Source: an optimization exercise on an open RTL-to-GDS flow (aim: small area). Production flows keep margins and buffers that such runs may drop. At most, simulation tests tie the RTL to the original design; equivalence was not proved. Some runs may be left out. An edit can pass the tests and still lose a function that they never use. For runs 3 and 4, only the layout was checked, not whether the RTL still works.

==> design.v <==
package ntt_defines_pkg;
parameter NTT_REG_SIZE = 23;  
localparam ct =3'd0,
           gs =3'd1,
           pwm=3'd2,
           pwa=3'd3,
           pws=3'd4;
typedef logic [2:0] mode_t;
typedef struct packed {
    logic [NTT_REG_SIZE-1:0] u00_i;
    logic [NTT_REG_SIZE-1:0] u01_i;
    logic [NTT_REG_SIZE-1:0] v00_i;
    logic [NTT_REG_SIZE-1:0] v01_i;
    logic [NTT_REG_SIZE-1:0] w00_i;
    logic [NTT_REG_SIZE-1:0] w01_i;
    logic [NTT_REG_SIZE-1:0] w10_i;
    logic [NTT_REG_SIZE-1:0] w11_i;
} bf_uvwi_t;
typedef struct packed {
    logic [NTT_REG_SIZE-1:0] u20_o;
    logic [NTT_REG_SIZE-1:0] u21_o;
    logic [NTT_REG_SIZE-1:0] v20_o;
    logic [NTT_REG_SIZE-1:0] v21_o;
} bf_uvo_t;
typedef struct packed {
    logic [13:0] src_base_addr;
    logic [13:0] interim_base_addr;
    logic [13:0] dest_base_addr;
} ntt_mem_addr_t;
typedef struct packed {
    logic [13:0] pw_base_addr_a;
    logic [13:0] pw_base_addr_b;
    logic [13:0] pw_base_addr_c;
} pwo_mem_addr_t;
typedef struct packed {
    logic [NTT_REG_SIZE-1:0] u0_i;
    logic [NTT_REG_SIZE-1:0] u1_i;
    logic [NTT_REG_SIZE-1:0] u2_i;
    logic [NTT_REG_SIZE-1:0] u3_i;
    logic [NTT_REG_SIZE-1:0] v0_i;
    logic [NTT_REG_SIZE-1:0] v1_i;
    logic [NTT_REG_SIZE-1:0] v2_i;
    logic [NTT_REG_SIZE-1:0] v3_i;
    logic [NTT_REG_SIZE-1:0] w0_i;
    logic [NTT_REG_SIZE-1:0] w1_i;
    logic [NTT_REG_SIZE-1:0] w2_i;
    logic [NTT_REG_SIZE-1:0] w3_i;
} pwo_uvwi_t;
typedef struct packed {
    logic [NTT_REG_SIZE-1:0] uv0;
    logic [NTT_REG_SIZE-1:0] uv1;
    logic [NTT_REG_SIZE-1:0] uv2;
    logic [NTT_REG_SIZE-1:0] uv3;
} pwo_t;
typedef enum logic [2:0] {RD_IDLE, RD_STAGE, RD_BUF, RD_EXEC, EXEC_WAIT} ntt_read_state_t;
typedef enum logic [2:0] {WR_IDLE, WR_STAGE, WR_BUF, WR_MEM, WR_WAIT} ntt_write_state_t;
endpackage
module abr_adder #(
    parameter RADIX          = 8
)
(
    input  wire [RADIX-1:0]  a_i,
    input  wire [RADIX-1:0]  b_i,
    input  wire              cin_i,
    output wire [RADIX-1:0]  s_o,
    output wire              cout_o
);
    logic [RADIX : 0]   s_full;
    always_comb begin
        s_full = a_i + b_i + cin_i;
    end
    assign s_o = s_full[RADIX-1 : 0];
    assign cout_o = s_full[RADIX];
endmodule
module abr_add_sub_mod #(
    parameter REG_SIZE      = 384
    )
    (
    input wire           clk,
    input wire           reset_n,
    input wire           zeroize,
    input  wire                 add_en_i,
    input  wire                 sub_i,
    input  wire  [REG_SIZE-1:0] opa_i,
    input  wire  [REG_SIZE-1:0] opb_i,
    input  wire  [REG_SIZE-1:0] prime_i,
    output logic [REG_SIZE-1:0] res_o,
    output logic                ready_o
);
    logic [REG_SIZE-1 : 0] opb0;
    logic [REG_SIZE-1 : 0] opb1;
    logic [REG_SIZE-1 : 0] r0;
    logic [REG_SIZE-1 : 0] r1;
    logic                  carry0; 
    logic                  sub_n;
    logic [REG_SIZE-1 : 0] r0_reg;
    logic                  carry0_reg;
    logic                  carry1;
    logic [1 : 0]          push_result_reg;
    abr_adder #(
        .RADIX(REG_SIZE)
        ) 
        adder_inst_0(
        .a_i(opa_i),
        .b_i(opb0),
        .cin_i(sub_i),
        .s_o(r0),
        .cout_o(carry0)
    );
    abr_adder #(
        .RADIX(REG_SIZE)
        ) 
        adder_inst_1(
        .a_i(r0_reg),
        .b_i(opb1),
        .cin_i(sub_n),
        .s_o(r1),
        .cout_o(carry1)
    );
    assign opb0 = sub_i ? ~opb_i : opb_i;
    always_ff @(posedge clk or negedge reset_n) 
    begin
        if(!reset_n) begin
            r0_reg <= '0;
            carry0_reg <= '0;
            sub_n <= '0;
            opb1 <= '0;
        end
        else if (zeroize) begin
            r0_reg <= '0;
            carry0_reg <= '0;
            sub_n <= '0;
            opb1 <= '0;
        end
        else if (add_en_i) begin 
            r0_reg <= r0;
            carry0_reg <= carry0;
            sub_n <= !sub_i;
            if (sub_i)
                opb1 <= prime_i;
            else
                opb1 <= ~prime_i;
        end
    end
    always_ff @(posedge clk or negedge reset_n) begin
        if (!reset_n)
            push_result_reg <= 2'b0;
        else if (zeroize)
            push_result_reg <= 2'b0;
        else if (add_en_i)
            push_result_reg <= 2'b10;
        else  
            push_result_reg <= 2'(push_result_reg >> 1);
    end
    assign ready_o = push_result_reg[0];
    assign res_o = sub_n ? (carry0_reg ^ carry1)? r1 : r0_reg : (carry0_reg) ? r0_reg : r1;
endmodule
module ntt_mult_dsp #(
    parameter RADIX = 32
)
(
    input  wire  [RADIX-1 : 0]        A_i,
    input  wire  [RADIX-1 : 0]        B_i,
    output logic [(2*RADIX)-1 : 0]    P_o
);
    always_comb begin
        P_o = A_i * B_i;
    end
endmodule
module ntt_special_adder #(
    parameter REG_SIZE      = 24
    )
    (
    input wire           clk,
    input wire           reset_n,
    input wire           zeroize,
    input  wire                 add_en_i,
    input  wire  [10:0]         opa_i,
    input  wire  [12:0]         opb_i,
    input  wire  [REG_SIZE-1:0] prime_i,
    output logic [REG_SIZE-1:0] res_o,
    output logic                ready_o
);
    logic [REG_SIZE-1 : 0] opb1;
    logic [REG_SIZE-1 : 0] r0;
    logic [REG_SIZE-1 : 0] r1;
    logic                  carry0; 
    logic [REG_SIZE-1 : 0] r0_reg;
    logic                  carry0_reg;
    logic                  carry1;
    logic [1 : 0]          push_result_reg;
    always_comb {carry0, r0} = {opa_i, opb_i};
    always_comb opb1 = ~prime_i;
    abr_adder #(
        .RADIX(REG_SIZE)
        ) 
        adder_inst_1(
        .a_i(r0_reg),
        .b_i(opb1),
        .cin_i(1'b1),
        .s_o(r1),
        .cout_o(carry1)
    );
    always_ff @(posedge clk or negedge reset_n) 
    begin
        if(!reset_n) begin
            r0_reg <= '0;
            carry0_reg <= '0;
        end
        else if (zeroize) begin
            r0_reg <= '0;
            carry0_reg <= '0;
        end
        else if (add_en_i) begin 
            r0_reg <= r0;
            carry0_reg <= carry0;
        end
    end
    always_ff @(posedge clk or negedge reset_n) begin
        if (!reset_n)
            push_result_reg <= 2'b0;
        else if (zeroize)
            push_result_reg <= 2'b0;
        else if (add_en_i)
            push_result_reg <= 2'b10;
        else  
            push_result_reg <= 2'(push_result_reg >> 1);
    end
    assign ready_o = push_result_reg[0];
    assign res_o = (carry0_reg ^ carry1)? r1 : r0_reg;
endmodule
module ntt_div2
    #(
        parameter REG_SIZE      = 23,
        parameter MLDSA_Q   = 23'd8380417,
        parameter MLDSA_Q_DIV2_ODD = (MLDSA_Q + 1) / 2
    )
    (
        input  wire  [REG_SIZE-1:0] op_i,
        output logic [REG_SIZE-1:0] res_o
    );
    always_comb res_o = op_i[0] ? (op_i >> 1) + MLDSA_Q_DIV2_ODD
                                             : REG_SIZE'(op_i >> 1);
endmodule
module ntt_mult_reduction #(
    parameter REG_SIZE = 23,
    parameter PRIME = 23'd8380417
)
(
    input wire clk,
    input wire reset_n,
    input wire zeroize,
    input wire [(2*REG_SIZE)-1:0] opa_i,
    output logic [REG_SIZE-1:0] res_o,
    output logic ready_o
);
    logic [2*REG_SIZE-1:0] z;
    logic [2*REG_SIZE-1:0] z_f;
    logic [11:0] c;
    logic [10:0] d;
    logic [REG_SIZE-1:0] e;
    logic [13:0] f;
    logic [REG_SIZE-1:0] g_reduced;
    logic [REG_SIZE-1:0] res;
    logic ready;
    logic ready_e, ready_g_reduced;
    logic enable_reg;
    logic [1:0] push_result_reg;
    always_ff @(posedge clk or negedge reset_n) begin
        if (!reset_n) begin
            z_f <= 'h0;
        end
        else if (zeroize) begin
            z_f <= 'h0;
        end
        else begin
            z_f <= opa_i;
        end
    end
    always_comb begin
        c = z_f[45:43] + z_f[42:33] + z_f[32:23] + z_f[22:13];
        d = c[11:10] + c[9:0];
        f = z_f[45:43] + z_f[45:33] + c[11:10];
    end
    abr_add_sub_mod #(
        .REG_SIZE(REG_SIZE)
        )
        mod_add_inst_0(
        .clk(clk),
        .reset_n(reset_n),
        .zeroize(zeroize),
        .add_en_i(1'b1),  
        .sub_i(1'b0),
        .opa_i({{REG_SIZE-14{1'b0}},f[13:0]}),
        .opb_i(z_f[45:23]),
        .prime_i(PRIME),
        .res_o(e),
        .ready_o()  
    );
    ntt_special_adder #(
        .REG_SIZE(REG_SIZE)
        )
        mod_add_inst_1(
        .clk(clk),
        .reset_n(reset_n),
        .zeroize(zeroize),
        .add_en_i(1'b1),  
        .opa_i(d[10:0]),
        .opb_i(z_f[12:0]),  
        .prime_i(PRIME),
        .res_o(g_reduced),
        .ready_o()  
    );
    abr_add_sub_mod #(
        .REG_SIZE(REG_SIZE)
        )
        mod_sub_inst_0(
        .clk(clk),
        .reset_n(reset_n),
        .zeroize(zeroize),
        .add_en_i(1'b1),  
        .sub_i(1'b1),
        .opa_i(g_reduced),
        .opb_i(e[22:0]),
        .prime_i(PRIME),
        .res_o(res),
        .ready_o()  
    );
    always_ff @(posedge clk or negedge reset_n) begin
        if (!reset_n) begin
            res_o <= 'h0;
        end
        else if (zeroize) begin
            res_o <= 'h0;
        end
        else begin  
            res_o <= res;
        end
    end
endmodule
import ntt_defines_pkg::*;
module ntt_butterfly
#(
    parameter REG_SIZE  = 23,
    parameter MLDSA_Q     = 23'd8380417,
    parameter MLDSA_Q_DIV2_ODD = (MLDSA_Q + 1) / 2
)
(
    input wire clk,
    input wire reset_n,
    input wire zeroize,
    input ntt_defines_pkg::mode_t mode,
    input wire accumulate,
    input wire   [REG_SIZE-1:0] opu_i,
    input wire   [REG_SIZE-1:0] opv_i,
    input wire   [REG_SIZE-1:0] opw_i,
    output logic [REG_SIZE-1:0]   u_o,
    output logic [REG_SIZE-1:0]   v_o,
    output logic [REG_SIZE-1:0]   pwm_res_o
);
    logic [REG_SIZE-1:0] u_reg, u_reg_d2, u_reg_d3, u_reg_d4;
    logic [REG_SIZE-1:0] w_reg, w_reg_d2, w_reg_d3, w_reg_d4;  
    logic [(2*REG_SIZE)-1:0] vw, vw_reg, mul_res;
    logic [REG_SIZE-1:0] mul_res_reduced;
    logic [REG_SIZE-1:0] mul_opa, mul_opb;
    logic [REG_SIZE-1:0] u_minus_v, u_minus_v_div2;
    logic [REG_SIZE-1:0] add_opa, add_opb;
    logic [REG_SIZE-1:0] add_res, add_res_d1, add_res_d2, add_res_d3, add_res_d4, sub_res;
    logic [REG_SIZE-1:0] add_res_div2, sub_res_div2, mul_res_reduced_div2;
    always_ff @(posedge clk or negedge reset_n) begin
        if (!reset_n) begin
            u_reg    <= 'h0;
            u_reg_d2 <= 'h0;
            u_reg_d3 <= 'h0; 
            u_reg_d4 <= 'h0;
            w_reg    <= 'h0; 
            w_reg_d2 <= 'h0; 
            w_reg_d3 <= 'h0; 
            w_reg_d4 <= 'h0;
        end
        else if (zeroize) begin
            u_reg    <= 'h0;
            u_reg_d2 <= 'h0;
            u_reg_d3 <= 'h0; 
            u_reg_d4 <= 'h0;
            w_reg    <= 'h0; 
            w_reg_d2 <= 'h0; 
            w_reg_d3 <= 'h0; 
            w_reg_d4 <= 'h0;
        end
        else begin
            u_reg    <= opu_i;
            u_reg_d2 <= u_reg;
            u_reg_d3 <= u_reg_d2; 
            u_reg_d4 <= u_reg_d3;
            w_reg    <= opw_i; 
            w_reg_d2 <= w_reg; 
            w_reg_d3 <= w_reg_d2; 
            w_reg_d4 <= w_reg_d3;
        end
    end
    always_ff @(posedge clk or negedge reset_n) begin
        if (!reset_n) begin
            add_res_d1 <= 'h0;
            add_res_d2 <= 'h0;
            add_res_d3 <= 'h0;
            add_res_d4 <= 'h0;
        end
        else if (zeroize) begin
            add_res_d1 <= 'h0;
            add_res_d2 <= 'h0;
            add_res_d3 <= 'h0;
            add_res_d4 <= 'h0;
        end
        else begin
            add_res_d1 <= add_res;
            add_res_d2 <= add_res_d1;
            add_res_d3 <= add_res_d2;
            add_res_d4 <= add_res_d3;
        end
    end
    always_comb begin
        unique case(mode)
            ct: begin
                u_o = add_res;
                v_o = sub_res;
                pwm_res_o = 'h0;
            end
            gs: begin
                u_o = add_res_div2;
                v_o = mul_res_reduced;  
                pwm_res_o = 'h0;
            end
            pwm:begin
                u_o = accumulate ? add_res : mul_res_reduced;  
                v_o = 'h0;
                pwm_res_o = accumulate ? add_res : mul_res_reduced;
            end
            pwa:begin
                u_o = add_res;
                v_o = 'h0;
                pwm_res_o = add_res;
            end
            pws:begin
                u_o = u_minus_v;
                v_o = 'h0;
                pwm_res_o = u_minus_v;
            end
            default: begin
                u_o = 'h0;
                v_o = 'h0;
                pwm_res_o = 'h0;
            end
        endcase
    end
    always_comb begin
        unique case(mode)
            ct: begin
                add_opa = u_reg_d4;
                add_opb = mul_res_reduced;
                mul_opa = opv_i;
                mul_opb = opw_i;
            end
            gs: begin
                add_opa = opu_i;
                add_opb = opv_i;
                mul_opa = u_minus_v_div2;  
                mul_opb = w_reg;
            end
            pwm:begin
                add_opa = w_reg_d4;
                add_opb = mul_res_reduced;
                mul_opa = opu_i;
                mul_opb = opv_i;
            end
            pwa:begin
                add_opa = opu_i;
                add_opb = opv_i;
                mul_opa = 'h0;
                mul_opb = 'h0;
            end
            default: begin
                add_opa = 'h0;
                add_opb = 'h0;
                mul_opa = 'h0;
                mul_opb = 'h0;
            end
        endcase
    end
    abr_add_sub_mod #(
        .REG_SIZE(REG_SIZE)
        )
        sub_inst_0(
        .clk(clk),
        .reset_n(reset_n),
        .zeroize(zeroize),
        .add_en_i(1'b1),
        .sub_i(1'b1),
        .opa_i(opu_i),
        .opb_i(opv_i),
        .prime_i(MLDSA_Q),  
        .res_o(u_minus_v),
        .ready_o()
    );
    abr_add_sub_mod #(
        .REG_SIZE(REG_SIZE)
        )
        sub_inst_1(
        .clk(clk),
        .reset_n(reset_n),
        .zeroize(zeroize),
        .add_en_i(1'b1),
        .sub_i(1'b1),
        .opa_i(u_reg_d4),
        .opb_i(mul_res_reduced),
        .prime_i(MLDSA_Q),
        .res_o(sub_res),
        .ready_o()
    );
    abr_add_sub_mod #(
        .REG_SIZE(REG_SIZE)
        )
        add_inst_0(
        .clk(clk),
        .reset_n(reset_n),
        .zeroize(zeroize),
        .add_en_i(1'b1),
        .sub_i(1'b0),
        .opa_i(add_opa),
        .opb_i(add_opb),
        .prime_i(MLDSA_Q),
        .res_o(add_res),
        .ready_o()
    );
    ntt_mult_dsp #(
        .RADIX(REG_SIZE)
        )
        mul_inst_0 (
        .A_i(mul_opa),
        .B_i(mul_opb),
        .P_o(mul_res)
    );
    ntt_mult_reduction #(
        .REG_SIZE(REG_SIZE),
        .PRIME(MLDSA_Q)
        )
        mul_redux_inst_0 (
        .clk(clk),
        .reset_n(reset_n),
        .zeroize(zeroize),
        .opa_i(mul_res),
        .res_o(mul_res_reduced),
        .ready_o()
    );
    ntt_div2 #(
        .REG_SIZE(REG_SIZE),
        .MLDSA_Q(MLDSA_Q)
    )
    div2_inst_0 (
        .op_i (add_res_d4),
        .res_o (add_res_div2)
    );
    ntt_div2 #(
        .REG_SIZE(REG_SIZE),
        .MLDSA_Q(MLDSA_Q)
    )
    div2_inst_2 (
        .op_i (u_minus_v),
        .res_o (u_minus_v_div2)
    );
endmodule
import ntt_defines_pkg::*;
module ntt_butterfly2x2
#(
    parameter REG_SIZE = 23,
    parameter MLDSA_Q = 23'd8380417,
    parameter MLDSA_Q_DIV2_ODD = (MLDSA_Q + 1) / 2,
    parameter BF_LATENCY = 10,  
    parameter PWM_LATENCY = 5,  
    parameter PWA_LATENCY = 1,  
    parameter PWS_LATENCY = 1,   
    parameter BF_STAGE1_LATENCY = BF_LATENCY/2
)
(
    input wire clk,
    input wire reset_n,
    input wire zeroize,
    input ntt_defines_pkg::mode_t mode,
    input wire enable,
    input ntt_defines_pkg::bf_uvwi_t uvw_i,
    input ntt_defines_pkg::pwo_uvwi_t pw_uvw_i,
    input wire accumulate,
    output ntt_defines_pkg::bf_uvo_t uv_o,
    output ntt_defines_pkg::pwo_t pwo_uv_o,
    output logic ready_o
);
    logic [REG_SIZE-1:0] u00;
    logic [REG_SIZE-1:0] u01;
    logic [REG_SIZE-1:0] v00;
    logic [REG_SIZE-1:0] v01;
    logic [REG_SIZE-1:0] u10_int, u10;
    logic [REG_SIZE-1:0] u11_int, u11;
    logic [REG_SIZE-1:0] v10_int, v10;
    logic [REG_SIZE-1:0] v11_int, v11;
    logic [REG_SIZE-1:0] w00;
    logic [REG_SIZE-1:0] w01;
    logic [REG_SIZE-1:0] w10; 
    logic [REG_SIZE-1:0] w11;
    logic [BF_STAGE1_LATENCY-1:0][REG_SIZE-1:0] w10_reg, w11_reg;  
    logic pwo_mode;
    logic [BF_LATENCY-1:0] ready_reg;
    always_ff @(posedge clk or negedge reset_n) begin
        if (!reset_n) begin
            w10_reg <= 'h0;
            w11_reg <= 'h0;
        end
        else if (zeroize) begin
            w10_reg <= 'h0;
            w11_reg <= 'h0;
        end
        else begin
            w10_reg <= {uvw_i.w10_i, w10_reg[BF_STAGE1_LATENCY-1:1]};
            w11_reg <= {uvw_i.w11_i, w11_reg[BF_STAGE1_LATENCY-1:1]};
        end
    end
    assign pwo_mode = ((mode == pwm) || (mode == pwa) || (mode == pws));
    always_comb begin
        if (pwo_mode) begin
            u00 = pw_uvw_i.u0_i;
            v00 = pw_uvw_i.v0_i;
            w00 = pw_uvw_i.w0_i;
            u01 = pw_uvw_i.u1_i;
            v01 = pw_uvw_i.v1_i;
            w01 = pw_uvw_i.w1_i;
            u10 = pw_uvw_i.u2_i;
            v10 = pw_uvw_i.v2_i;
            w10 = pw_uvw_i.w2_i;
            u11 = pw_uvw_i.u3_i;
            v11 = pw_uvw_i.v3_i;
            w11 = pw_uvw_i.w3_i;
        end
        else begin
            u00 = uvw_i.u00_i;
            v00 = uvw_i.v00_i;
            w00 = uvw_i.w00_i;
            u01 = uvw_i.u01_i;
            v01 = uvw_i.v01_i;
            w01 = uvw_i.w01_i;
            u10 = u10_int;
            v10 = v10_int;
            w10 = w10_reg[0];
            u11 = u11_int;
            v11 = v11_int;
            w11 = w11_reg[0];
        end
    end
    ntt_butterfly #(
        .REG_SIZE(REG_SIZE),
        .MLDSA_Q(MLDSA_Q)
    )
    bf_inst00(
        .clk(clk),
        .reset_n(reset_n),
        .zeroize(zeroize),
        .mode(mode),
        .opu_i(u00),
        .opv_i(v00),
        .opw_i(w00),
        .accumulate(accumulate),
        .u_o(u10_int),
        .v_o(u11_int),
        .pwm_res_o(pwo_uv_o.uv0)
    );
    ntt_butterfly #(
        .REG_SIZE(REG_SIZE),
        .MLDSA_Q(MLDSA_Q)
    )
    bf_inst01(
        .clk(clk),
        .reset_n(reset_n),
        .zeroize(zeroize),
        .mode(mode),
        .opu_i(u01),
        .opv_i(v01),
        .opw_i(w01),
        .accumulate(accumulate),
        .u_o(v10_int),
        .v_o(v11_int),
        .pwm_res_o(pwo_uv_o.uv1)
    );
    ntt_butterfly #(
        .REG_SIZE(REG_SIZE),
        .MLDSA_Q(MLDSA_Q)
    )
    bf_inst10(
        .clk(clk),
        .reset_n(reset_n),
        .zeroize(zeroize),
        .mode(mode),
        .opu_i(u10),
        .opv_i(v10),
        .opw_i(w10),  
        .accumulate(accumulate),
        .u_o(uv_o.u20_o),
        .v_o(uv_o.v20_o),
        .pwm_res_o(pwo_uv_o.uv2)
    );
    ntt_butterfly #(
        .REG_SIZE(REG_SIZE),
        .MLDSA_Q(MLDSA_Q)
    )
    bf_inst11(
        .clk(clk),
        .reset_n(reset_n),
        .zeroize(zeroize),
        .mode(mode),
        .opu_i(u11),
        .opv_i(v11),
        .opw_i(w11),  
        .accumulate(accumulate),
        .u_o(uv_o.u21_o),
        .v_o(uv_o.v21_o),
        .pwm_res_o(pwo_uv_o.uv3)
    );
    always_ff @(posedge clk or negedge reset_n) begin
        if (!reset_n)
            ready_reg <= 'b0;
        else if (zeroize)
            ready_reg <= 'b0;
        else begin
            unique case(mode)
                ct:  ready_reg <= {enable, ready_reg[BF_LATENCY-1:1]};
                gs:  ready_reg <= {enable, ready_reg[BF_LATENCY-1:1]};
                pwm: ready_reg <= accumulate ? {5'h0, enable, ready_reg[PWM_LATENCY-1:1]} : {6'h0, enable, ready_reg[PWM_LATENCY-2:1]};
                pwa: ready_reg <= {9'h0, enable};
                pws: ready_reg <= {9'h0, enable};
                default: ready_reg <= 'h0;
            endcase
        end
    end
    assign ready_o = ready_reg[0];
endmodule
module ntt_bf2x2_top (
    input  wire         clk,
    input  wire         reset_n,
    input  wire         zeroize,
    input  wire [2:0]   mode,
    input  wire         enable,
    input  wire [183:0] uvw_i,
    input  wire [275:0] pw_uvw_i,
    input  wire         accumulate,
    output wire [91:0]  uv_o,
    output wire [91:0]  pwo_uv_o,
    output wire         ready_o
);
    ntt_butterfly2x2 #(
        .REG_SIZE(23),
        .MLDSA_Q(23'd8380417)
    ) u_bf2x2 (
        .clk(clk),
        .reset_n(reset_n),
        .zeroize(zeroize),
        .mode(mode),
        .enable(enable),
        .uvw_i(uvw_i),
        .pw_uvw_i(pw_uvw_i),
        .accumulate(accumulate),
        .uv_o(uv_o),
        .pwo_uv_o(pwo_uv_o),
        .ready_o(ready_o)
    );
endmodule
==> run.sh <==
#!/bin/bash
# synth_recipe.tcl (not shown) runs the flow's synth.tcl, then flattens the netlist and writes it again
# the make line also repeats each setting of config.mk as NAME=value (left out here)
make -C /OpenROAD-flow-scripts/flow DESIGN_CONFIG=/design/flow/config.mk WORK_HOME=/design/flow/orfs CLKGATE_MAP_FILE= SYNTH_SCRIPT=/design/flow/synth_recipe.tcl finish
==> config.mk <==
export PLATFORM = sky130hd
export DESIGN_NAME = ntt_bf2x2_top
export DESIGN_NICKNAME = ntt_bf2x2_top
export VERILOG_FILES = /design/flow/design.v
export SDC_FILE = /design/flow/constraint.sdc
export NUM_CORES = 4
export LEC_CHECK = 0
export CAP_MARGIN = 30
export CORE_MARGIN = 2
export CORE_UTILIZATION = 35
export PLACE_DENSITY = 0.5
export SLEW_MARGIN = 30
==> constraint.sdc <==
create_clock -name core_clock -period 11.0 [get_ports {clk}]
set_input_delay 2.2000 -clock core_clock [delete_from_list [all_inputs] [get_ports {clk}]]
set_output_delay 2.2000 -clock core_clock [all_outputs]
set_load 0.01 [all_outputs]
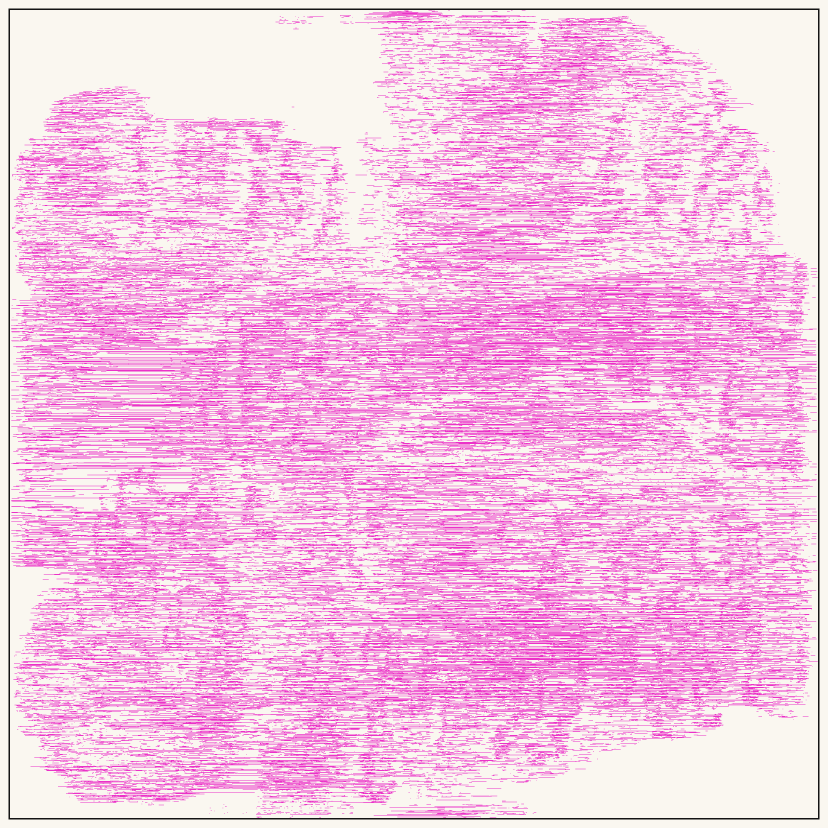
Fig. 1. The metal 1 layer (run 1).
share of all routed wire	43%
main direction	horizontal
longest straight run	155 um
wire length on this layer	352 mm
Final Routed Wirelength: 819,000 um
met1 Usage GRT: 0.381
total vias in the final route: 160,000

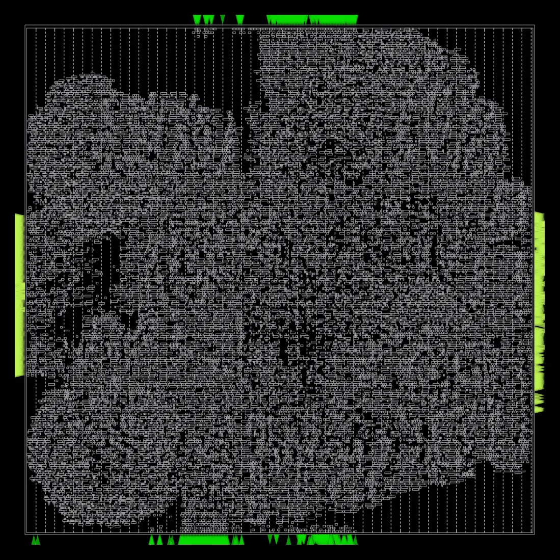
Fig. 2. Placed standard cells (run 1).
number of cell rows: 274
non-filler instance count after layout: 30,600

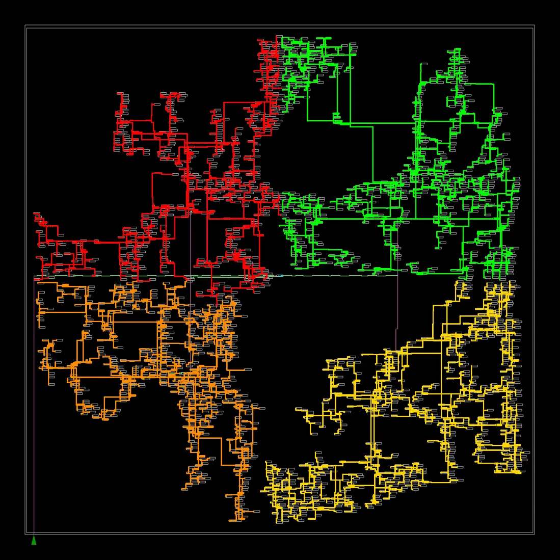
Fig. 3. Clock tree branches (run 1).
sink count of the clock tree: 2,197
num sequential: 2,197

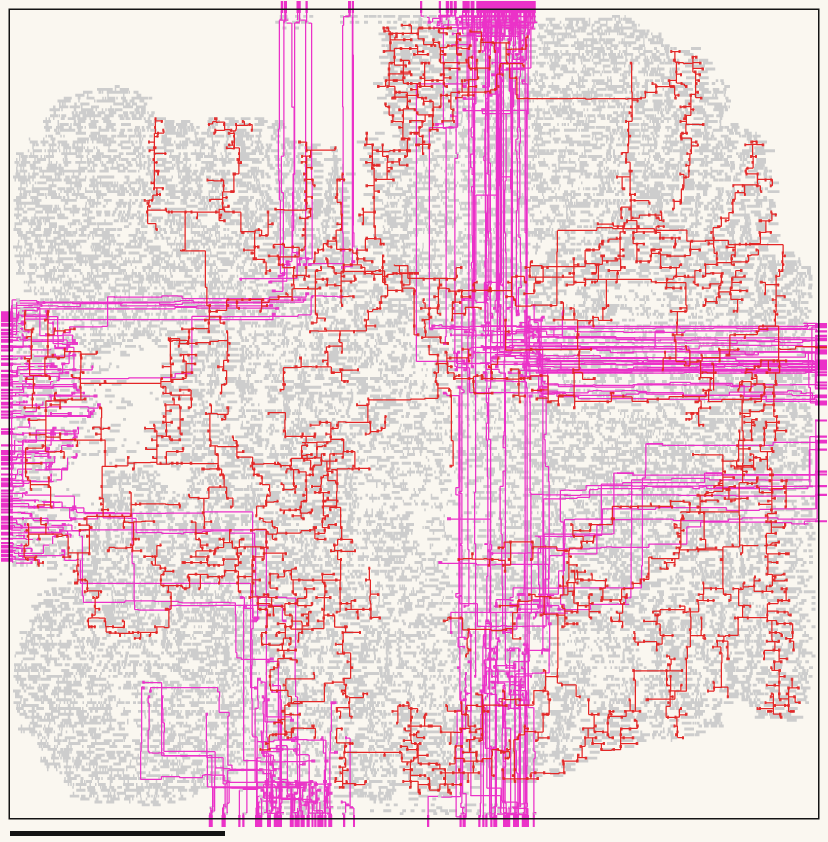
Fig. 4. Port wiring (run 1).
Bar = 200 um.
port	colour	direction	edge	end cells	buffers	wire
pw_uvw_i	magenta	input	87 left, 82 top, 69 bottom, 38 right	504	312	49.3 mm
zeroize	red	input	right	2,142	22	21.8 mm
ports placed on the boundary: 653
number of buffers inserted by port buffering: 652

==> results list, run 1 <==
* Drt pass-1 iters: 6
- Type of origin of the critical path: register
* Most utilized layer in the global route result: met2
- Setup bufs post-CTS: 0
- After global routing the overflow that remains totals 0.
- Status: no timing/DRC/antenna violations
- Non-clock inverter count: 2,606
* Number of register bits inferred by synthesis: 2,197
- Number of buffers and inverters on the critical path: 11
- The highest metal layer carrying signal wires in the routed design is met5.
* CTS Root Cell: sky130_fd_sc_hd__clkbuf_16
* First-pass GRT wire length: 1,170,000 um
- Y dimension of the die: 753 um
* R2R cell count: 40
* Post-DR wirelength/cell: 26.8 um
- The worst path meets setup with 374 ps of slack.
* Proportion of netlist area held by the largest area contributor: 0.280
- The layout contains a multi-input combinational cell count of 15,800.
* CTS HTree Levels: 5
* Commonest cells after routing, fill and taps aside: sky130_fd_sc_hd__inv_1, sky130_fd_sc_hd__nand2_1, sky130_fd_sc_hd__dfrtp_1
- Top cells by instance count after synthesis: sky130_fd_sc_hd__inv_1, sky130_fd_sc_hd__nand2_1, sky130_fd_sc_hd__dfrtp_1, sky130_fd_sc_hd__nor2_1, sky130_fd_sc_hd__fa_1
- Entering global routing, the biggest net connects 184 pins.
- Multiplexer share of the synthesized area: 0.0205
- From synthesis to final layout, the design area changed by 17.4%.
- Fmax: 0.0941 GHz
* Type of element capturing the critical path: register
- In this run the worst setup path terminates at u_bf2x2.bf_inst11.mul_redux_inst_0.z_f[45].
* Share of synthesized registers carrying an async set or reset: 1.00
- Summed area of non-filler cells in the final layout: 230,000 um2
- Counting every instance in the synthesized netlist gives 21,600.
- DRC violation count after routing: 0
- The count of final hold-check violations was 0.
* Worst min-delay path endpoint: u_bf2x2.w11_reg[19]
- For this run, global-route usage on met2 was measured as 0.436.
- On the critical path, the stage with the largest delay is an instance of sky130_fd_sc_hd__or4_1.
- In this design, the largest share of critical-path delay is due to adder cells.
- The path class of the tightest hold or removal check is reg2reg.
- Ant. Diodes: 51
- Register area share after synthesis: 0.280
- N_taps: 7,452
- The floorplan step defined a die boundary enclosing 566,000 um2.
- Levels on crit path: 40
- The placed instances occupy a cell area of 220,000 um2.
* Layout non-clock buf frac: 0.0790
- MaxCap Viol Count: 0
- Hold Path Stages: 1
* CP Class: reg2reg
* Count of different cell masters after synthesis: 114
* Sequential share of cell area: 0.239
- Die Span X: 753 um
- After detailed routing, the number of vias per cell comes to 5.23.
- Antenna viol nets, final: 0
- Clock latency on the worst-skew pair: 990 ps
* Largest cell class: multi-input combinational cells
* Multi-input combinational cell area: 128,000 um2
- GPL Wtd Cong: 1.00
* Clock buf count: 373
* Yosys warning count: 8
* Layout cells sized above 1: 0.0903
* Number of violations reported at the end of detailed-routing iteration 0: 13,600
- For the worst setup path, the data arrival time is 11,420 ps.
- Post-DP HPWL: 678,000 um
- The number of gates resized after CTS was 0.
* Final number of max-transition violations: 0
* Filler instances: 55,900
- Standard cell core area: 557,000 um2
- TritonCTS built the clock tree.
* Most frequently used cell type in the post-synthesis netlist: sky130_fd_sc_hd__inv_1
* # hold bufs at CTS: 0
- Area share of fa/ha/maj cells after synthesis: 0.285
- For the pin with the worst max-slew slack, the measured transition is 1120 ps.
- Max Fanout on Critical Path: 11
- Worst Clk Skew: 75.8 ps
* CTS clk-pin slew, worst paths: 60 ps
- Area contributors post-synth: sky130_fd_sc_hd__dfrtp_1, sky130_fd_sc_hd__fa_1, sky130_fd_sc_hd__ha_1
- Most frequent cell on the critical path: sky130_fd_sc_hd__fa_1
* Global-route usage over all layers: 0.284
* CTS Buf Count: 272
* Synthesized-area fraction occupied by ao, oa, aoi and oai cells: 0.109
- Across all hold checks on the routed design, the worst slack comes to 381 ps.
- Total of plain and repair buffers excluding clock buffers: 1,987
--- run 2 (changed files replaced; the others as in run 1) ---
==> design.v <==
package ntt_defines_pkg;
parameter NTT_REG_SIZE = 23;  
localparam ct =3'd0,
           gs =3'd1,
           pwm=3'd2,
           pwa=3'd3,
           pws=3'd4;
typedef logic [2:0] mode_t;
typedef struct packed {
    logic [NTT_REG_SIZE-1:0] u00_i;
    logic [NTT_REG_SIZE-1:0] u01_i;
    logic [NTT_REG_SIZE-1:0] v00_i;
    logic [NTT_REG_SIZE-1:0] v01_i;
    logic [NTT_REG_SIZE-1:0] w00_i;
    logic [NTT_REG_SIZE-1:0] w01_i;
    logic [NTT_REG_SIZE-1:0] w10_i;
    logic [NTT_REG_SIZE-1:0] w11_i;
} bf_uvwi_t;
typedef struct packed {
    logic [NTT_REG_SIZE-1:0] u20_o;
    logic [NTT_REG_SIZE-1:0] u21_o;
    logic [NTT_REG_SIZE-1:0] v20_o;
    logic [NTT_REG_SIZE-1:0] v21_o;
} bf_uvo_t;
typedef struct packed {
    logic [13:0] src_base_addr;
    logic [13:0] interim_base_addr;
    logic [13:0] dest_base_addr;
} ntt_mem_addr_t;
typedef struct packed {
    logic [13:0] pw_base_addr_a;
    logic [13:0] pw_base_addr_b;
    logic [13:0] pw_base_addr_c;
} pwo_mem_addr_t;
typedef struct packed {
    logic [NTT_REG_SIZE-1:0] u0_i;
    logic [NTT_REG_SIZE-1:0] u1_i;
    logic [NTT_REG_SIZE-1:0] u2_i;
    logic [NTT_REG_SIZE-1:0] u3_i;
    logic [NTT_REG_SIZE-1:0] v0_i;
    logic [NTT_REG_SIZE-1:0] v1_i;
    logic [NTT_REG_SIZE-1:0] v2_i;
    logic [NTT_REG_SIZE-1:0] v3_i;
    logic [NTT_REG_SIZE-1:0] w0_i;
    logic [NTT_REG_SIZE-1:0] w1_i;
    logic [NTT_REG_SIZE-1:0] w2_i;
    logic [NTT_REG_SIZE-1:0] w3_i;
} pwo_uvwi_t;
typedef struct packed {
    logic [NTT_REG_SIZE-1:0] uv0;
    logic [NTT_REG_SIZE-1:0] uv1;
    logic [NTT_REG_SIZE-1:0] uv2;
    logic [NTT_REG_SIZE-1:0] uv3;
} pwo_t;
typedef enum logic [2:0] {RD_IDLE, RD_STAGE, RD_BUF, RD_EXEC, EXEC_WAIT} ntt_read_state_t;
typedef enum logic [2:0] {WR_IDLE, WR_STAGE, WR_BUF, WR_MEM, WR_WAIT} ntt_write_state_t;
endpackage
import ntt_defines_pkg::*;
module ntt_butterfly
#(
    parameter REG_SIZE  = 23,
    parameter MLDSA_Q   = 23'd8380417
)
(
    input wire clk,
    input wire sa_uv, sa_u4, sa_w4, sb_p4,
    input wire sm_vw, sm_gs, sm_uv,
    input wire ou_ar, ou_d4, ou_p4, ou_umv,
    input wire ov_sr, ov_p4,
    input wire pw_en,
    input wire   [REG_SIZE-1:0] opu_i,
    input wire   [REG_SIZE-1:0] opv_i,
    input wire   [REG_SIZE-1:0] opw_i,
    output logic [REG_SIZE-1:0] u_o,
    output logic [REG_SIZE-1:0] v_o,
    output logic [REG_SIZE-1:0] pwm_res_o
);
    localparam [23:0] Q24 = {1'b0, MLDSA_Q};
    localparam [22:0] QH  = (MLDSA_Q + 1) / 2;
    function automatic [22:0] fadd_corr(input [23:0] s);    
        fadd_corr = (s >= Q24) ? 23'(s - Q24) : s[22:0];
    endfunction
    function automatic [22:0] fsub_corr(input [23:0] d);    
        fsub_corr = d[23] ? 23'(d[22:0] + MLDSA_Q) : d[22:0];
    endfunction
    function automatic [22:0] fdiv2(input [22:0] x);
        fdiv2 = x[0] ? 23'({1'b0, x[22:1]} + QH) : {1'b0, x[22:1]};
    endfunction
    logic [22:0] u1, u2, u3, u4, w1, w2, w3, w4;
    logic [22:0] d1, d2, d3, d4;
    logic [23:0] umv_r, ar_r, sr_r;
    logic [22:0] umv, ar, sr, p4;
    logic [22:0] add_a, add_b, mul_a, mul_b;
    assign add_a = ({23{sa_uv}} & opu_i) | ({23{sa_u4}} & u4) | ({23{sa_w4}} & w4);
    assign add_b = ({23{sa_uv}} & opv_i) | ({23{sb_p4}} & p4);
    assign mul_a = ({23{sm_vw}} & opv_i) | ({23{sm_gs}} & fdiv2(umv)) | ({23{sm_uv}} & opu_i);
    assign mul_b = ({23{sm_vw}} & opw_i) | ({23{sm_gs}} & w1) | ({23{sm_uv}} & opv_i);
    always_ff @(posedge clk) begin
        u1 <= opu_i; u2 <= u1; u3 <= u2; u4 <= u3;
        w1 <= opw_i; w2 <= w1; w3 <= w2; w4 <= w3;
        umv_r <= {1'b0, opu_i} - {1'b0, opv_i};
        ar_r  <= {1'b0, add_a} + {1'b0, add_b};
        sr_r  <= {1'b0, u4} - {1'b0, p4};
        d1 <= ar; d2 <= d1; d3 <= d2; d4 <= d3;
    end
    assign umv = fsub_corr(umv_r);
    assign ar  = fadd_corr(ar_r);
    assign sr  = fsub_corr(sr_r);
    logic [45:0] zf;
    logic [22:0] e_r;
    logic [23:0] g_r;
    logic [23:0] res_r;
    logic [11:0] c;
    logic [10:0] d;
    logic [13:0] f;
    always_comb begin
        c = zf[45:43] + zf[42:33] + zf[32:23] + zf[22:13];
        d = c[11:10] + c[9:0];
        f = zf[45:43] + zf[45:33] + c[11:10];
    end
    always_ff @(posedge clk) begin
        zf    <= mul_a * mul_b;
        e_r   <= 23'(f + zf[45:23]);           
        g_r   <= {d, zf[12:0]};
        res_r <= {1'b0, fadd_corr(g_r)} - {1'b0, e_r};
        p4    <= fsub_corr(res_r);
    end
    assign u_o = ({23{ou_ar}} & ar) | ({23{ou_d4}} & fdiv2(d4)) | ({23{ou_p4}} & p4) | ({23{ou_umv}} & umv);
    assign v_o = ({23{ov_sr}} & sr) | ({23{ov_p4}} & p4);
    assign pwm_res_o = {23{pw_en}} & u_o;
endmodule
import ntt_defines_pkg::*;
module ntt_butterfly2x2
#(
    parameter REG_SIZE = 23,
    parameter MLDSA_Q = 23'd8380417,
    parameter MLDSA_Q_DIV2_ODD = (MLDSA_Q + 1) / 2,
    parameter BF_LATENCY = 10,
    parameter PWM_LATENCY = 5,
    parameter PWA_LATENCY = 1,
    parameter PWS_LATENCY = 1,
    parameter BF_STAGE1_LATENCY = BF_LATENCY/2
)
(
    input wire clk,
    input wire reset_n,
    input wire zeroize,
    input ntt_defines_pkg::mode_t mode,
    input wire enable,
    input ntt_defines_pkg::bf_uvwi_t uvw_i,
    input ntt_defines_pkg::pwo_uvwi_t pw_uvw_i,
    input wire accumulate,
    output ntt_defines_pkg::bf_uvo_t uv_o,
    output ntt_defines_pkg::pwo_t pwo_uv_o,
    output logic ready_o
);
    logic [5:1] zf;
    always_ff @(posedge clk or negedge reset_n) begin
        if (!reset_n) zf <= 5'h1f;
        else          zf <= {zf[4:1] | {4{zeroize}}, zeroize};
    end
    logic m_ct, m_gs, m_pwm, m_pwa, m_pws, pwo_mode;
    assign m_ct  = (mode == ct);
    assign m_gs  = (mode == gs);
    assign m_pwm = (mode == pwm);
    assign m_pwa = (mode == pwa);
    assign m_pws = (mode == pws);
    assign pwo_mode = m_pwm | m_pwa | m_pws;
    logic sa_uv, sa_u4, sa_w4, sb_p4, sm_vw, sm_gs, sm_uv;
    logic ou_ar, ou_d4, ou_p4, ou_umv, ov_sr, ov_p4;
    assign sa_uv  = m_gs | m_pwa;
    assign sa_u4  = m_ct & ~zf[4];
    assign sa_w4  = m_pwm & ~zf[4];
    assign sb_p4  = (m_ct | m_pwm) & ~zf[4];
    assign sm_vw  = m_ct;
    assign sm_gs  = m_gs & ~zf[1];
    assign sm_uv  = m_pwm;
    assign ou_ar  = (m_ct | m_pwa | (m_pwm & accumulate)) & ~zf[1];
    assign ou_d4  = m_gs & ~zf[5];
    assign ou_p4  = m_pwm & ~accumulate & ~zf[4];
    assign ou_umv = m_pws & ~zf[1];
    assign ov_sr  = m_ct & ~zf[5];
    assign ov_p4  = m_gs & ~zf[4];
    logic [BF_STAGE1_LATENCY-1:0][REG_SIZE-1:0] w10_reg, w11_reg;
    always_ff @(posedge clk) begin
        w10_reg <= {uvw_i.w10_i, w10_reg[BF_STAGE1_LATENCY-1:1]};
        w11_reg <= {uvw_i.w11_i, w11_reg[BF_STAGE1_LATENCY-1:1]};
    end
    logic [REG_SIZE-1:0] u00, u01, v00, v01, w00, w01;
    logic [REG_SIZE-1:0] u10, u11, v10, v11, w10, w11;
    logic [REG_SIZE-1:0] u10_int, u11_int, v10_int, v11_int;
    logic [REG_SIZE-1:0] pw00, pw01;
    logic w2_sel;
    assign w2_sel = ~pwo_mode & ~zf[5];
    assign u00 = pwo_mode ? pw_uvw_i.u0_i : uvw_i.u00_i;
    assign v00 = pwo_mode ? pw_uvw_i.v0_i : uvw_i.v00_i;
    assign w00 = pwo_mode ? pw_uvw_i.w0_i : uvw_i.w00_i;
    assign u01 = pwo_mode ? pw_uvw_i.u1_i : uvw_i.u01_i;
    assign v01 = pwo_mode ? pw_uvw_i.v1_i : uvw_i.v01_i;
    assign w01 = pwo_mode ? pw_uvw_i.w1_i : uvw_i.w01_i;
    assign u10 = pwo_mode ? pw_uvw_i.u2_i : u10_int;
    assign v10 = pwo_mode ? pw_uvw_i.v2_i : v10_int;
    assign w10 = (pwo_mode ? pw_uvw_i.w2_i : '0) | (w2_sel ? w10_reg[0] : '0);
    assign u11 = pwo_mode ? pw_uvw_i.u3_i : u11_int;
    assign v11 = pwo_mode ? pw_uvw_i.v3_i : v11_int;
    assign w11 = (pwo_mode ? pw_uvw_i.w3_i : '0) | (w2_sel ? w11_reg[0] : '0);
    ntt_butterfly #(.REG_SIZE(REG_SIZE), .MLDSA_Q(MLDSA_Q)) bf_inst00 (.clk(clk), .sa_uv(sa_uv), .sa_u4(sa_u4), .sa_w4(sa_w4), .sb_p4(sb_p4), 
        .sm_vw(sm_vw), .sm_gs(sm_gs), .sm_uv(sm_uv), .ou_ar(ou_ar), .ou_d4(ou_d4), 
        .ou_p4(ou_p4), .ou_umv(ou_umv), .ov_sr(ov_sr), .ov_p4(ov_p4), .pw_en(pwo_mode),
        .opu_i(u00), .opv_i(v00), .opw_i(w00),
        .u_o(u10_int), .v_o(u11_int), .pwm_res_o(pwo_uv_o.uv0));
    ntt_butterfly #(.REG_SIZE(REG_SIZE), .MLDSA_Q(MLDSA_Q)) bf_inst01 (.clk(clk), .sa_uv(sa_uv), .sa_u4(sa_u4), .sa_w4(sa_w4), .sb_p4(sb_p4), 
        .sm_vw(sm_vw), .sm_gs(sm_gs), .sm_uv(sm_uv), .ou_ar(ou_ar), .ou_d4(ou_d4), 
        .ou_p4(ou_p4), .ou_umv(ou_umv), .ov_sr(ov_sr), .ov_p4(ov_p4), .pw_en(pwo_mode),
        .opu_i(u01), .opv_i(v01), .opw_i(w01),
        .u_o(v10_int), .v_o(v11_int), .pwm_res_o(pwo_uv_o.uv1));
    ntt_butterfly #(.REG_SIZE(REG_SIZE), .MLDSA_Q(MLDSA_Q)) bf_inst10 (.clk(clk), .sa_uv(sa_uv), .sa_u4(sa_u4), .sa_w4(sa_w4), .sb_p4(sb_p4), 
        .sm_vw(sm_vw), .sm_gs(sm_gs), .sm_uv(sm_uv), .ou_ar(ou_ar), .ou_d4(ou_d4), 
        .ou_p4(ou_p4), .ou_umv(ou_umv), .ov_sr(ov_sr), .ov_p4(ov_p4), .pw_en(pwo_mode),
        .opu_i(u10), .opv_i(v10), .opw_i(w10),
        .u_o(uv_o.u20_o), .v_o(uv_o.v20_o), .pwm_res_o(pwo_uv_o.uv2));
    ntt_butterfly #(.REG_SIZE(REG_SIZE), .MLDSA_Q(MLDSA_Q)) bf_inst11 (.clk(clk), .sa_uv(sa_uv), .sa_u4(sa_u4), .sa_w4(sa_w4), .sb_p4(sb_p4), 
        .sm_vw(sm_vw), .sm_gs(sm_gs), .sm_uv(sm_uv), .ou_ar(ou_ar), .ou_d4(ou_d4), 
        .ou_p4(ou_p4), .ou_umv(ou_umv), .ov_sr(ov_sr), .ov_p4(ov_p4), .pw_en(pwo_mode),
        .opu_i(u11), .opv_i(v11), .opw_i(w11),
        .u_o(uv_o.u21_o), .v_o(uv_o.v21_o), .pwm_res_o(pwo_uv_o.uv3));
    logic [BF_LATENCY-1:0] ready_reg;
    always_ff @(posedge clk or negedge reset_n) begin
        if (!reset_n)
            ready_reg <= 'b0;
        else if (zeroize)
            ready_reg <= 'b0;
        else begin
            unique case(mode)
                ct:  ready_reg <= {enable, ready_reg[BF_LATENCY-1:1]};
                gs:  ready_reg <= {enable, ready_reg[BF_LATENCY-1:1]};
                pwm: ready_reg <= accumulate ? {5'h0, enable, ready_reg[PWM_LATENCY-1:1]} : {6'h0, enable, ready_reg[PWM_LATENCY-2:1]};
                pwa: ready_reg <= {9'h0, enable};
                pws: ready_reg <= {9'h0, enable};
                default: ready_reg <= 'h0;
            endcase
        end
    end
    assign ready_o = ready_reg[0];
endmodule
module ntt_bf2x2_top (
    input  wire         clk,
    input  wire         reset_n,
    input  wire         zeroize,
    input  wire [2:0]   mode,
    input  wire         enable,
    input  wire [183:0] uvw_i,
    input  wire [275:0] pw_uvw_i,
    input  wire         accumulate,
    output wire [91:0]  uv_o,
    output wire [91:0]  pwo_uv_o,
    output wire         ready_o
);
    ntt_butterfly2x2 #(
        .REG_SIZE(23),
        .MLDSA_Q(23'd8380417)
    ) u_bf2x2 (
        .clk(clk),
        .reset_n(reset_n),
        .zeroize(zeroize),
        .mode(mode),
        .enable(enable),
        .uvw_i(uvw_i),
        .pw_uvw_i(pw_uvw_i),
        .accumulate(accumulate),
        .uv_o(uv_o),
        .pwo_uv_o(pwo_uv_o),
        .ready_o(ready_o)
    );
endmodule
==> run 2 against run 1 <==
Non-clock buffer count rose by 285. Maximum frequency rose by 0.24%. Cell count fell by 15%. Design area fell by 14%. Hold slack got worse by 100 ps. First-iteration DRC count fell by 31%. Via count fell by 19%. Setup slack improved by 26 ps. Critical path type is now in2reg. Count of clock-buffer cells in the layout fell by 50.
==> results list, run 2 <==
- Top cells by instance count after synthesis: sky130_fd_sc_hd__inv_1, sky130_fd_sc_hd__nand2_1, sky130_fd_sc_hd__dfxtp_1, sky130_fd_sc_hd__fa_1, sky130_fd_sc_hd__ha_1 (was sky130_fd_sc_hd__inv_1, sky130_fd_sc_hd__nand2_1, sky130_fd_sc_hd__dfrtp_1, sky130_fd_sc_hd__nor2_1, sky130_fd_sc_hd__fa_1)
- Filler instances: 46,100 (was 55,900)
- Setup bufs post-CTS: 0 (unchanged)
- Number of register bits inferred by synthesis: 2,197 (unchanged)
- The top cell class by occupied area was multi-input combinational cells (unchanged).
- The uppermost layer routed is met5 (unchanged).
- The logic depth of the worst setup path including buffers was 34 (was 40).
* Clock buf count: 323 (was 373)
- The path depth of the worst reg2reg path is 31 (was 40).
* Clock latency on the worst-skew pair: 1010 ps (was 990 ps)
- Standard cell core area: 463,000 um2 (was 557,000 um2)
- The sequential cell area share was 0.223 (was 0.239).
- Ant. Diodes: 41 (was 51)
- Average instance area after synthesis: 9.17 um2 (was 9.10 um2)
* Share of synthesized registers carrying an async set or reset: 0.00683 (was 1.00)
* Status: no timing/DRC/antenna violations (unchanged)
- The CTS clock-pin slew for the worst setup and hold paths was 70 ps (was 60 ps).
* Worst-Margin Slew: 1110 ps (was 1120 ps)
- The dominant delay contributor by cell family on the critical path is adder cells (unchanged).
- The proportion of final cell area spent on non-clock buffers was 0.105 (was 0.0790).
- The layout cell share with drive strength beyond 1 was 0.115 (was 0.0903).
- GPL Wtd Cong: 1.03 (was 1.00)
* Commonest cells after routing, fill and taps aside: sky130_fd_sc_hd__inv_1, sky130_fd_sc_hd__nand2_1, sky130_fd_sc_hd__dfxtp_1 (was sky130_fd_sc_hd__inv_1, sky130_fd_sc_hd__nand2_1, sky130_fd_sc_hd__dfrtp_1)
- First-pass GRT wire length: 907,000 um (was 1,170,000 um)
- Count of different cell masters after synthesis: 111 (was 114)
- The number of non-clock inverters is 2,543 (was 2,606).
* Post-placement cell area: 189,000 um2 (was 220,000 um2)
- The count of pins over their slew limit came to 0 (unchanged).
- The type of element capturing the critical path is a register (unchanged).
- The non-filler instance count after layout was 26,000 (was 30,600).
- CP Class: in2reg (was reg2reg)
* Number of buffers and inverters on the critical path: 8 (was 11)
- Routed vias/inst: 5.00 (was 5.23)
- Data arrival at the endpoint of the critical path: 11,500 ps (was 11,420 ps)
* Register area share after synthesis: 0.271 (was 0.280)
- Post-DR wirelength/cell: 24.4 um (was 26.8 um)
- # hold bufs at CTS: 0 (unchanged)
* MaxCap Viol Count: 0 (unchanged)
- Worst hold slack: 278 ps (was 381 ps)
* Instance count of the mapped netlist: 17,700 (was 21,600)
- Slack of the critical path: 400 ps (was 374 ps)
- Final hold viol count: 0 (unchanged)
- The share of Yosys cell area claimed by the top area cell type came to 0.269 (was 0.280).
- Y dimension of the die: 685 um (was 753 um)
- Ports placed on the boundary: 653 (unchanged)
* Number of buffers inserted by port buffering: 652 (unchanged)
- Area contributors post-synth: sky130_fd_sc_hd__dfxtp_1, sky130_fd_sc_hd__fa_1, sky130_fd_sc_hd__ha_1 (was sky130_fd_sc_hd__dfrtp_1, sky130_fd_sc_hd__fa_1, sky130_fd_sc_hd__ha_1).
- The floorplan die width is 685 um (was 753 um).
- The busiest layer in global routing is met2 (unchanged).
- Cell at the slowest stage of the critical path: sky130_fd_sc_hd__fa_1 (was sky130_fd_sc_hd__or4_1)
- The residual DRC count came to 0 (unchanged).
- The most frequent cell on the critical path is sky130_fd_sc_hd__fa_1 (unchanged).
- Antenna viol nets, final: 0 (unchanged)
- The count of standard-cell rows was 250 (was 274).
- The synthesis-to-layout area growth came to 21.6% (was 17.4%).
- Multiplexer share of the synthesized area: 0.0146 (was 0.0205)
- Fmax: 0.0943 GHz (was 0.0941 GHz)
- N_taps: 6,174 (was 7,452)
- Post-DP HPWL: 543,000 um (was 678,000 um)
- Hold Crit Class: reg2reg (unchanged)
* Met1 Usage GRT: 0.341 (was 0.381)
- Drt pass-1 iters: 9 (was 6)
- Worst min-delay path endpoint: u_bf2x2.bf_inst01.d4[16] (was u_bf2x2.w11_reg[19])
- Multi-input combinational cell area: 107,000 um2 (was 128,000 um2)
- The total routing resource utilization after global routing is 0.265 (was 0.284).
- Area share of fa/ha/maj cells after synthesis: 0.329 (was 0.285)
- The top fanout value on the critical path is 13 (was 11).
- The first-iteration detailed-routing DRC count was 9,370 (was 13,600).
- Total of plain and repair buffers excluding clock buffers: 2,272 (was 1,987)
- Count of cells resized by post-cts repair: 0 (unchanged)
- The clock skew after layout came to 83.8 ps (was 75.8 ps).
- Yosys warning count: 2 (was 8)
* Type of origin of the critical path: input port (was register)
- The hold-critical path depth came to 0 (was 1).
- Clock tree from TritonCTS: built (unchanged)
* CP Capture Point: u_bf2x2.bf_inst10.zf[44] (was u_bf2x2.bf_inst11.mul_redux_inst_0.z_f[45])
- The most instantiated library cell after synthesis is sky130_fd_sc_hd__inv_1 (unchanged).
* Multi-input gate count: 12,300 (was 15,800)
* Sink count of the clock tree: 2,197 (unchanged)
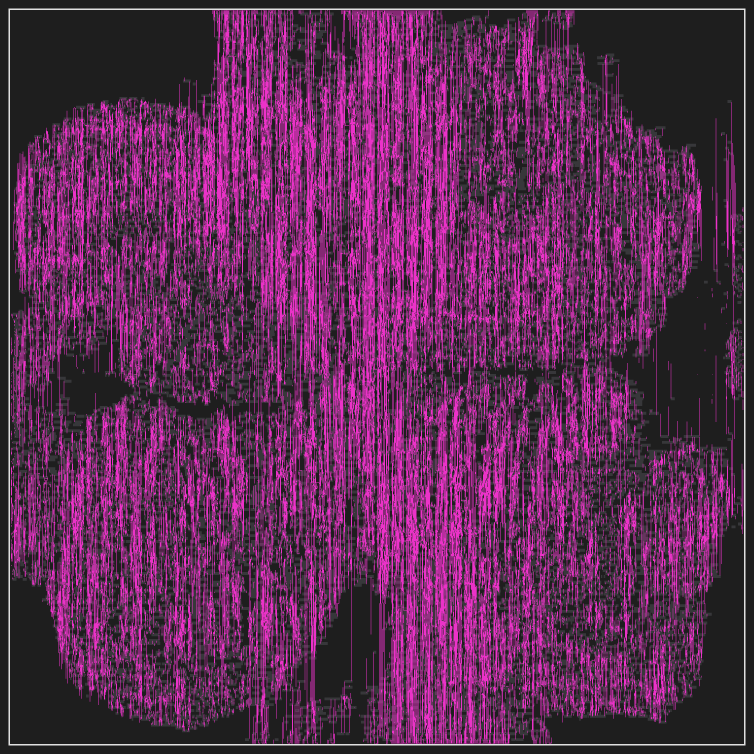
Fig. 5. Signal wires on met2 (run 2).
share of all routed wire	46%
nets with wire on the layer	19,302
Final Routed Wirelength: 633,000 um
global-route track usage on met2: 0.433
total vias in the final route: 130,000

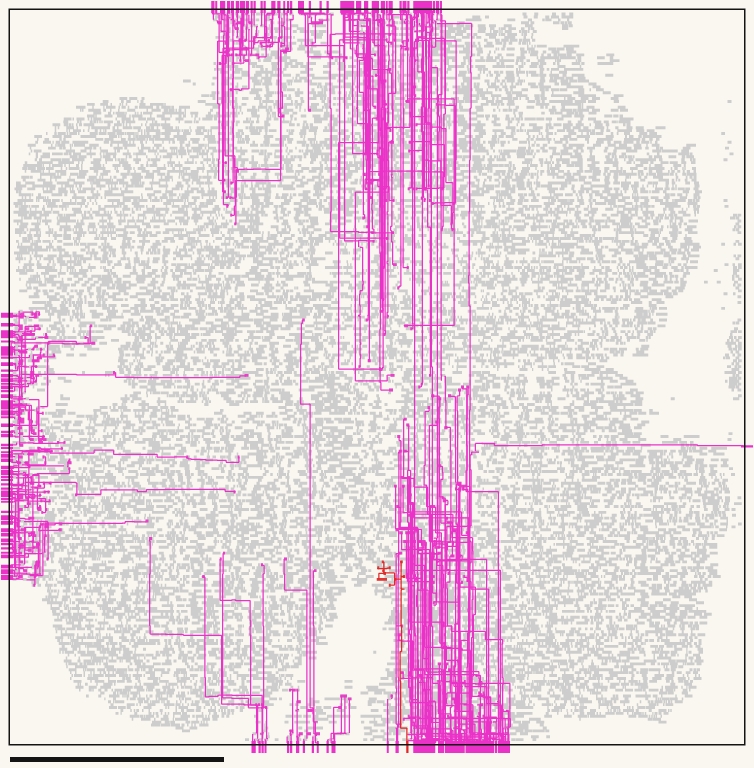
Fig. 6. Port wiring (run 2).
Bar = 200 um.
port	colour	direction	edge	end cells	buffers	wire
zeroize	red	input	bottom	10	1	253 um
pw_uvw_i	magenta	input	93 left, 92 top, 90 bottom, 1 right	461	283	39.8 mm

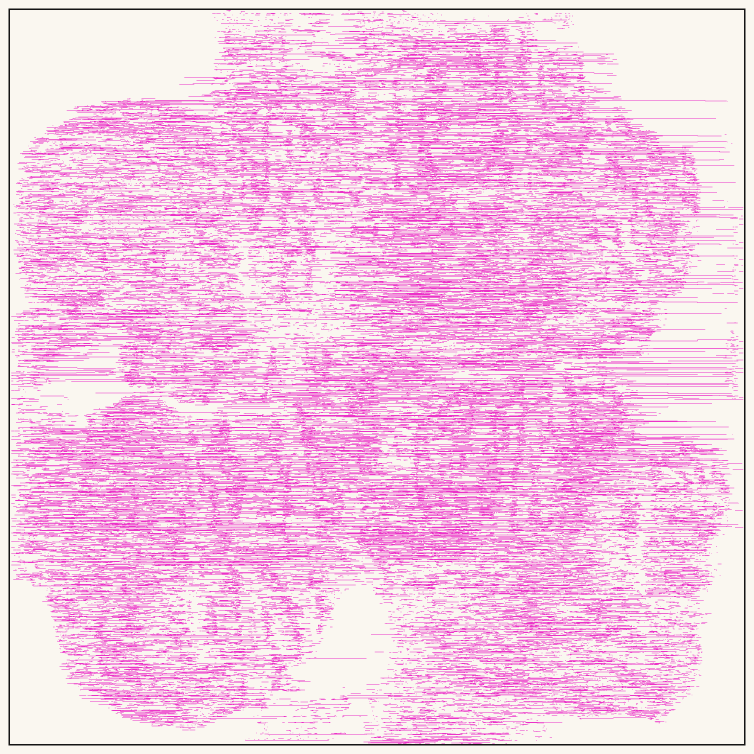
Fig. 7. The metal 1 layer (run 2).
nets with wire on the layer	21,637
main direction	horizontal
wire length on this layer	267 mm

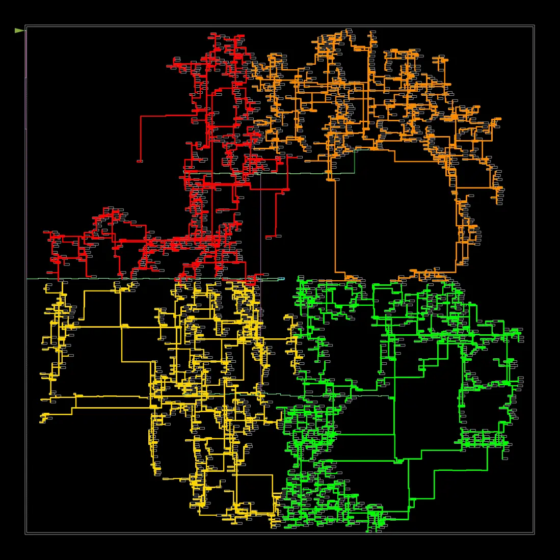
Fig. 8. Clock tree branches (run 2).
CTS Root Cell: sky130_fd_sc_hd__clkbuf_16
CTS Buf Count: 243
CTS HTree Levels: 4

## Run 3: large edit since run 2, in outline
design.v: 275 -> 1613 lines; modules unchanged: 1
  bfa: new, 4 lines
  bha: new, 4 lines
  bhan: new, 4 lines
  ntt_mul23_csa: new, 1086 lines
  ntt_mult_reduction: new, 224 lines
  ntt_butterfly: edited, 73 -> 83 lines
  ntt_butterfly2x2: edited, 113 -> 119 lines
==> module ntt_butterfly2x2 as of run 3 <==
module ntt_butterfly2x2
#(
    parameter REG_SIZE = 23,
    parameter MLDSA_Q = 23'd8380417,
    parameter MLDSA_Q_DIV2_ODD = (MLDSA_Q + 1) / 2,
    parameter BF_LATENCY = 10,
    parameter PWM_LATENCY = 5,
    parameter PWA_LATENCY = 1,
    parameter PWS_LATENCY = 1,
    parameter BF_STAGE1_LATENCY = BF_LATENCY/2
)
(
    input wire clk,
    input wire reset_n,
    input wire zeroize,
    input ntt_defines_pkg::mode_t mode,
    input wire enable,
    input ntt_defines_pkg::bf_uvwi_t uvw_i,
    input ntt_defines_pkg::pwo_uvwi_t pw_uvw_i,
    input wire accumulate,
    output ntt_defines_pkg::bf_uvo_t uv_o,
    output ntt_defines_pkg::pwo_t pwo_uv_o,
    output logic ready_o
);
    logic [5:1] zf;
    always_ff @(posedge clk or negedge reset_n) begin
        if (!reset_n) zf <= 5'h1f;
        else          zf <= {zf[4:1] | {4{zeroize}}, zeroize};
    end
    logic m_ct, m_gs, m_pwm, m_pwa, m_pws, pwo_mode;
    assign m_ct  = (mode == ct);
    assign m_gs  = (mode == gs);
    assign m_pwm = (mode == pwm);
    assign m_pwa = (mode == pwa);
    assign m_pws = (mode == pws);
    assign pwo_mode = m_pwm | m_pwa | m_pws;
    logic sa_uv, sa_u4, sa_w4, sb_p4, sx_v, sx_g;
    logic ct_d, gs_d, pwm_d, bs_w1, bs_w2, bs_u1;
    logic ou_ar, ou_d4, ou_p4, ou_umv, ov_sr, ov_p4;
    assign sa_uv  = m_gs | m_pwa;
    assign sa_u4  = m_ct & ~zf[4];
    assign sa_w4  = m_pwm & ~zf[4];
    assign sb_p4  = (m_ct | m_pwm) & ~zf[4];
    assign sx_v   = m_ct | m_pwm;
    assign sx_g   = m_gs & ~zf[1];
    always_ff @(posedge clk) begin
        ct_d <= m_ct; gs_d <= m_gs; pwm_d <= m_pwm;
    end
    assign bs_w1 = ct_d & ~zf[1];
    assign bs_w2 = gs_d & ~zf[2];
    assign bs_u1 = pwm_d & ~zf[1];
    assign ou_ar  = (m_ct | m_pwa | (m_pwm & accumulate)) & ~zf[1];
    assign ou_d4  = m_gs & ~zf[5];
    assign ou_p4  = m_pwm & ~accumulate & ~zf[4];
    assign ou_umv = m_pws & ~zf[1];
    assign ov_sr  = m_ct & ~zf[5];
    assign ov_p4  = m_gs & ~zf[4];
    logic [BF_STAGE1_LATENCY-1:0][REG_SIZE-1:0] w10_reg, w11_reg;
    always_ff @(posedge clk) begin
        w10_reg <= {uvw_i.w10_i, w10_reg[BF_STAGE1_LATENCY-1:1]};
        w11_reg <= {uvw_i.w11_i, w11_reg[BF_STAGE1_LATENCY-1:1]};
    end
    logic [REG_SIZE-1:0] u00, u01, v00, v01, w00, w01;
    logic [REG_SIZE-1:0] u10, u11, v10, v11, w10, w11;
    logic [REG_SIZE-1:0] u10_int, u11_int, v10_int, v11_int;
    logic [REG_SIZE-1:0] pw00, pw01;
    logic w2_sel;
    assign w2_sel = ~pwo_mode & ~zf[5];
    assign u00 = pwo_mode ? pw_uvw_i.u0_i : uvw_i.u00_i;
    assign v00 = pwo_mode ? pw_uvw_i.v0_i : uvw_i.v00_i;
    assign w00 = pwo_mode ? pw_uvw_i.w0_i : uvw_i.w00_i;
    assign u01 = pwo_mode ? pw_uvw_i.u1_i : uvw_i.u01_i;
    assign v01 = pwo_mode ? pw_uvw_i.v1_i : uvw_i.v01_i;
    assign w01 = pwo_mode ? pw_uvw_i.w1_i : uvw_i.w01_i;
    assign u10 = pwo_mode ? pw_uvw_i.u2_i : u10_int;
    assign v10 = pwo_mode ? pw_uvw_i.v2_i : v10_int;
    assign w10 = (pwo_mode ? pw_uvw_i.w2_i : '0) | (w2_sel ? w10_reg[0] : '0);
    assign u11 = pwo_mode ? pw_uvw_i.u3_i : u11_int;
    assign v11 = pwo_mode ? pw_uvw_i.v3_i : v11_int;
    assign w11 = (pwo_mode ? pw_uvw_i.w3_i : '0) | (w2_sel ? w11_reg[0] : '0);
    ntt_butterfly #(.REG_SIZE(REG_SIZE), .MLDSA_Q(MLDSA_Q)) bf_inst00 (.clk(clk), .sa_uv(sa_uv), .sa_u4(sa_u4), .sa_w4(sa_w4), .sb_p4(sb_p4), 
        .sx_v(sx_v), .sx_g(sx_g), .bs_w1(bs_w1), .bs_w2(bs_w2), .bs_u1(bs_u1), .ou_ar(ou_ar), .ou_d4(ou_d4), 
        .ou_p4(ou_p4), .ou_umv(ou_umv), .ov_sr(ov_sr), .ov_p4(ov_p4), .pw_en(pwo_mode),
        .opu_i(u00), .opv_i(v00), .opw_i(w00),
        .u_o(u10_int), .v_o(u11_int), .pwm_res_o(pwo_uv_o.uv0));
    ntt_butterfly #(.REG_SIZE(REG_SIZE), .MLDSA_Q(MLDSA_Q)) bf_inst01 (.clk(clk), .sa_uv(sa_uv), .sa_u4(sa_u4), .sa_w4(sa_w4), .sb_p4(sb_p4), 
        .sx_v(sx_v), .sx_g(sx_g), .bs_w1(bs_w1), .bs_w2(bs_w2), .bs_u1(bs_u1), .ou_ar(ou_ar), .ou_d4(ou_d4), 
        .ou_p4(ou_p4), .ou_umv(ou_umv), .ov_sr(ov_sr), .ov_p4(ov_p4), .pw_en(pwo_mode),
        .opu_i(u01), .opv_i(v01), .opw_i(w01),
        .u_o(v10_int), .v_o(v11_int), .pwm_res_o(pwo_uv_o.uv1));
    ntt_butterfly #(.REG_SIZE(REG_SIZE), .MLDSA_Q(MLDSA_Q)) bf_inst10 (.clk(clk), .sa_uv(sa_uv), .sa_u4(sa_u4), .sa_w4(sa_w4), .sb_p4(sb_p4), 
        .sx_v(sx_v), .sx_g(sx_g), .bs_w1(bs_w1), .bs_w2(bs_w2), .bs_u1(bs_u1), .ou_ar(ou_ar), .ou_d4(ou_d4), 
        .ou_p4(ou_p4), .ou_umv(ou_umv), .ov_sr(ov_sr), .ov_p4(ov_p4), .pw_en(pwo_mode),
        .opu_i(u10), .opv_i(v10), .opw_i(w10),
        .u_o(uv_o.u20_o), .v_o(uv_o.v20_o), .pwm_res_o(pwo_uv_o.uv2));
    ntt_butterfly #(.REG_SIZE(REG_SIZE), .MLDSA_Q(MLDSA_Q)) bf_inst11 (.clk(clk), .sa_uv(sa_uv), .sa_u4(sa_u4), .sa_w4(sa_w4), .sb_p4(sb_p4), 
        .sx_v(sx_v), .sx_g(sx_g), .bs_w1(bs_w1), .bs_w2(bs_w2), .bs_u1(bs_u1), .ou_ar(ou_ar), .ou_d4(ou_d4), 
        .ou_p4(ou_p4), .ou_umv(ou_umv), .ov_sr(ov_sr), .ov_p4(ov_p4), .pw_en(pwo_mode),
        .opu_i(u11), .opv_i(v11), .opw_i(w11),
        .u_o(uv_o.u21_o), .v_o(uv_o.v21_o), .pwm_res_o(pwo_uv_o.uv3));
    logic [BF_LATENCY-1:0] ready_reg;
    always_ff @(posedge clk or negedge reset_n) begin
        if (!reset_n)
            ready_reg <= 'b0;
        else if (zeroize)
            ready_reg <= 'b0;
        else begin
            unique case(mode)
                ct:  ready_reg <= {enable, ready_reg[BF_LATENCY-1:1]};
                gs:  ready_reg <= {enable, ready_reg[BF_LATENCY-1:1]};
                pwm: ready_reg <= accumulate ? {5'h0, enable, ready_reg[PWM_LATENCY-1:1]} : {6'h0, enable, ready_reg[PWM_LATENCY-2:1]};
                pwa: ready_reg <= {9'h0, enable};
                pws: ready_reg <= {9'h0, enable};
                default: ready_reg <= 'h0;
            endcase
        end
    end
    assign ready_o = ready_reg[0];
endmodule
==> module bfa as of run 3 <==
module bfa (input wire a, input wire b, input wire c, output wire s, output wire co);
    assign s  = a ^ b ^ c;
    assign co = (a & b) | (a & c) | (b & c);
endmodule
==> module ntt_butterfly as of run 3 <==
module ntt_butterfly
#(
    parameter REG_SIZE  = 23,
    parameter MLDSA_Q   = 23'd8380417
)
(
    input wire clk,
    input wire sa_uv, sa_u4, sa_w4, sb_p4,    
    input wire sx_v, sx_g,                    
    input wire bs_w1, bs_w2, bs_u1,           
    input wire ou_ar, ou_d4, ou_p4, ou_umv,   
    input wire ov_sr, ov_p4,                  
    input wire pw_en,                         
    input wire   [REG_SIZE-1:0] opu_i,
    input wire   [REG_SIZE-1:0] opv_i,
    input wire   [REG_SIZE-1:0] opw_i,
    output logic [REG_SIZE-1:0] u_o,
    output logic [REG_SIZE-1:0] v_o,
    output logic [REG_SIZE-1:0] pwm_res_o
);
    function automatic [22:0] corr_add(input [23:0] s);
        logic [12:0] fl;
        logic [9:0]  fu;
        logic        lnz, ge;
        lnz = |s[12:0];
        ge  = s[23] | ((&s[22:13]) & lnz);
        fl[0] = 1'b1;
        for (int i = 1; i < 13; i++) fl[i] = fl[i-1] & ~s[i-1];
        fu[0] = lnz;
        for (int j = 1; j < 10; j++) fu[j] = fu[j-1] & s[13+j-1];
        corr_add = s[22:0] ^ ({23{ge}} & {fu, fl});
    endfunction
    function automatic [22:0] corr_sub(input [23:0] d);
        logic [12:0] fl;
        logic [9:0]  fu;
        logic        c;
        fl[0] = 1'b1;
        for (int i = 1; i < 13; i++) fl[i] = fl[i-1] & d[i-1];
        c = &d[12:0];
        fu[0] = ~c;
        for (int j = 1; j < 10; j++) fu[j] = fu[j-1] & ~d[13+j-1];
        corr_sub = d[22:0] ^ ({23{d[23]}} & {fu, fl});
    endfunction
    function automatic [22:0] div2(input [22:0] x);
        logic [21:0] y;
        logic [11:0] fl;
        logic [9:0]  fu;
        logic        c, b;
        y = x[22:1];
        fl[0] = 1'b1;
        for (int i = 1; i < 12; i++) fl[i] = fl[i-1] & y[i-1];
        c = &y[11:0];
        fu[0] = ~c;
        for (int j = 1; j < 10; j++) fu[j] = fu[j-1] & ~y[12+j-1];
        b = ~c & ~(|y[21:12]);
        div2 = {x[0] & ~b, y ^ ({22{x[0]}} & {fu, fl})};
    endfunction
    logic [22:0] u1, u2, u3, u4, w1, w2, w3, w4;
    logic [22:0] h1, h2, h3, h4;               
    logic [23:0] umv_r, ar_r, sr_r;
    logic [22:0] umv, ar, sr, p4;
    logic [22:0] xa;                           
    logic [22:0] add_a, add_b, mul_b;
    assign add_a = ({23{sa_uv}} & opu_i) | ({23{sa_u4}} & u4) | ({23{sa_w4}} & w4);
    assign add_b = ({23{sa_uv}} & opv_i) | ({23{sb_p4}} & p4);
    assign mul_b = ({23{bs_w1}} & w1) | ({23{bs_w2}} & w2) | ({23{bs_u1}} & u1);
    always_ff @(posedge clk) begin
        u1 <= opu_i; u2 <= u1; u3 <= u2; u4 <= u3;
        w1 <= opw_i; w2 <= w1; w3 <= w2; w4 <= w3;
        umv_r <= {1'b0, opu_i} - {1'b0, opv_i};
        ar_r  <= {1'b0, add_a} + {1'b0, add_b};
        sr_r  <= {1'b0, u4} - {1'b0, p4};
        h1 <= div2(ar); h2 <= h1; h3 <= h2; h4 <= h3;
        xa <= ({23{sx_v}} & opv_i) | ({23{sx_g}} & div2(umv));
    end
    assign umv = corr_sub(umv_r);
    assign ar  = corr_add(ar_r);
    assign sr  = corr_sub(sr_r);
    ntt_mult_reduction u_mul (.clk(clk), .a_i(xa), .b_i(mul_b), .res_o(p4));
    assign u_o = ({23{ou_ar}} & ar) | ({23{ou_d4}} & h4) | ({23{ou_p4}} & p4) | ({23{ou_umv}} & umv);
    assign v_o = ({23{ov_sr}} & sr) | ({23{ov_p4}} & p4);
    assign pwm_res_o = {23{pw_en}} & u_o;
endmodule
==> module bhan as of run 3 <==
module bhan (input wire a, input wire b, output wire s, output wire co);
    assign s  = ~(a ^ b);
    assign co = a | b;
endmodule
==> module bha as of run 3 <==
module bha (input wire a, input wire b, output wire s, output wire co);
    assign s  = a ^ b;
    assign co = a & b;
endmodule
--- a/config.mk
+++ b/config.mk
@@ -11,2 +11,3 @@
 export PLACE_DENSITY = 0.5
 export SLEW_MARGIN = 30
+export SYNTH_HIERARCHICAL = 1
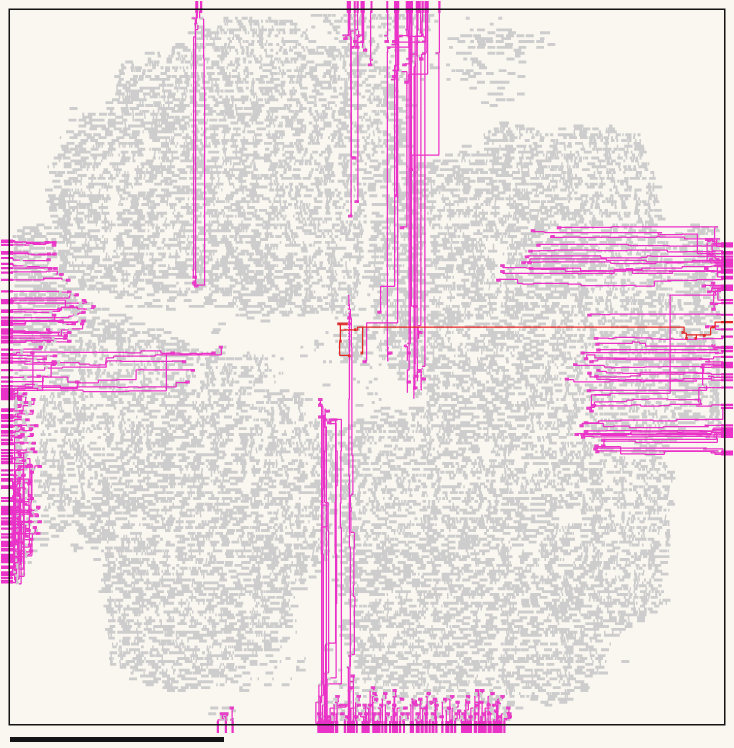
Fig. 9. Port wiring (run 3).
Bar = 200 um.
port	colour	direction	edge	end cells	buffers	wire
zeroize	red	input	right	9	1	457 um
pw_uvw_i	magenta	input	108 left, 85 bottom, 51 right, 32 top	276	276	22.4 mm

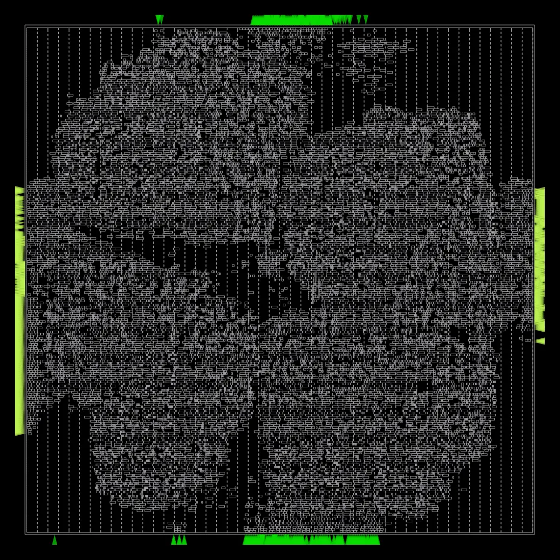
Fig. 10. Placed standard cells (run 3).
sequential share of cell area: 0.251
non-filler instance count after layout: 21,500
number of cell rows: 243

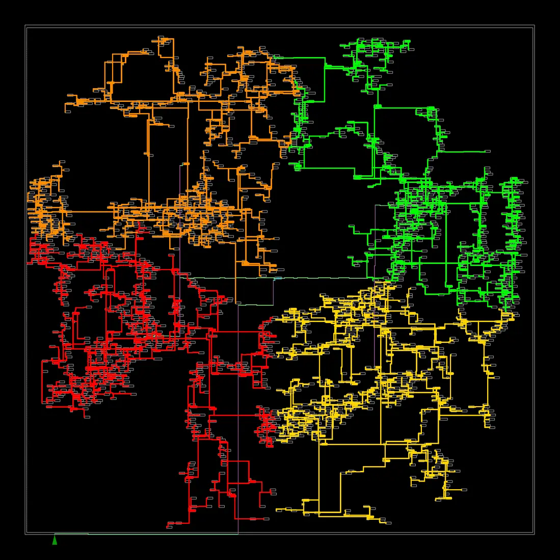
Fig. 11. Clock tree branches (run 3).
num sequential: 2,128
sink count of the clock tree: 2,128

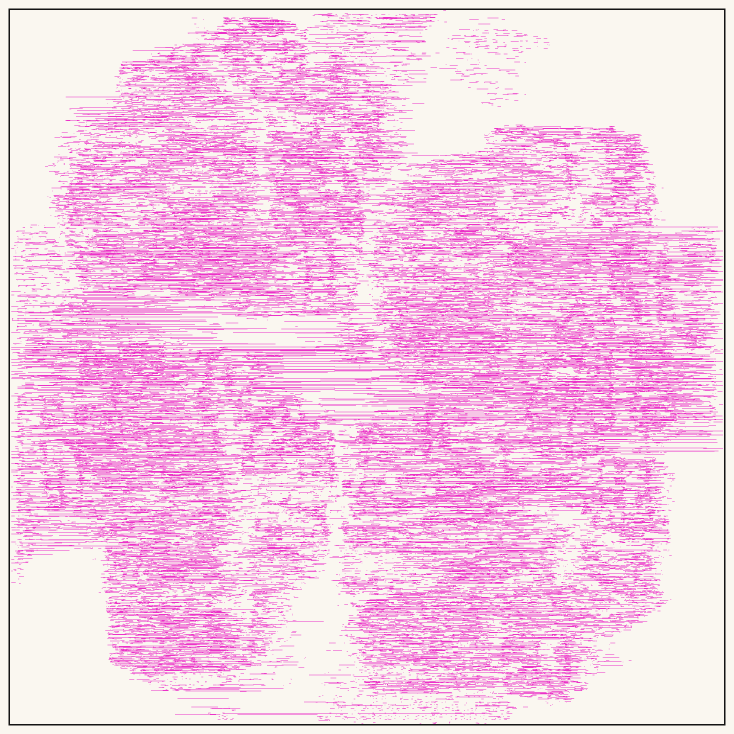
Fig. 12. The metal 1 layer (run 3).
wire length on this layer	234 mm
nets with wire on the layer	17,348
share of all routed wire	43%
main direction	horizontal
met1 Usage GRT: 0.324
total vias in the final route: 111,000
Final Routed Wirelength: 547,000 um

==> run 3 against run 2 <==
Synthesized cell count shrank 14%. Count of clock-buffer cells in the layout shrank 5. Hold slack gained 23 ps. Utilization shrank 3.8 points. First-iteration DRC count grew 7.4%. Highest routed layer unchanged.
==> results list, run 3 <==
- Register area share after synthesis: 0.277 (was 0.271)
* Multiplexer share of the synthesized area: 0.0228 (was 0.0146)
* Setup bufs post-CTS: 0 (unchanged)
- DR top layer: met5 (unchanged)
* Count of different cell masters after synthesis: 101 (was 111)
- The total of flip-flops plus latches after synthesis is 2,128 (was 2,197).
- Yosys warning count: 9 (was 2)
- Die Span X: 667 um (was 685 um)
* Die Footprint: 445,000 um2 (was 469,000 um2)
- First-pass GRT wire length: 792,000 um (was 907,000 um)
- Most frequent cell on the critical path: sky130_fd_sc_hd__fa_1 (unchanged)
- The number of I/O pins is 653 (unchanged).
- The layout filler cell count is 43,500 (was 46,100).
* Clock buf count: 318 (was 323)
- Multi-input gate count: 10,500 (was 12,300)
- Clock tree from TritonCTS: built (unchanged)
- The share of Yosys cell area claimed by the top area cell type came to 0.279 (was 0.269).
- Clock latency on the worst-skew pair: 960 ps (was 1010 ps)
- Layout non-clock buf frac: 0.0510 (was 0.105)
- Status: no timing/DRC/antenna violations (unchanged)
- The half-perimeter wire length of the detailed placement result is 436,000 um (was 543,000 um).
- Fmax: 0.101 GHz (was 0.0943 GHz)
* Type of origin of the critical path: register (was input port)
- Data arrival at the endpoint of the critical path: 10,730 ps (was 11,500 ps)
* Cell family with most CP delay: adder cells (unchanged)
* Grt ovf: 0 (unchanged)
- The area fraction in compound gates after synthesis was 0.101 (was 0.104).
- The synthesis-to-layout area growth is 10.6% (was 21.6%).
- Summed area of non-filler cells in the final layout: 170,000 um2 (was 197,000 um2)
- Maximum number of pins on one net before global-route repair: 123 (was 113)
- Worst hold slack: 301 ps (was 278 ps)
* Multi-input combinational cell area: 97,500 um2 (was 107,000 um2)
- Most utilized layer in the global route result: met2 (unchanged)
- The count of final hold-check violations was 0 (unchanged).
- The die outline height was 667 um (was 685 um).
* Max Fanout on Critical Path: 46 (was 13)
- The async set-or-reset flop fraction in the synthesized netlist came to 0.00705 (was 0.00683).
- The endpoint of the most critical setup path is u_bf2x2.bf_inst10.u_mul.zn[32] (was u_bf2x2.bf_inst10.zf[44]).
- Top cells by instance count after synthesis: sky130_fd_sc_hd__nand2_1, sky130_fd_sc_hd__fa_1, sky130_fd_sc_hd__dfxtp_1, sky130_fd_sc_hd__inv_1, sky130_fd_sc_hd__ha_1 (was sky130_fd_sc_hd__inv_1, sky130_fd_sc_hd__nand2_1, sky130_fd_sc_hd__dfxtp_1, sky130_fd_sc_hd__fa_1, sky130_fd_sc_hd__ha_1)
- The first-iteration detailed-routing DRC count came to 10,100 (was 9,370).
- Routed vias/inst: 5.17 (was 5.00)
* Slack of the critical path: 1080 ps (was 400 ps)
* Non-clock inverter count: 1,554 (was 2,543)
- Instance count of the mapped netlist: 15,200 (was 17,700)
* Post-DR wirelength/cell: 25.5 um (was 24.4 um)
* Average instance area after synthesis: 10.2 um2 (was 9.17 um2)
* Worst min-delay path endpoint: u_bf2x2.bf_inst11.u4[13] (was u_bf2x2.bf_inst01.d4[16])
- Commonest cells after routing, fill and taps aside: sky130_fd_sc_hd__nand2_1, sky130_fd_sc_hd__fa_1, sky130_fd_sc_hd__dfxtp_1 (was sky130_fd_sc_hd__inv_1, sky130_fd_sc_hd__nand2_1, sky130_fd_sc_hd__dfxtp_1).
Fig. 13: run 3, signal wires on met2
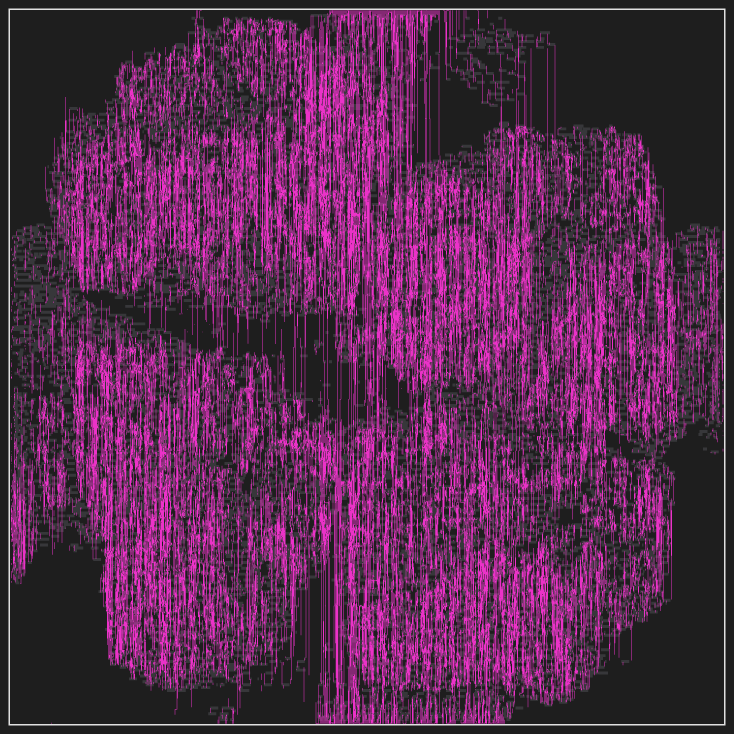

## Run 4: what changed since run 3
--- a/config.mk
+++ b/config.mk
@@ -8,6 +8,7 @@
 export CAP_MARGIN = 30
 export CORE_MARGIN = 2
 export CORE_UTILIZATION = 35
+export GPL_TIMING_DRIVEN = 0
 export PLACE_DENSITY = 0.5
 export SLEW_MARGIN = 30
 export SYNTH_HIERARCHICAL = 1
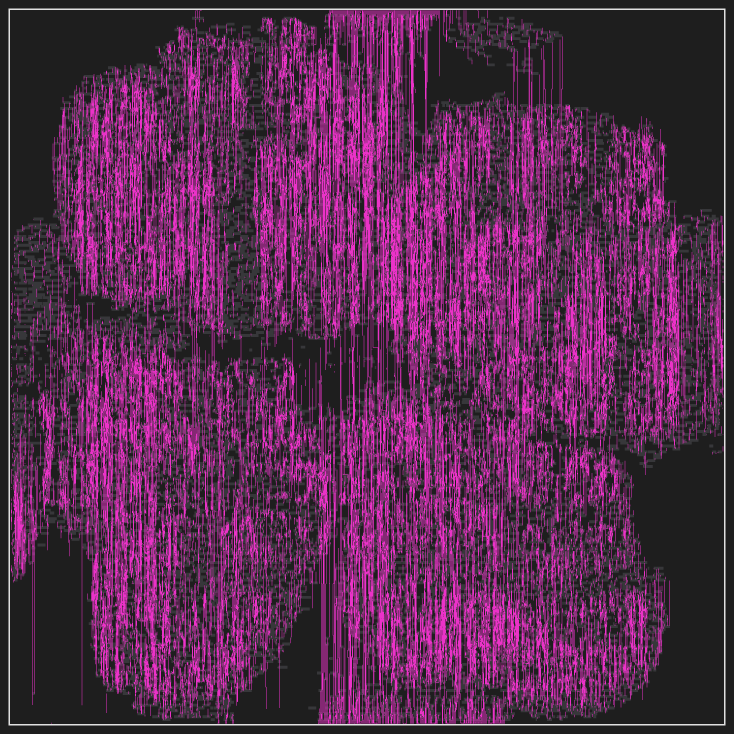
Fig. 14. Signal wires on met2 (run 4).
main direction	vertical
wire length on this layer	251 mm

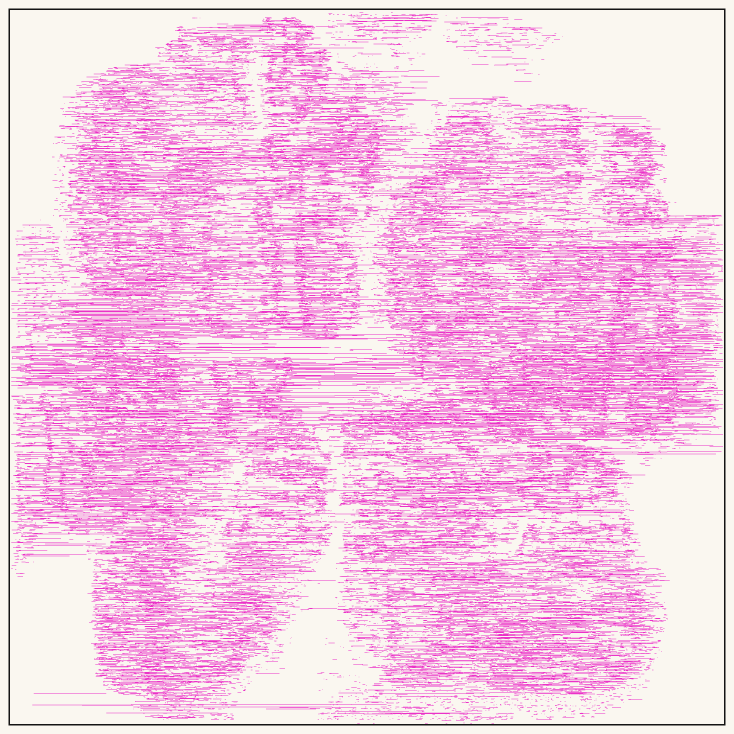
Fig. 15. The metal 1 layer (run 4).
longest straight run	230 um
nets with wire on the layer	18,138
share of all routed wire	43%
wire length on this layer	241 mm
Final Routed Wirelength: 560,000 um
total vias in the final route: 113,000
met1 Usage GRT: 0.333

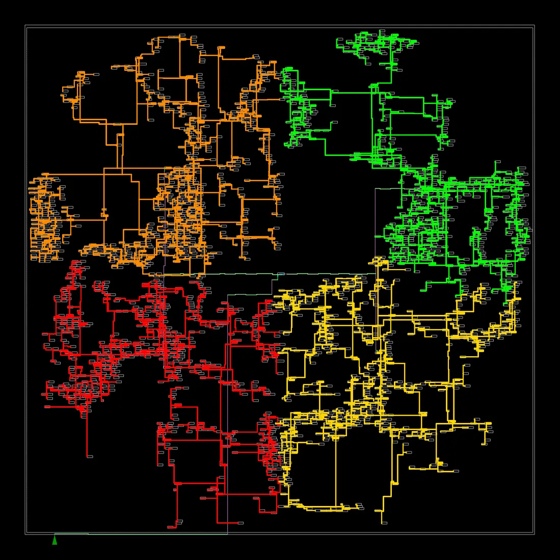
Fig. 16. Clock tree branches (run 4).
CTS Buf Count: 237

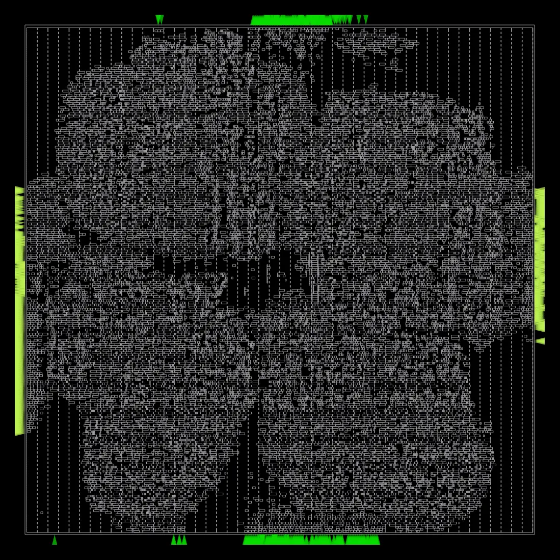
Fig. 17. Placed standard cells (run 4).
standard cell core area: 438,000 um2
filler instances: 43,100
n_taps: 5,880
final cell utilization of the core: 0.404

==> run 4 against run 3 <==
Critical path type unchanged. Critical endpoint is now u_bf2x2.bf_inst00.u_mul.zn[32]. Clock skew rose by 29 ps. Synthesized area unchanged. Synthesized cell count is the same. Highest routed layer unchanged. Largest cell class unchanged. Maximum frequency shrank 7.8%. Hold slack worse by 22 ps.
==> results list, run 4 <==
- Status: no timing/DRC/antenna violations (unchanged).
- The area fraction in compound gates after synthesis came to 0.101 (unchanged).
- The die outline height came to 667 um (unchanged).
- Post-DR wirelength/cell: 25.1 um (was 25.5 um)
* Num sequential: 2,128 (unchanged)
- Number of buffers inserted by port buffering: 652 (unchanged)
- The residual DRC count was 0 (unchanged).
- Number of violations reported at the end of detailed-routing iteration 0: 10,400 (was 10,100)
- Most frequently used cell type in the post-synthesis netlist: sky130_fd_sc_hd__nand2_1 (unchanged)
- The half-perimeter wire length of the detailed placement result is 466,000 um (was 436,000 um).
- The worst setup slack after layout came to 241 ps (was 1080 ps).
- Area contributors post-synth: sky130_fd_sc_hd__fa_1, sky130_fd_sc_hd__dfxtp_1, sky130_fd_sc_hd__nand2_1 (unchanged).
* Multi-input gate count: 10,500 (unchanged)
* Area added between synthesis and finish: 15.1% (was 10.6%)
- Post-placement cell area: 169,000 um2 (was 162,000 um2)
- Levels on crit path: 28 (was 24)
* Top cells by instance count after synthesis: sky130_fd_sc_hd__nand2_1, sky130_fd_sc_hd__fa_1, sky130_fd_sc_hd__dfxtp_1, sky130_fd_sc_hd__inv_1, sky130_fd_sc_hd__ha_1 (unchanged)
- The layout cell share with drive strength beyond 1 came to 0.0953 (was 0.0611).
- Average instance area after synthesis: 10.2 um2 (unchanged)
- The routability congestion estimate came to 0.967 (was 0.948).
* Cell family with most CP delay: adder cells (unchanged)
* CTS HTree Levels: 4 (unchanged)
- The die area was 445,000 um2 (unchanged).
* First-pass GRT wire length: 809,000 um (was 792,000 um)
- Final number of max-transition violations: 0 (unchanged)
- The root buffer selected by CTS is sky130_fd_sc_hd__clkbuf_16 (unchanged).
* Max Fanout on Critical Path: 10 (was 46)
- The end of the worst hold path was u_bf2x2.bf_inst10.w4[15] (was u_bf2x2.bf_inst11.u4[13]).
- Register area share after synthesis: 0.277 (unchanged)
- The post-CTS setup repair buffer count is 0 (unchanged).
- The count of mapped cells out of synthesis came to 15,200 (unchanged).
- The count of final hold-check violations came to 0 (unchanged).
- Global-route usage over all layers: 0.249 (was 0.243)
- The number of non-clock inverters is 1,554 (unchanged).
- The top cell class by occupied area is multi-input combinational cells (unchanged).
- Cell at the slowest stage of the critical path: sky130_fd_sc_hd__clkbuf_1 (was sky130_fd_sc_hd__inv_1)
- The clock latency on the worst-skew pair was 1000 ps (was 960 ps).
* Worst Clk Skew: 93.7 ps (was 64.5 ps)
* Area share of fa/ha/maj cells after synthesis: 0.339 (unchanged)
- Number of cell rows: 243 (unchanged)
* Sink count of the clock tree: 2,128 (unchanged)
- The CTS tree was built (unchanged).
- Routed vias/inst: 5.08 (was 5.17)
- Sequential share of cell area: 0.241 (was 0.251)
- The number of I/O pins is 653 (unchanged).
- The type of element capturing the critical path is a register (unchanged).
- Number of buffers and inverters on the critical path: 8 (was 4)
* Multi-input combinational cell area: 97,400 um2 (was 97,500 um2)
- Drt pass-1 iters: 9 (was 10)
* CP Class: reg2reg (unchanged)
- Grt ovf: 0 (unchanged)
- Maximum number of pins on one net before global-route repair: 30 (was 123)
- R2R cell count: 28 (was 24)
- The proportion of final cell area spent on non-clock buffers was 0.0873 (was 0.0510).
* Clock buf count: 296 (was 318)
- The endpoint of the most critical setup path is u_bf2x2.bf_inst00.u_mul.zn[32] (was u_bf2x2.bf_inst10.u_mul.zn[32]).
- The async set-or-reset flop fraction in the synthesized netlist is 0.00705 (unchanged).
- The number of antenna diodes was 91 (was 95).
* Most utilized layer in the global route result: met2 (unchanged)
- The multiplexer fraction of the synthesized cell area came to 0.0228 (unchanged).
* Count of different cell masters after synthesis: 101 (unchanged)
## Run 5: large edit since run 4, in outline
design.v: 1613 -> 1901 lines; modules unchanged: 4
  ntt_mul23_csa: edited, 1086 -> 1086 lines
  ntt_add23_ci: new, 76 lines
  ntt_sub23_ci: new, 78 lines
  ntt_sub23_rc: new, 55 lines
  ntt_add25_ci: new, 77 lines
  ntt_mult_reduction: edited, 224 -> 226 lines
  ntt_butterfly: edited, 83 -> 87 lines
  removed: bhan
==> module ntt_butterfly as of run 5 <==
module ntt_butterfly
#(
    parameter REG_SIZE  = 23,
    parameter MLDSA_Q   = 23'd8380417
)
(
    input wire clk,
    input wire sa_uv, sa_u4, sa_w4, sb_p4,    
    input wire sx_v, sx_g,                    
    input wire bs_w1, bs_w2, bs_u1,           
    input wire ou_ar, ou_d4, ou_p4, ou_umv,   
    input wire ov_sr, ov_p4,                  
    input wire pw_en,                         
    input wire   [REG_SIZE-1:0] opu_i,
    input wire   [REG_SIZE-1:0] opv_i,
    input wire   [REG_SIZE-1:0] opw_i,
    output logic [REG_SIZE-1:0] u_o,
    output logic [REG_SIZE-1:0] v_o,
    output logic [REG_SIZE-1:0] pwm_res_o
);
    function automatic [22:0] corr_add(input [23:0] s);
        logic [12:0] fl;
        logic [9:0]  fu;
        logic        lnz, ge;
        lnz = |s[12:0];
        ge  = s[23] | ((&s[22:13]) & lnz);
        fl[0] = 1'b1;
        for (int i = 1; i < 13; i++) fl[i] = fl[i-1] & ~s[i-1];
        fu[0] = lnz;
        for (int j = 1; j < 10; j++) fu[j] = fu[j-1] & s[13+j-1];
        corr_add = s[22:0] ^ ({23{ge}} & {fu, fl});
    endfunction
    function automatic [22:0] corr_sub(input [23:0] d);
        logic [12:0] fl;
        logic [9:0]  fu;
        logic        c;
        fl[0] = 1'b1;
        for (int i = 1; i < 13; i++) fl[i] = fl[i-1] & d[i-1];
        c = &d[12:0];
        fu[0] = ~c;
        for (int j = 1; j < 10; j++) fu[j] = fu[j-1] & ~d[13+j-1];
        corr_sub = d[22:0] ^ ({23{d[23]}} & {fu, fl});
    endfunction
    function automatic [22:0] div2(input [22:0] x);
        logic [21:0] y;
        logic [11:0] fl;
        logic [9:0]  fu;
        logic        c, b;
        y = x[22:1];
        fl[0] = 1'b1;
        for (int i = 1; i < 12; i++) fl[i] = fl[i-1] & y[i-1];
        c = &y[11:0];
        fu[0] = ~c;
        for (int j = 1; j < 10; j++) fu[j] = fu[j-1] & ~y[12+j-1];
        b = ~c & ~(|y[21:12]);
        div2 = {x[0] & ~b, y ^ ({22{x[0]}} & {fu, fl})};
    endfunction
    logic [22:0] u1, u2, u3, u4, w1, w2, w3, w4;
    logic [22:0] h1, h2, h3, h4;               
    logic [23:0] umv_r, ar_r, sr_r;
    logic [22:0] umv, ar, sr, p4;
    logic [22:0] xa;                           
    logic [22:0] add_a, add_b, mul_b;
    wire  [23:0] umv_s, ar_s, sr_s;            
    assign add_a = ({23{sa_uv}} & opu_i) | ({23{sa_u4}} & u4) | ({23{sa_w4}} & w4);
    assign add_b = ({23{sa_uv}} & opv_i) | ({23{sb_p4}} & p4);
    assign mul_b = ({23{bs_w1}} & w1) | ({23{bs_w2}} & w2) | ({23{bs_u1}} & u1);
    ntt_sub23_ci u_umv (.a(opu_i), .b(opv_i), .s(umv_s));
    ntt_add23_ci u_ar  (.a(add_a), .b(add_b), .s(ar_s));
    ntt_sub23_rc u_sr  (.a(u4), .b(p4), .s(sr_s));
    always_ff @(posedge clk) begin
        u1 <= opu_i; u2 <= u1; u3 <= u2; u4 <= u3;
        w1 <= opw_i; w2 <= w1; w3 <= w2; w4 <= w3;
        umv_r <= {~umv_s[23], umv_s[22:0]};
        ar_r  <= ar_s;
        sr_r  <= {~sr_s[23], sr_s[22:0]};
        h1 <= div2(ar); h2 <= h1; h3 <= h2; h4 <= h3;
        xa <= ({23{sx_v}} & opv_i) | ({23{sx_g}} & div2(umv));
    end
    assign umv = corr_sub(umv_r);
    assign ar  = corr_add(ar_r);
    assign sr  = corr_sub(sr_r);
    ntt_mult_reduction u_mul (.clk(clk), .a_i(xa), .b_i(mul_b), .res_o(p4));
    assign u_o = ({23{ou_ar}} & ar) | ({23{ou_d4}} & h4) | ({23{ou_p4}} & p4) | ({23{ou_umv}} & umv);
    assign v_o = ({23{ov_sr}} & sr) | ({23{ov_p4}} & p4);
    assign pwm_res_o = {23{pw_en}} & u_o;
endmodule
==> module ntt_add23_ci as of run 5 <==
module ntt_add23_ci (input wire [22:0] a, input wire [22:0] b, output wire [23:0] s);
    wire s0_0, c0_0, s0_1, c0_1, s0_2, c0_2, s0_3, c0_3, s0_4, c0_4, cb0, s0_5, c0_5, s0_6, c0_6, s0_7;
    wire c0_7, s0_8, c0_8, s0_9, c0_9, s0_10, c0_10, t_6, t_7, t_8, t_9, t_10, all1, cb1, s0_11, c0_11;
    wire s0_12, c0_12, s0_13, c0_13, s0_14, c0_14, s0_15, c0_15, s0_16, c0_16, t_12, t_13, t_14, t_15, t_16, all2;
    wire cb2, s0_17, c0_17, s0_18, c0_18, s0_19, c0_19, s0_20, c0_20, s0_21, c0_21, s0_22, c0_22, t_18, t_19, t_20;
    wire t_21, t_22, all3, cb3;
    bha h0 (.a(a[0]), .b(b[0]), .s(s0_0), .co(c0_0));
    bfa f1 (.a(a[1]), .b(b[1]), .c(c0_0), .s(s0_1), .co(c0_1));
    bfa f2 (.a(a[2]), .b(b[2]), .c(c0_1), .s(s0_2), .co(c0_2));
    bfa f3 (.a(a[3]), .b(b[3]), .c(c0_2), .s(s0_3), .co(c0_3));
    bfa f4 (.a(a[4]), .b(b[4]), .c(c0_3), .s(s0_4), .co(c0_4));
    assign s[0] = s0_0;
    assign s[1] = s0_1;
    assign s[2] = s0_2;
    assign s[3] = s0_3;
    assign s[4] = s0_4;
    assign cb0 = c0_4;
    bha h5 (.a(a[5]), .b(b[5]), .s(s0_5), .co(c0_5));
    bfa f6 (.a(a[6]), .b(b[6]), .c(c0_5), .s(s0_6), .co(c0_6));
    bfa f7 (.a(a[7]), .b(b[7]), .c(c0_6), .s(s0_7), .co(c0_7));
    bfa f8 (.a(a[8]), .b(b[8]), .c(c0_7), .s(s0_8), .co(c0_8));
    bfa f9 (.a(a[9]), .b(b[9]), .c(c0_8), .s(s0_9), .co(c0_9));
    bfa f10 (.a(a[10]), .b(b[10]), .c(c0_9), .s(s0_10), .co(c0_10));
    assign s[5] = s0_5 ^ cb0;
    assign t_6 = cb0 & s0_5;
    assign s[6] = s0_6 ^ t_6;
    assign t_7 = t_6 & s0_6;
    assign s[7] = s0_7 ^ t_7;
    assign t_8 = t_7 & s0_7;
    assign s[8] = s0_8 ^ t_8;
    assign t_9 = t_8 & s0_8;
    assign s[9] = s0_9 ^ t_9;
    assign t_10 = t_9 & s0_9;
    assign s[10] = s0_10 ^ t_10;
    assign all1 = s0_5 & s0_6 & s0_7 & s0_8 & s0_9 & s0_10;
    assign cb1 = c0_10 | (cb0 & all1);
    bha h11 (.a(a[11]), .b(b[11]), .s(s0_11), .co(c0_11));
    bfa f12 (.a(a[12]), .b(b[12]), .c(c0_11), .s(s0_12), .co(c0_12));
    bfa f13 (.a(a[13]), .b(b[13]), .c(c0_12), .s(s0_13), .co(c0_13));
    bfa f14 (.a(a[14]), .b(b[14]), .c(c0_13), .s(s0_14), .co(c0_14));
    bfa f15 (.a(a[15]), .b(b[15]), .c(c0_14), .s(s0_15), .co(c0_15));
    bfa f16 (.a(a[16]), .b(b[16]), .c(c0_15), .s(s0_16), .co(c0_16));
    assign s[11] = s0_11 ^ cb1;
    assign t_12 = cb1 & s0_11;
    assign s[12] = s0_12 ^ t_12;
    assign t_13 = t_12 & s0_12;
    assign s[13] = s0_13 ^ t_13;
    assign t_14 = t_13 & s0_13;
    assign s[14] = s0_14 ^ t_14;
    assign t_15 = t_14 & s0_14;
    assign s[15] = s0_15 ^ t_15;
    assign t_16 = t_15 & s0_15;
    assign s[16] = s0_16 ^ t_16;
    assign all2 = s0_11 & s0_12 & s0_13 & s0_14 & s0_15 & s0_16;
    assign cb2 = c0_16 | (cb1 & all2);
    bha h17 (.a(a[17]), .b(b[17]), .s(s0_17), .co(c0_17));
    bfa f18 (.a(a[18]), .b(b[18]), .c(c0_17), .s(s0_18), .co(c0_18));
    bfa f19 (.a(a[19]), .b(b[19]), .c(c0_18), .s(s0_19), .co(c0_19));
    bfa f20 (.a(a[20]), .b(b[20]), .c(c0_19), .s(s0_20), .co(c0_20));
    bfa f21 (.a(a[21]), .b(b[21]), .c(c0_20), .s(s0_21), .co(c0_21));
    bfa f22 (.a(a[22]), .b(b[22]), .c(c0_21), .s(s0_22), .co(c0_22));
    assign s[17] = s0_17 ^ cb2;
    assign t_18 = cb2 & s0_17;
    assign s[18] = s0_18 ^ t_18;
    assign t_19 = t_18 & s0_18;
    assign s[19] = s0_19 ^ t_19;
    assign t_20 = t_19 & s0_19;
    assign s[20] = s0_20 ^ t_20;
    assign t_21 = t_20 & s0_20;
    assign s[21] = s0_21 ^ t_21;
    assign t_22 = t_21 & s0_21;
    assign s[22] = s0_22 ^ t_22;
    assign all3 = s0_17 & s0_18 & s0_19 & s0_20 & s0_21 & s0_22;
    assign cb3 = c0_22 | (cb2 & all3);
    assign s[23] = cb3;
endmodule
--- a/config.mk
+++ b/config.mk
@@ -9,5 +9,5 @@
 export CORE_MARGIN = 2
 export CORE_UTILIZATION = 35
-export GPL_TIMING_DRIVEN = 0
+export CTS_BUF_LIST = sky130_fd_sc_hd__clkbuf_4 sky130_fd_sc_hd__clkbuf_8
 export PLACE_DENSITY = 0.5
 export SLEW_MARGIN = 30
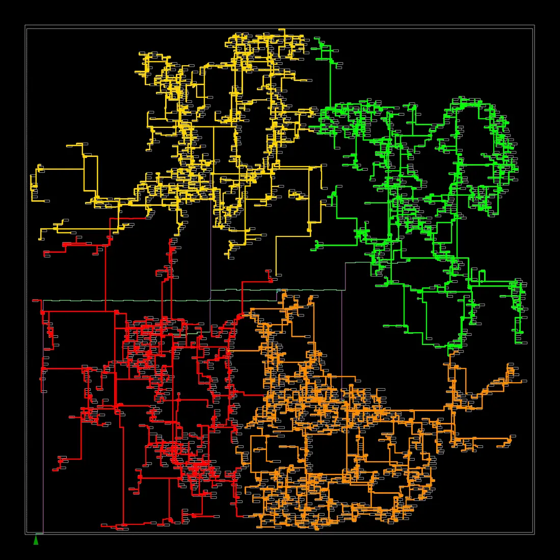
Fig. 18. Clock tree branches (run 5).
CTS HTree Levels: 5
CTS Buf Count: 375
CTS Root Cell: sky130_fd_sc_hd__clkbuf_8

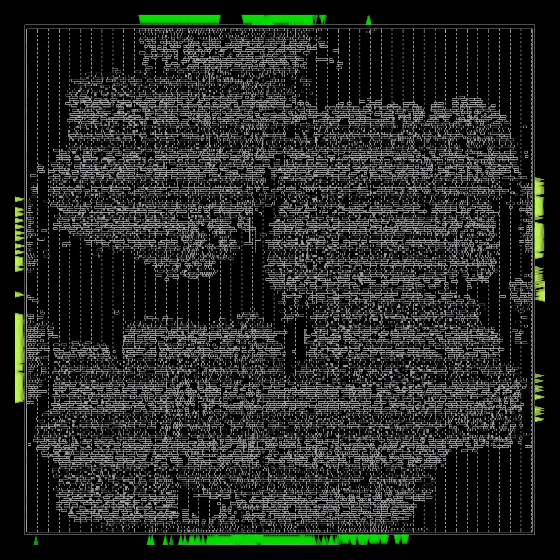
Fig. 19. Placed standard cells (run 5).
final cell utilization of the core: 0.390
number of cell rows: 238
filler instances: 41,100
standard cell core area: 421,000 um2
non-filler instance count after layout: 19,300

==> run 5 against run 4 <==
Count of clock-buffer cells in the layout is 250 higher. Setup slack better by 880 ps. Critical endpoint unchanged. Maximum frequency is 8.9% higher. Hold slack worse by 33 ps. Cell count is 13% lower. Clock skew is 16 ps higher. First-iteration DRC count is 12% lower. Critical path depth is 6 lower.
==> results list, run 5 <==
* Die Footprint: 429,000 um2 (was 445,000 um2)
- The final hold slack came to 247 ps (was 280 ps).
* Worst-Margin Slew: 1090 ps (was 1020 ps)
- The top cell class by occupied area was multi-input combinational cells (unchanged).
- Fmax: 0.101 GHz (was 0.0929 GHz)
* Most frequent cell on the critical path: sky130_fd_sc_hd__fa_1 (unchanged)
- The end of the worst hold path is u_bf2x2.bf_inst00.h3[0] (was u_bf2x2.bf_inst10.w4[15]).
- The path depth of the worst reg2reg path came to 22 (was 28).
- Grt ovf: 0 (unchanged)
- The tap cell count is 5,640 (was 5,880).
- The combined buffer and inverter count along the critical path was 2 (was 8).
- Cell family with most CP delay: adder cells (unchanged)
* Cell at the slowest stage of the critical path: sky130_fd_sc_hd__dfstp_2 (was sky130_fd_sc_hd__clkbuf_1)
- The type of the tightest min-delay check is reg2reg (unchanged).
- Most utilized layer in the global route result: met2 (unchanged)
- The terminus of the critical flop-to-flop path is u_bf2x2.bf_inst00.u_mul.zn[32] (unchanged).
- CP Capture Point: u_bf2x2.bf_inst00.u_mul.zn[32] (unchanged)
* MaxCap Viol Count: 0 (unchanged)
- Sequential share of cell area: 0.260 (was 0.241)
* Antenna viol nets, final: 0 (unchanged)
* Drt pass-1 iters: 9 (unchanged)
- The average wire per cell in the routed design came to 27.0 um (was 25.1 um).
* DRC violation count after routing: 0 (unchanged)
* Post-DP HPWL: 417,000 um (was 466,000 um)
- Status: no timing/DRC/antenna violations (unchanged).
- The proportion of final cell area spent on non-clock buffers came to 0.0540 (was 0.0873).
- Commonest cells after routing, fill and taps aside: sky130_fd_sc_hd__fa_1, sky130_fd_sc_hd__nand2_1, sky130_fd_sc_hd__dfxtp_1 (was sky130_fd_sc_hd__nand2_1, sky130_fd_sc_hd__fa_1, sky130_fd_sc_hd__dfxtp_1).
* Average instance area after synthesis: 11.4 um2 (was 10.2 um2)
- The number of clock-tree buffers in the layout came to 546 (was 296).
- The layout cell share with drive strength beyond 1 is 0.0931 (was 0.0953).
- The post-placement cell area was 155,000 um2 (was 169,000 um2).
- The maximum number of pins on one net before global-route repair came to 102 (was 30).
- The worst setup slack after layout was 1120 ps (was 241 ps).
* Type of origin of the critical path: register (unchanged)
- DR top layer: met5 (unchanged)
* GPL Wtd Cong: 0.943 (was 0.967)
- Routed vias/inst: 5.07 (was 5.08)
- Y dimension of the die: 655 um (was 667 um)
- The quantity of gates resized following cts was 0 (unchanged).
* Ant. Diodes: 106 (was 91)
- Multi-input combinational cell area: 93,600 um2 (was 97,400 um2)
- The first-iteration detailed-routing DRC count is 9,138 (was 10,400).
- The critical path data arrival time was 10,770 ps (was 11,580 ps).
- The top fanout value on the critical path came to 46 (was 10).
- Area added between synthesis and finish: 10.7% (was 15.1%)
- Summed area of non-filler cells in the final layout: 164,000 um2 (was 177,000 um2)
- The CTS clock-pin slew for the worst setup and hold paths came to 70 ps (was 60 ps).
- Type of element capturing the critical path: register (unchanged)
* First-pass GRT wire length: 745,000 um (was 809,000 um)
- Die Span X: 655 um (was 667 um)
- The final sequential cell count is 2,128 (unchanged).
- The number of buffers other than clock buffers in the final layout was 940 (was 1,718).
* Number of buffers inserted by port buffering: 652 (unchanged)
- Final number of max-transition violations: 0 (unchanged)
- The category of the critical setup timing path was reg2reg (unchanged).
- Non-clock inverter count: 810 (was 1,554)
- Global-route track usage on met2: 0.384 (was 0.395)
- The CTS tree is built (unchanged).
- Worst Clk Skew: 110 ps (was 93.7 ps)
- The count of yosys warnings during synthesis came to 9 (unchanged).
* Setup bufs post-CTS: 0 (unchanged)
* # hold bufs at CTS: 0 (unchanged)
- The total number of clock tree sinks came to 2,128 (unchanged).
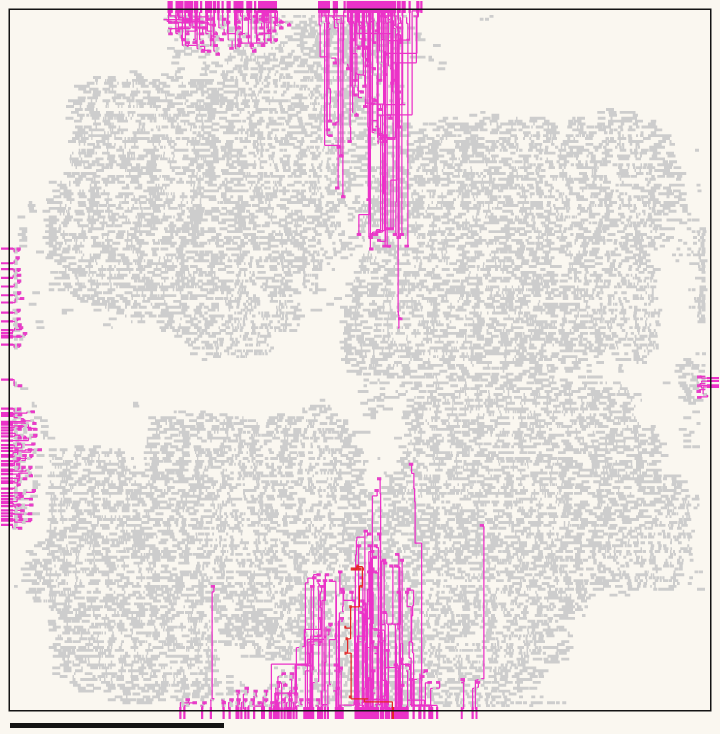
Fig. 20. Port wiring (run 5).
Bar = 200 um.
port	colour	direction	edge	end cells	buffers	wire
zeroize	red	input	bottom	9	1	213 um
pw_uvw_i	magenta	input	118 top, 100 bottom, 54 left, 4 right	276	276	18,500 um

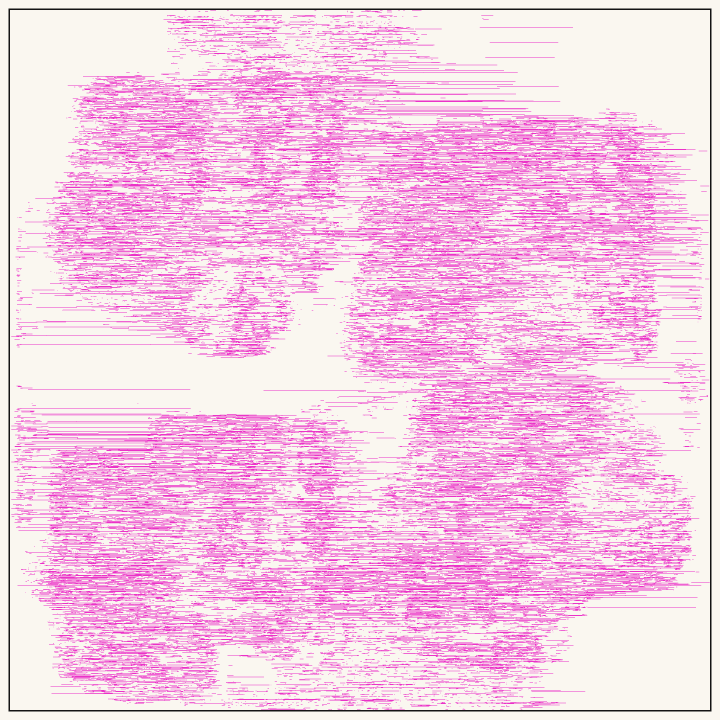
Fig. 21. The metal 1 layer (run 5).
wire length on this layer	217 mm
share of all routed wire	42%
main direction	horizontal
nets with wire on the layer	15,455
longest straight run	172 um
Final Routed Wirelength: 520,000 um
total vias in the final route: 97,800
met1 Usage GRT: 0.321

## Run 6: what changed since run 5
--- a/config.mk
+++ b/config.mk
@@ -8,7 +8,6 @@
 export CAP_MARGIN = 30
 export CORE_MARGIN = 2
 export CORE_UTILIZATION = 35
-export CTS_BUF_LIST = sky130_fd_sc_hd__clkbuf_4 sky130_fd_sc_hd__clkbuf_8
 export PLACE_DENSITY = 0.5
 export SLEW_MARGIN = 30
 export SYNTH_HIERARCHICAL = 1
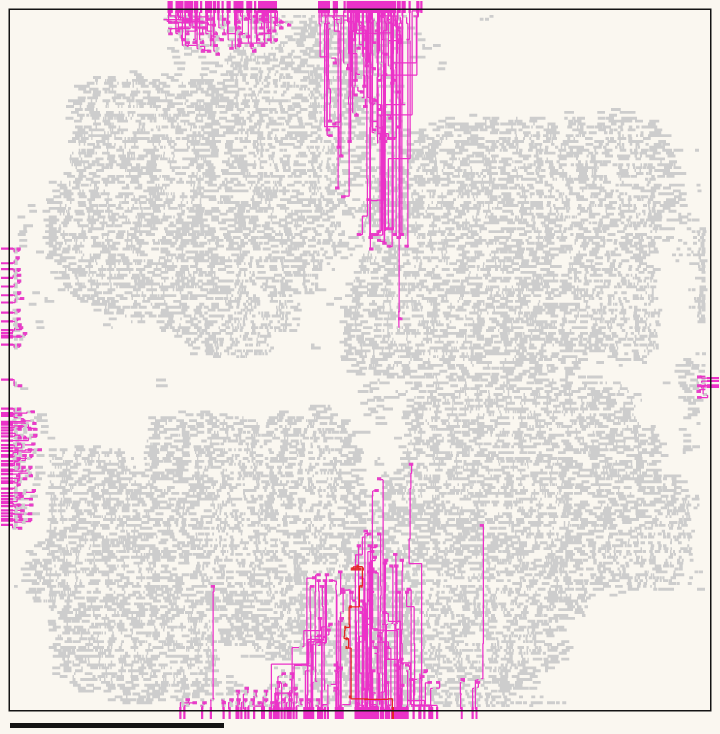
Fig. 22. Port wiring (run 6).
Bar = 200 um.
port	colour	direction	edge	end cells	buffers	wire
pw_uvw_i	magenta	input	118 top, 100 bottom, 54 left, 4 right	276	276	18,500 um
zeroize	red	input	bottom	9	1	215 um

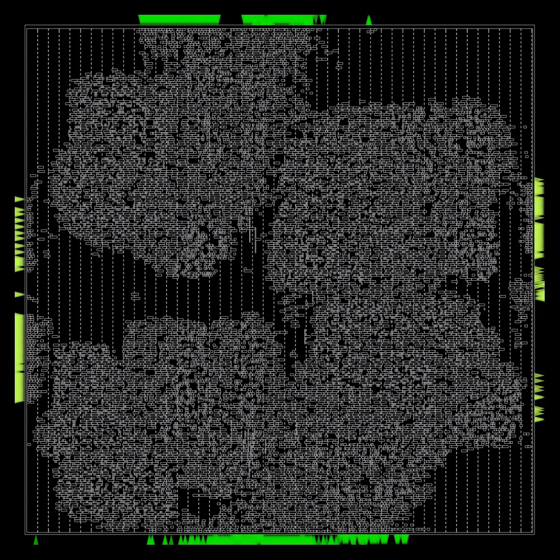
Fig. 23. Placed standard cells (run 6).
non-filler instance count after layout: 19,100
filler instances: 40,900
sequential share of cell area: 0.260
n_taps: 5,640
final cell utilization of the core: 0.390

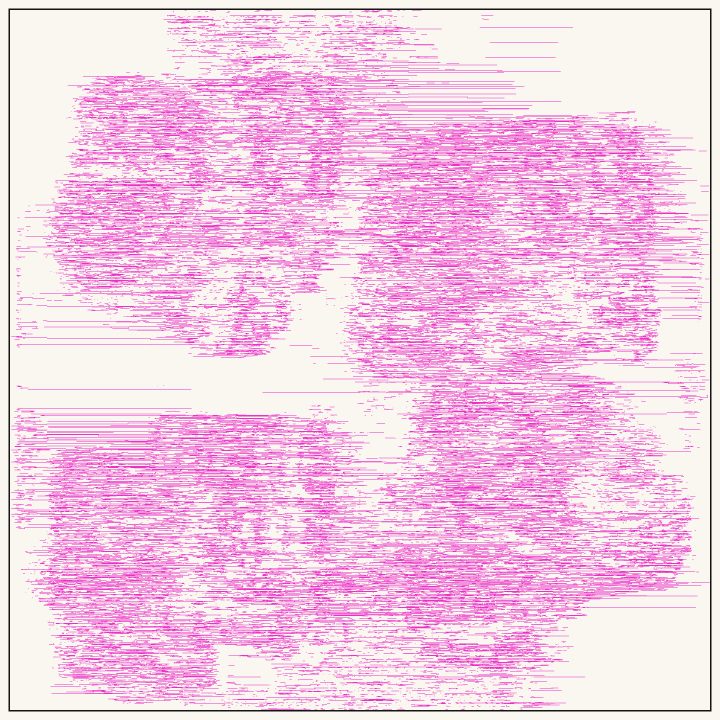
Fig. 24. The metal 1 layer (run 6).
share of all routed wire	42%
nets with wire on the layer	15,327

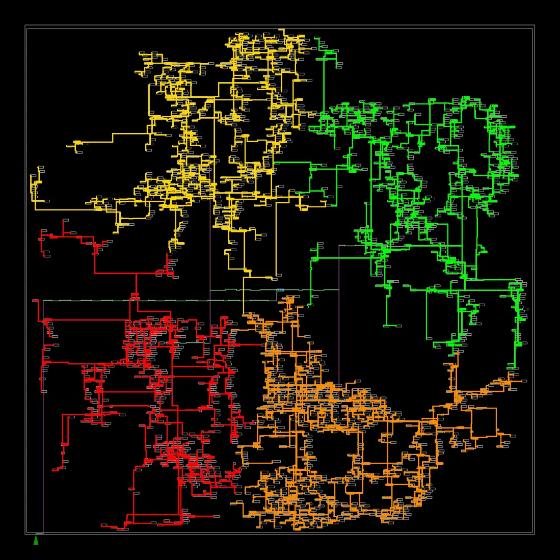
Fig. 25. Clock tree branches (run 6).
CTS HTree Levels: 4
CTS Root Cell: sky130_fd_sc_hd__clkbuf_16

==> run 6 against run 5 <==
Setup slack worse by 21 ps. Maximum frequency is 0.22% lower. Clock skew is 13 ps lower. Critical path type unchanged. Synthesized area stayed put. Utilization hardly changed. Register-to-register slack worse by 20 ps. Hold slack worse by 5.5 ps. Design area hardly changed.
==> results list, run 6 <==
- Status: no timing/DRC/antenna violations (unchanged).
- CTS Buf Count: 239 (was 375)
- The residual antenna-violating net count after detailed routing was 0 (unchanged).
- DR top layer: met5 (unchanged)
- Clock latency on the worst-skew pair: 980 ps (was 1120 ps)
- The floorplan die width was 655 um (unchanged).
- Non-clock inverter count: 810 (unchanged)
- R2R cell count: 23 (was 22)
- The total routing resource utilization after global routing came to 0.240 (was 0.241).
- CP Class: reg2reg (unchanged)
- Layout non-clock buf frac: 0.0540 (about the same)
- The area used by multi-input combinational logic came to 93,600 um2 (unchanged).
- Instance count of the mapped netlist: 13,000 (unchanged)
- Worst hold slack: 241 ps (was 247 ps)
- Ant. Diodes: 108 (was 106)
- Max Fanout on Critical Path: 46 (unchanged)
* Multi-input gate count: 8,994 (unchanged)
- DRC violation count after routing: 0 (unchanged)
* Type of element capturing the critical path: register (unchanged)
- The maximum number of pins on one net before global-route repair was 102 (unchanged).
* Average instance area after synthesis: 11.4 um2 (unchanged)
- The count of final hold-check violations was 0 (unchanged).
- The quantity of gates resized following cts came to 0 (unchanged).
- The post-placement cell area was 155,000 um2 (unchanged).
- The met1 track demand over resource in global routing was 0.322 (was 0.321).
- The count of standard-cell rows came to 238 (unchanged).
- MaxCap Viol Count: 0 (unchanged)
- The die area is 429,000 um2 (unchanged).
- Clock buf count: 285 (was 546)
- Final number of max-transition violations: 0 (unchanged)
- Most frequent cell on the critical path: sky130_fd_sc_hd__fa_1 (unchanged)
- Num sequential: 2,128 (unchanged)
* Cell at the slowest stage of the critical path: sky130_fd_sc_hd__dfstp_2 (unchanged)
- The worst setup slack after layout was 1100 ps (was 1120 ps).
* Ports placed on the boundary: 653 (unchanged)
- Levels on crit path: 23 (was 22)
* Clock tree from TritonCTS: built (unchanged)
- The routability congestion estimate was 0.943 (unchanged).
- The first-iteration detailed-routing DRC count came to 8,886 (was 9,138).
## Run 7: what changed since run 6
--- a/config.mk
+++ b/config.mk
@@ -7,7 +7,9 @@
 export LEC_CHECK = 0
 export CAP_MARGIN = 30
 export CORE_MARGIN = 2
-export CORE_UTILIZATION = 35
-export PLACE_DENSITY = 0.5
+export CORE_UTILIZATION = 50
+export CTS_CLUSTER_DIAMETER = 100
+export CTS_CLUSTER_SIZE = 25
+export PLACE_DENSITY = 0.65
 export SLEW_MARGIN = 30
 export SYNTH_HIERARCHICAL = 1
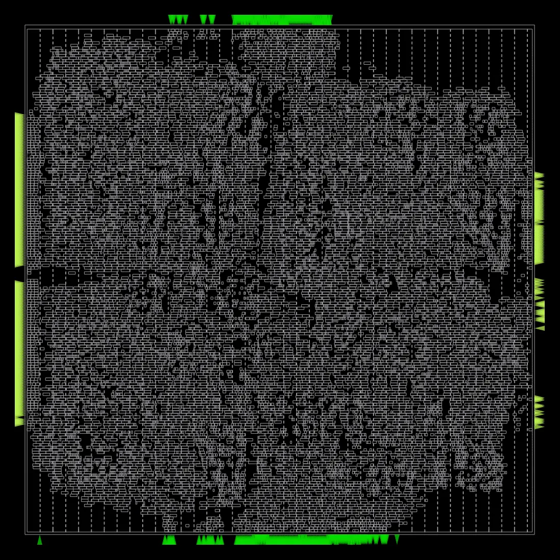
Fig. 26. Placed standard cells (run 7).
number of cell rows: 199
filler instances: 25,400
n_taps: 3,919

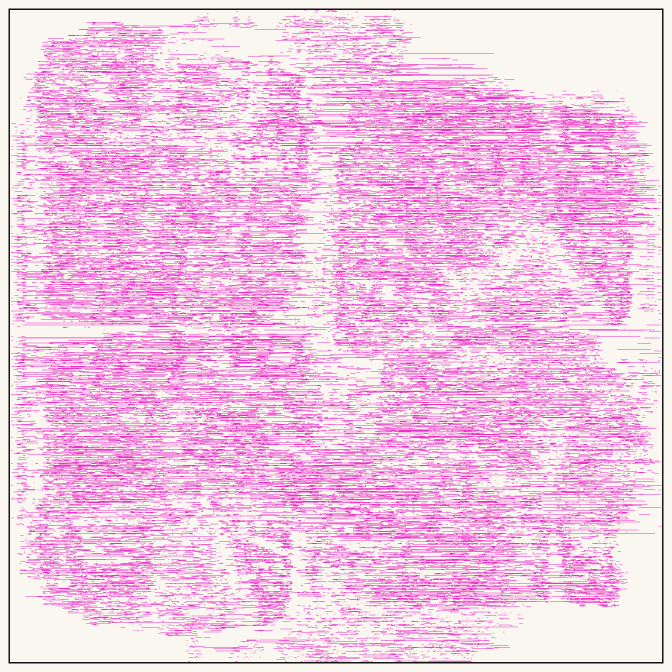
Fig. 27. The metal 1 layer (run 7).
main direction	horizontal
wire length on this layer	187 mm
longest straight run	209 um
nets with wire on the layer	15,226
share of all routed wire	39%

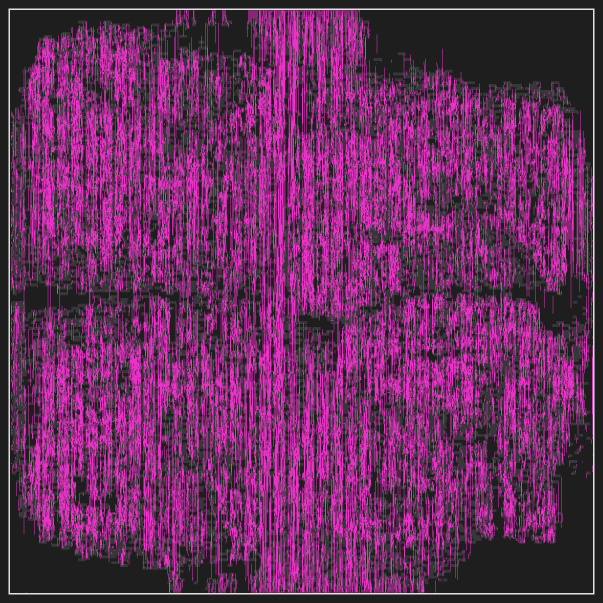
Fig. 28. Signal wires on met2 (run 7).
wire length on this layer	222 mm
nets with wire on the layer	14,715
longest straight run	133 um
main direction	vertical
share of all routed wire	46%
Final Routed Wirelength: 485,000 um
total vias in the final route: 99,500

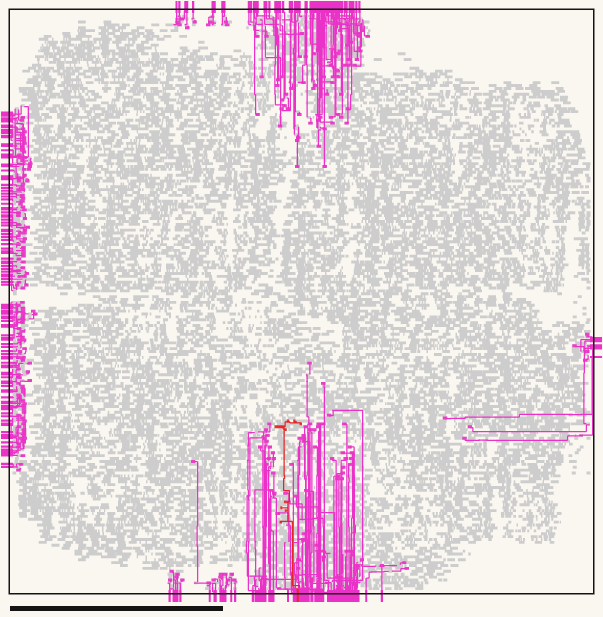
Fig. 29. Port wiring (run 7).
Bar = 200 um.
port	colour	direction	edge	end cells	buffers	wire
pw_uvw_i	magenta	input	115 left, 82 bottom, 72 top, 7 right	276	276	15,800 um
zeroize	red	input	bottom	9	1	227 um

==> run 7 against run 6 <==
Still clean on timing, DRC and antenna. Maximum frequency shrank 1.0%. Via count grew 2.4%. Sequential share of layout area grew 1.2 points. Register-to-register slack lost 100 ps.
==> results list, run 7 <==
- Standard cell core area: 294,000 um2 (was 421,000 um2)
- Drt pass-1 iters: 8 (unchanged)
* Maximum number of pins on one net before global-route repair: 135 (was 102)
- The clock skew after layout was 70.0 ps (was 96.6 ps).
- Final number of max-transition violations: 0 (unchanged)
* Multi-input gate count: 8,994 (unchanged)
- First-pass GRT wire length: 706,000 um (was 742,000 um)
- Final hold viol count: 0 (unchanged)
- The busiest layer in global routing was met2 (unchanged).
- Multi-input combinational cell area: 93,500 um2 (was 93,600 um2)
- Slack of the critical path: 999 ps (was 1100 ps)
- Commonest cells after routing, fill and taps aside: sky130_fd_sc_hd__fa_1, sky130_fd_sc_hd__nand2_1, sky130_fd_sc_hd__dfxtp_1 (unchanged).
- Number of buffers and inverters on the critical path: 2 (was 3)
- The die outline height came to 548 um (was 655 um).
- The number of buffers other than clock buffers in the final layout is 920 (was 940).
- Num sequential: 2,128 (unchanged)
* GPL Wtd Cong: 1.02 (was 0.943)
* Worst-Margin Slew: 1070 ps (was 1090 ps)
- Instance count of the mapped netlist: 13,000 (unchanged)
- The average wire per cell in the routed design was 28.6 um (was 27.2 um).
* CTS HTree Levels: 3 (was 4)
- Die Footprint: 301,000 um2 (was 429,000 um2)
- The count of yosys warnings during synthesis is 9 (unchanged).
- Critical register-to-register path endpoint: u_bf2x2.bf_inst11.u_mul.zn[32] (was u_bf2x2.bf_inst00.u_mul.zn[32])
- The type of the tightest min-delay check was reg2reg (unchanged).
* Cell at the slowest stage of the critical path: sky130_fd_sc_hd__inv_1 (was sky130_fd_sc_hd__dfstp_2)
* Most frequent cell on the critical path: sky130_fd_sc_hd__fa_1 (unchanged)
- CP Capture Point: u_bf2x2.bf_inst11.u_mul.zn[32] (was u_bf2x2.bf_inst00.u_mul.zn[32])
* Worst min-delay path endpoint: u_bf2x2.bf_inst10.u3[20] (was u_bf2x2.bf_inst00.h2[4])
- The number of antenna diodes is 49 (was 108).
- Global-route usage over all layers: 0.321 (was 0.240)
- Status: no timing/DRC/antenna violations (unchanged)
* Clock buf count: 127 (was 285)
- Final cell utilization of the core: 0.533 (was 0.390)
* Count of cells resized by post-cts repair: 0 (unchanged)
* MaxCap Viol Count: 0 (unchanged)
* Area added between synthesis and finish: 5.77% (was 10.7%)
- The top cell class by occupied area is multi-input combinational cells (unchanged).

==> re-timing with driven ports <==
In the flow no input, the clock included, has a driving cell. The finished layouts below were timed again as built, in two steps.
Step 1 (the two cells are an assumption about what drives the block):
set clk [get_ports {clk}]
set_driving_cell -lib_cell sky130_fd_sc_hd__clkbuf_16 $clk
set_driving_cell -lib_cell sky130_fd_sc_hd__buf_2 [delete_from_list [all_inputs] $clk]
Step 2 also shifts input and output timing later by t, the mid clock arrival at the registers, as if the neighbouring blocks saw the same clock.
a / b / c = no drivers / after step 1 / after step 2; a / b = the first two.
run	t (ns)	setup slack, ns	worst setup path after step 2	worst data-port slew with drivers (ns)	cell pins on the clock port's net
run 1	1.095	0.374 / 0.374 / -0.039	input to register	0.34	1
run 2	1.089	0.400 / 0.495 / -0.595	input to register	0.30	1
run 3	1.034	1.078 / 1.078 / 1.078	register to register	0.11	1
run 4	1.054	0.241 / 0.241 / 0.241	register to register	0.11	1
run 5	1.171	1.122 / 1.122 / 1.122	register to register	0.14	1
run 6	1.046	1.100 / 1.100 / 1.100	register to register	0.14	1
run 7	1.012	0.999 / 0.999 / 0.999	register to register	0.19	1
Met with ideal ports but missed after step 2: setup timing in run 1 and run 2. For run 2, which loses most, drivers alone change the setup slack by +0.095 ns; drivers and shift together by -0.995 ns.
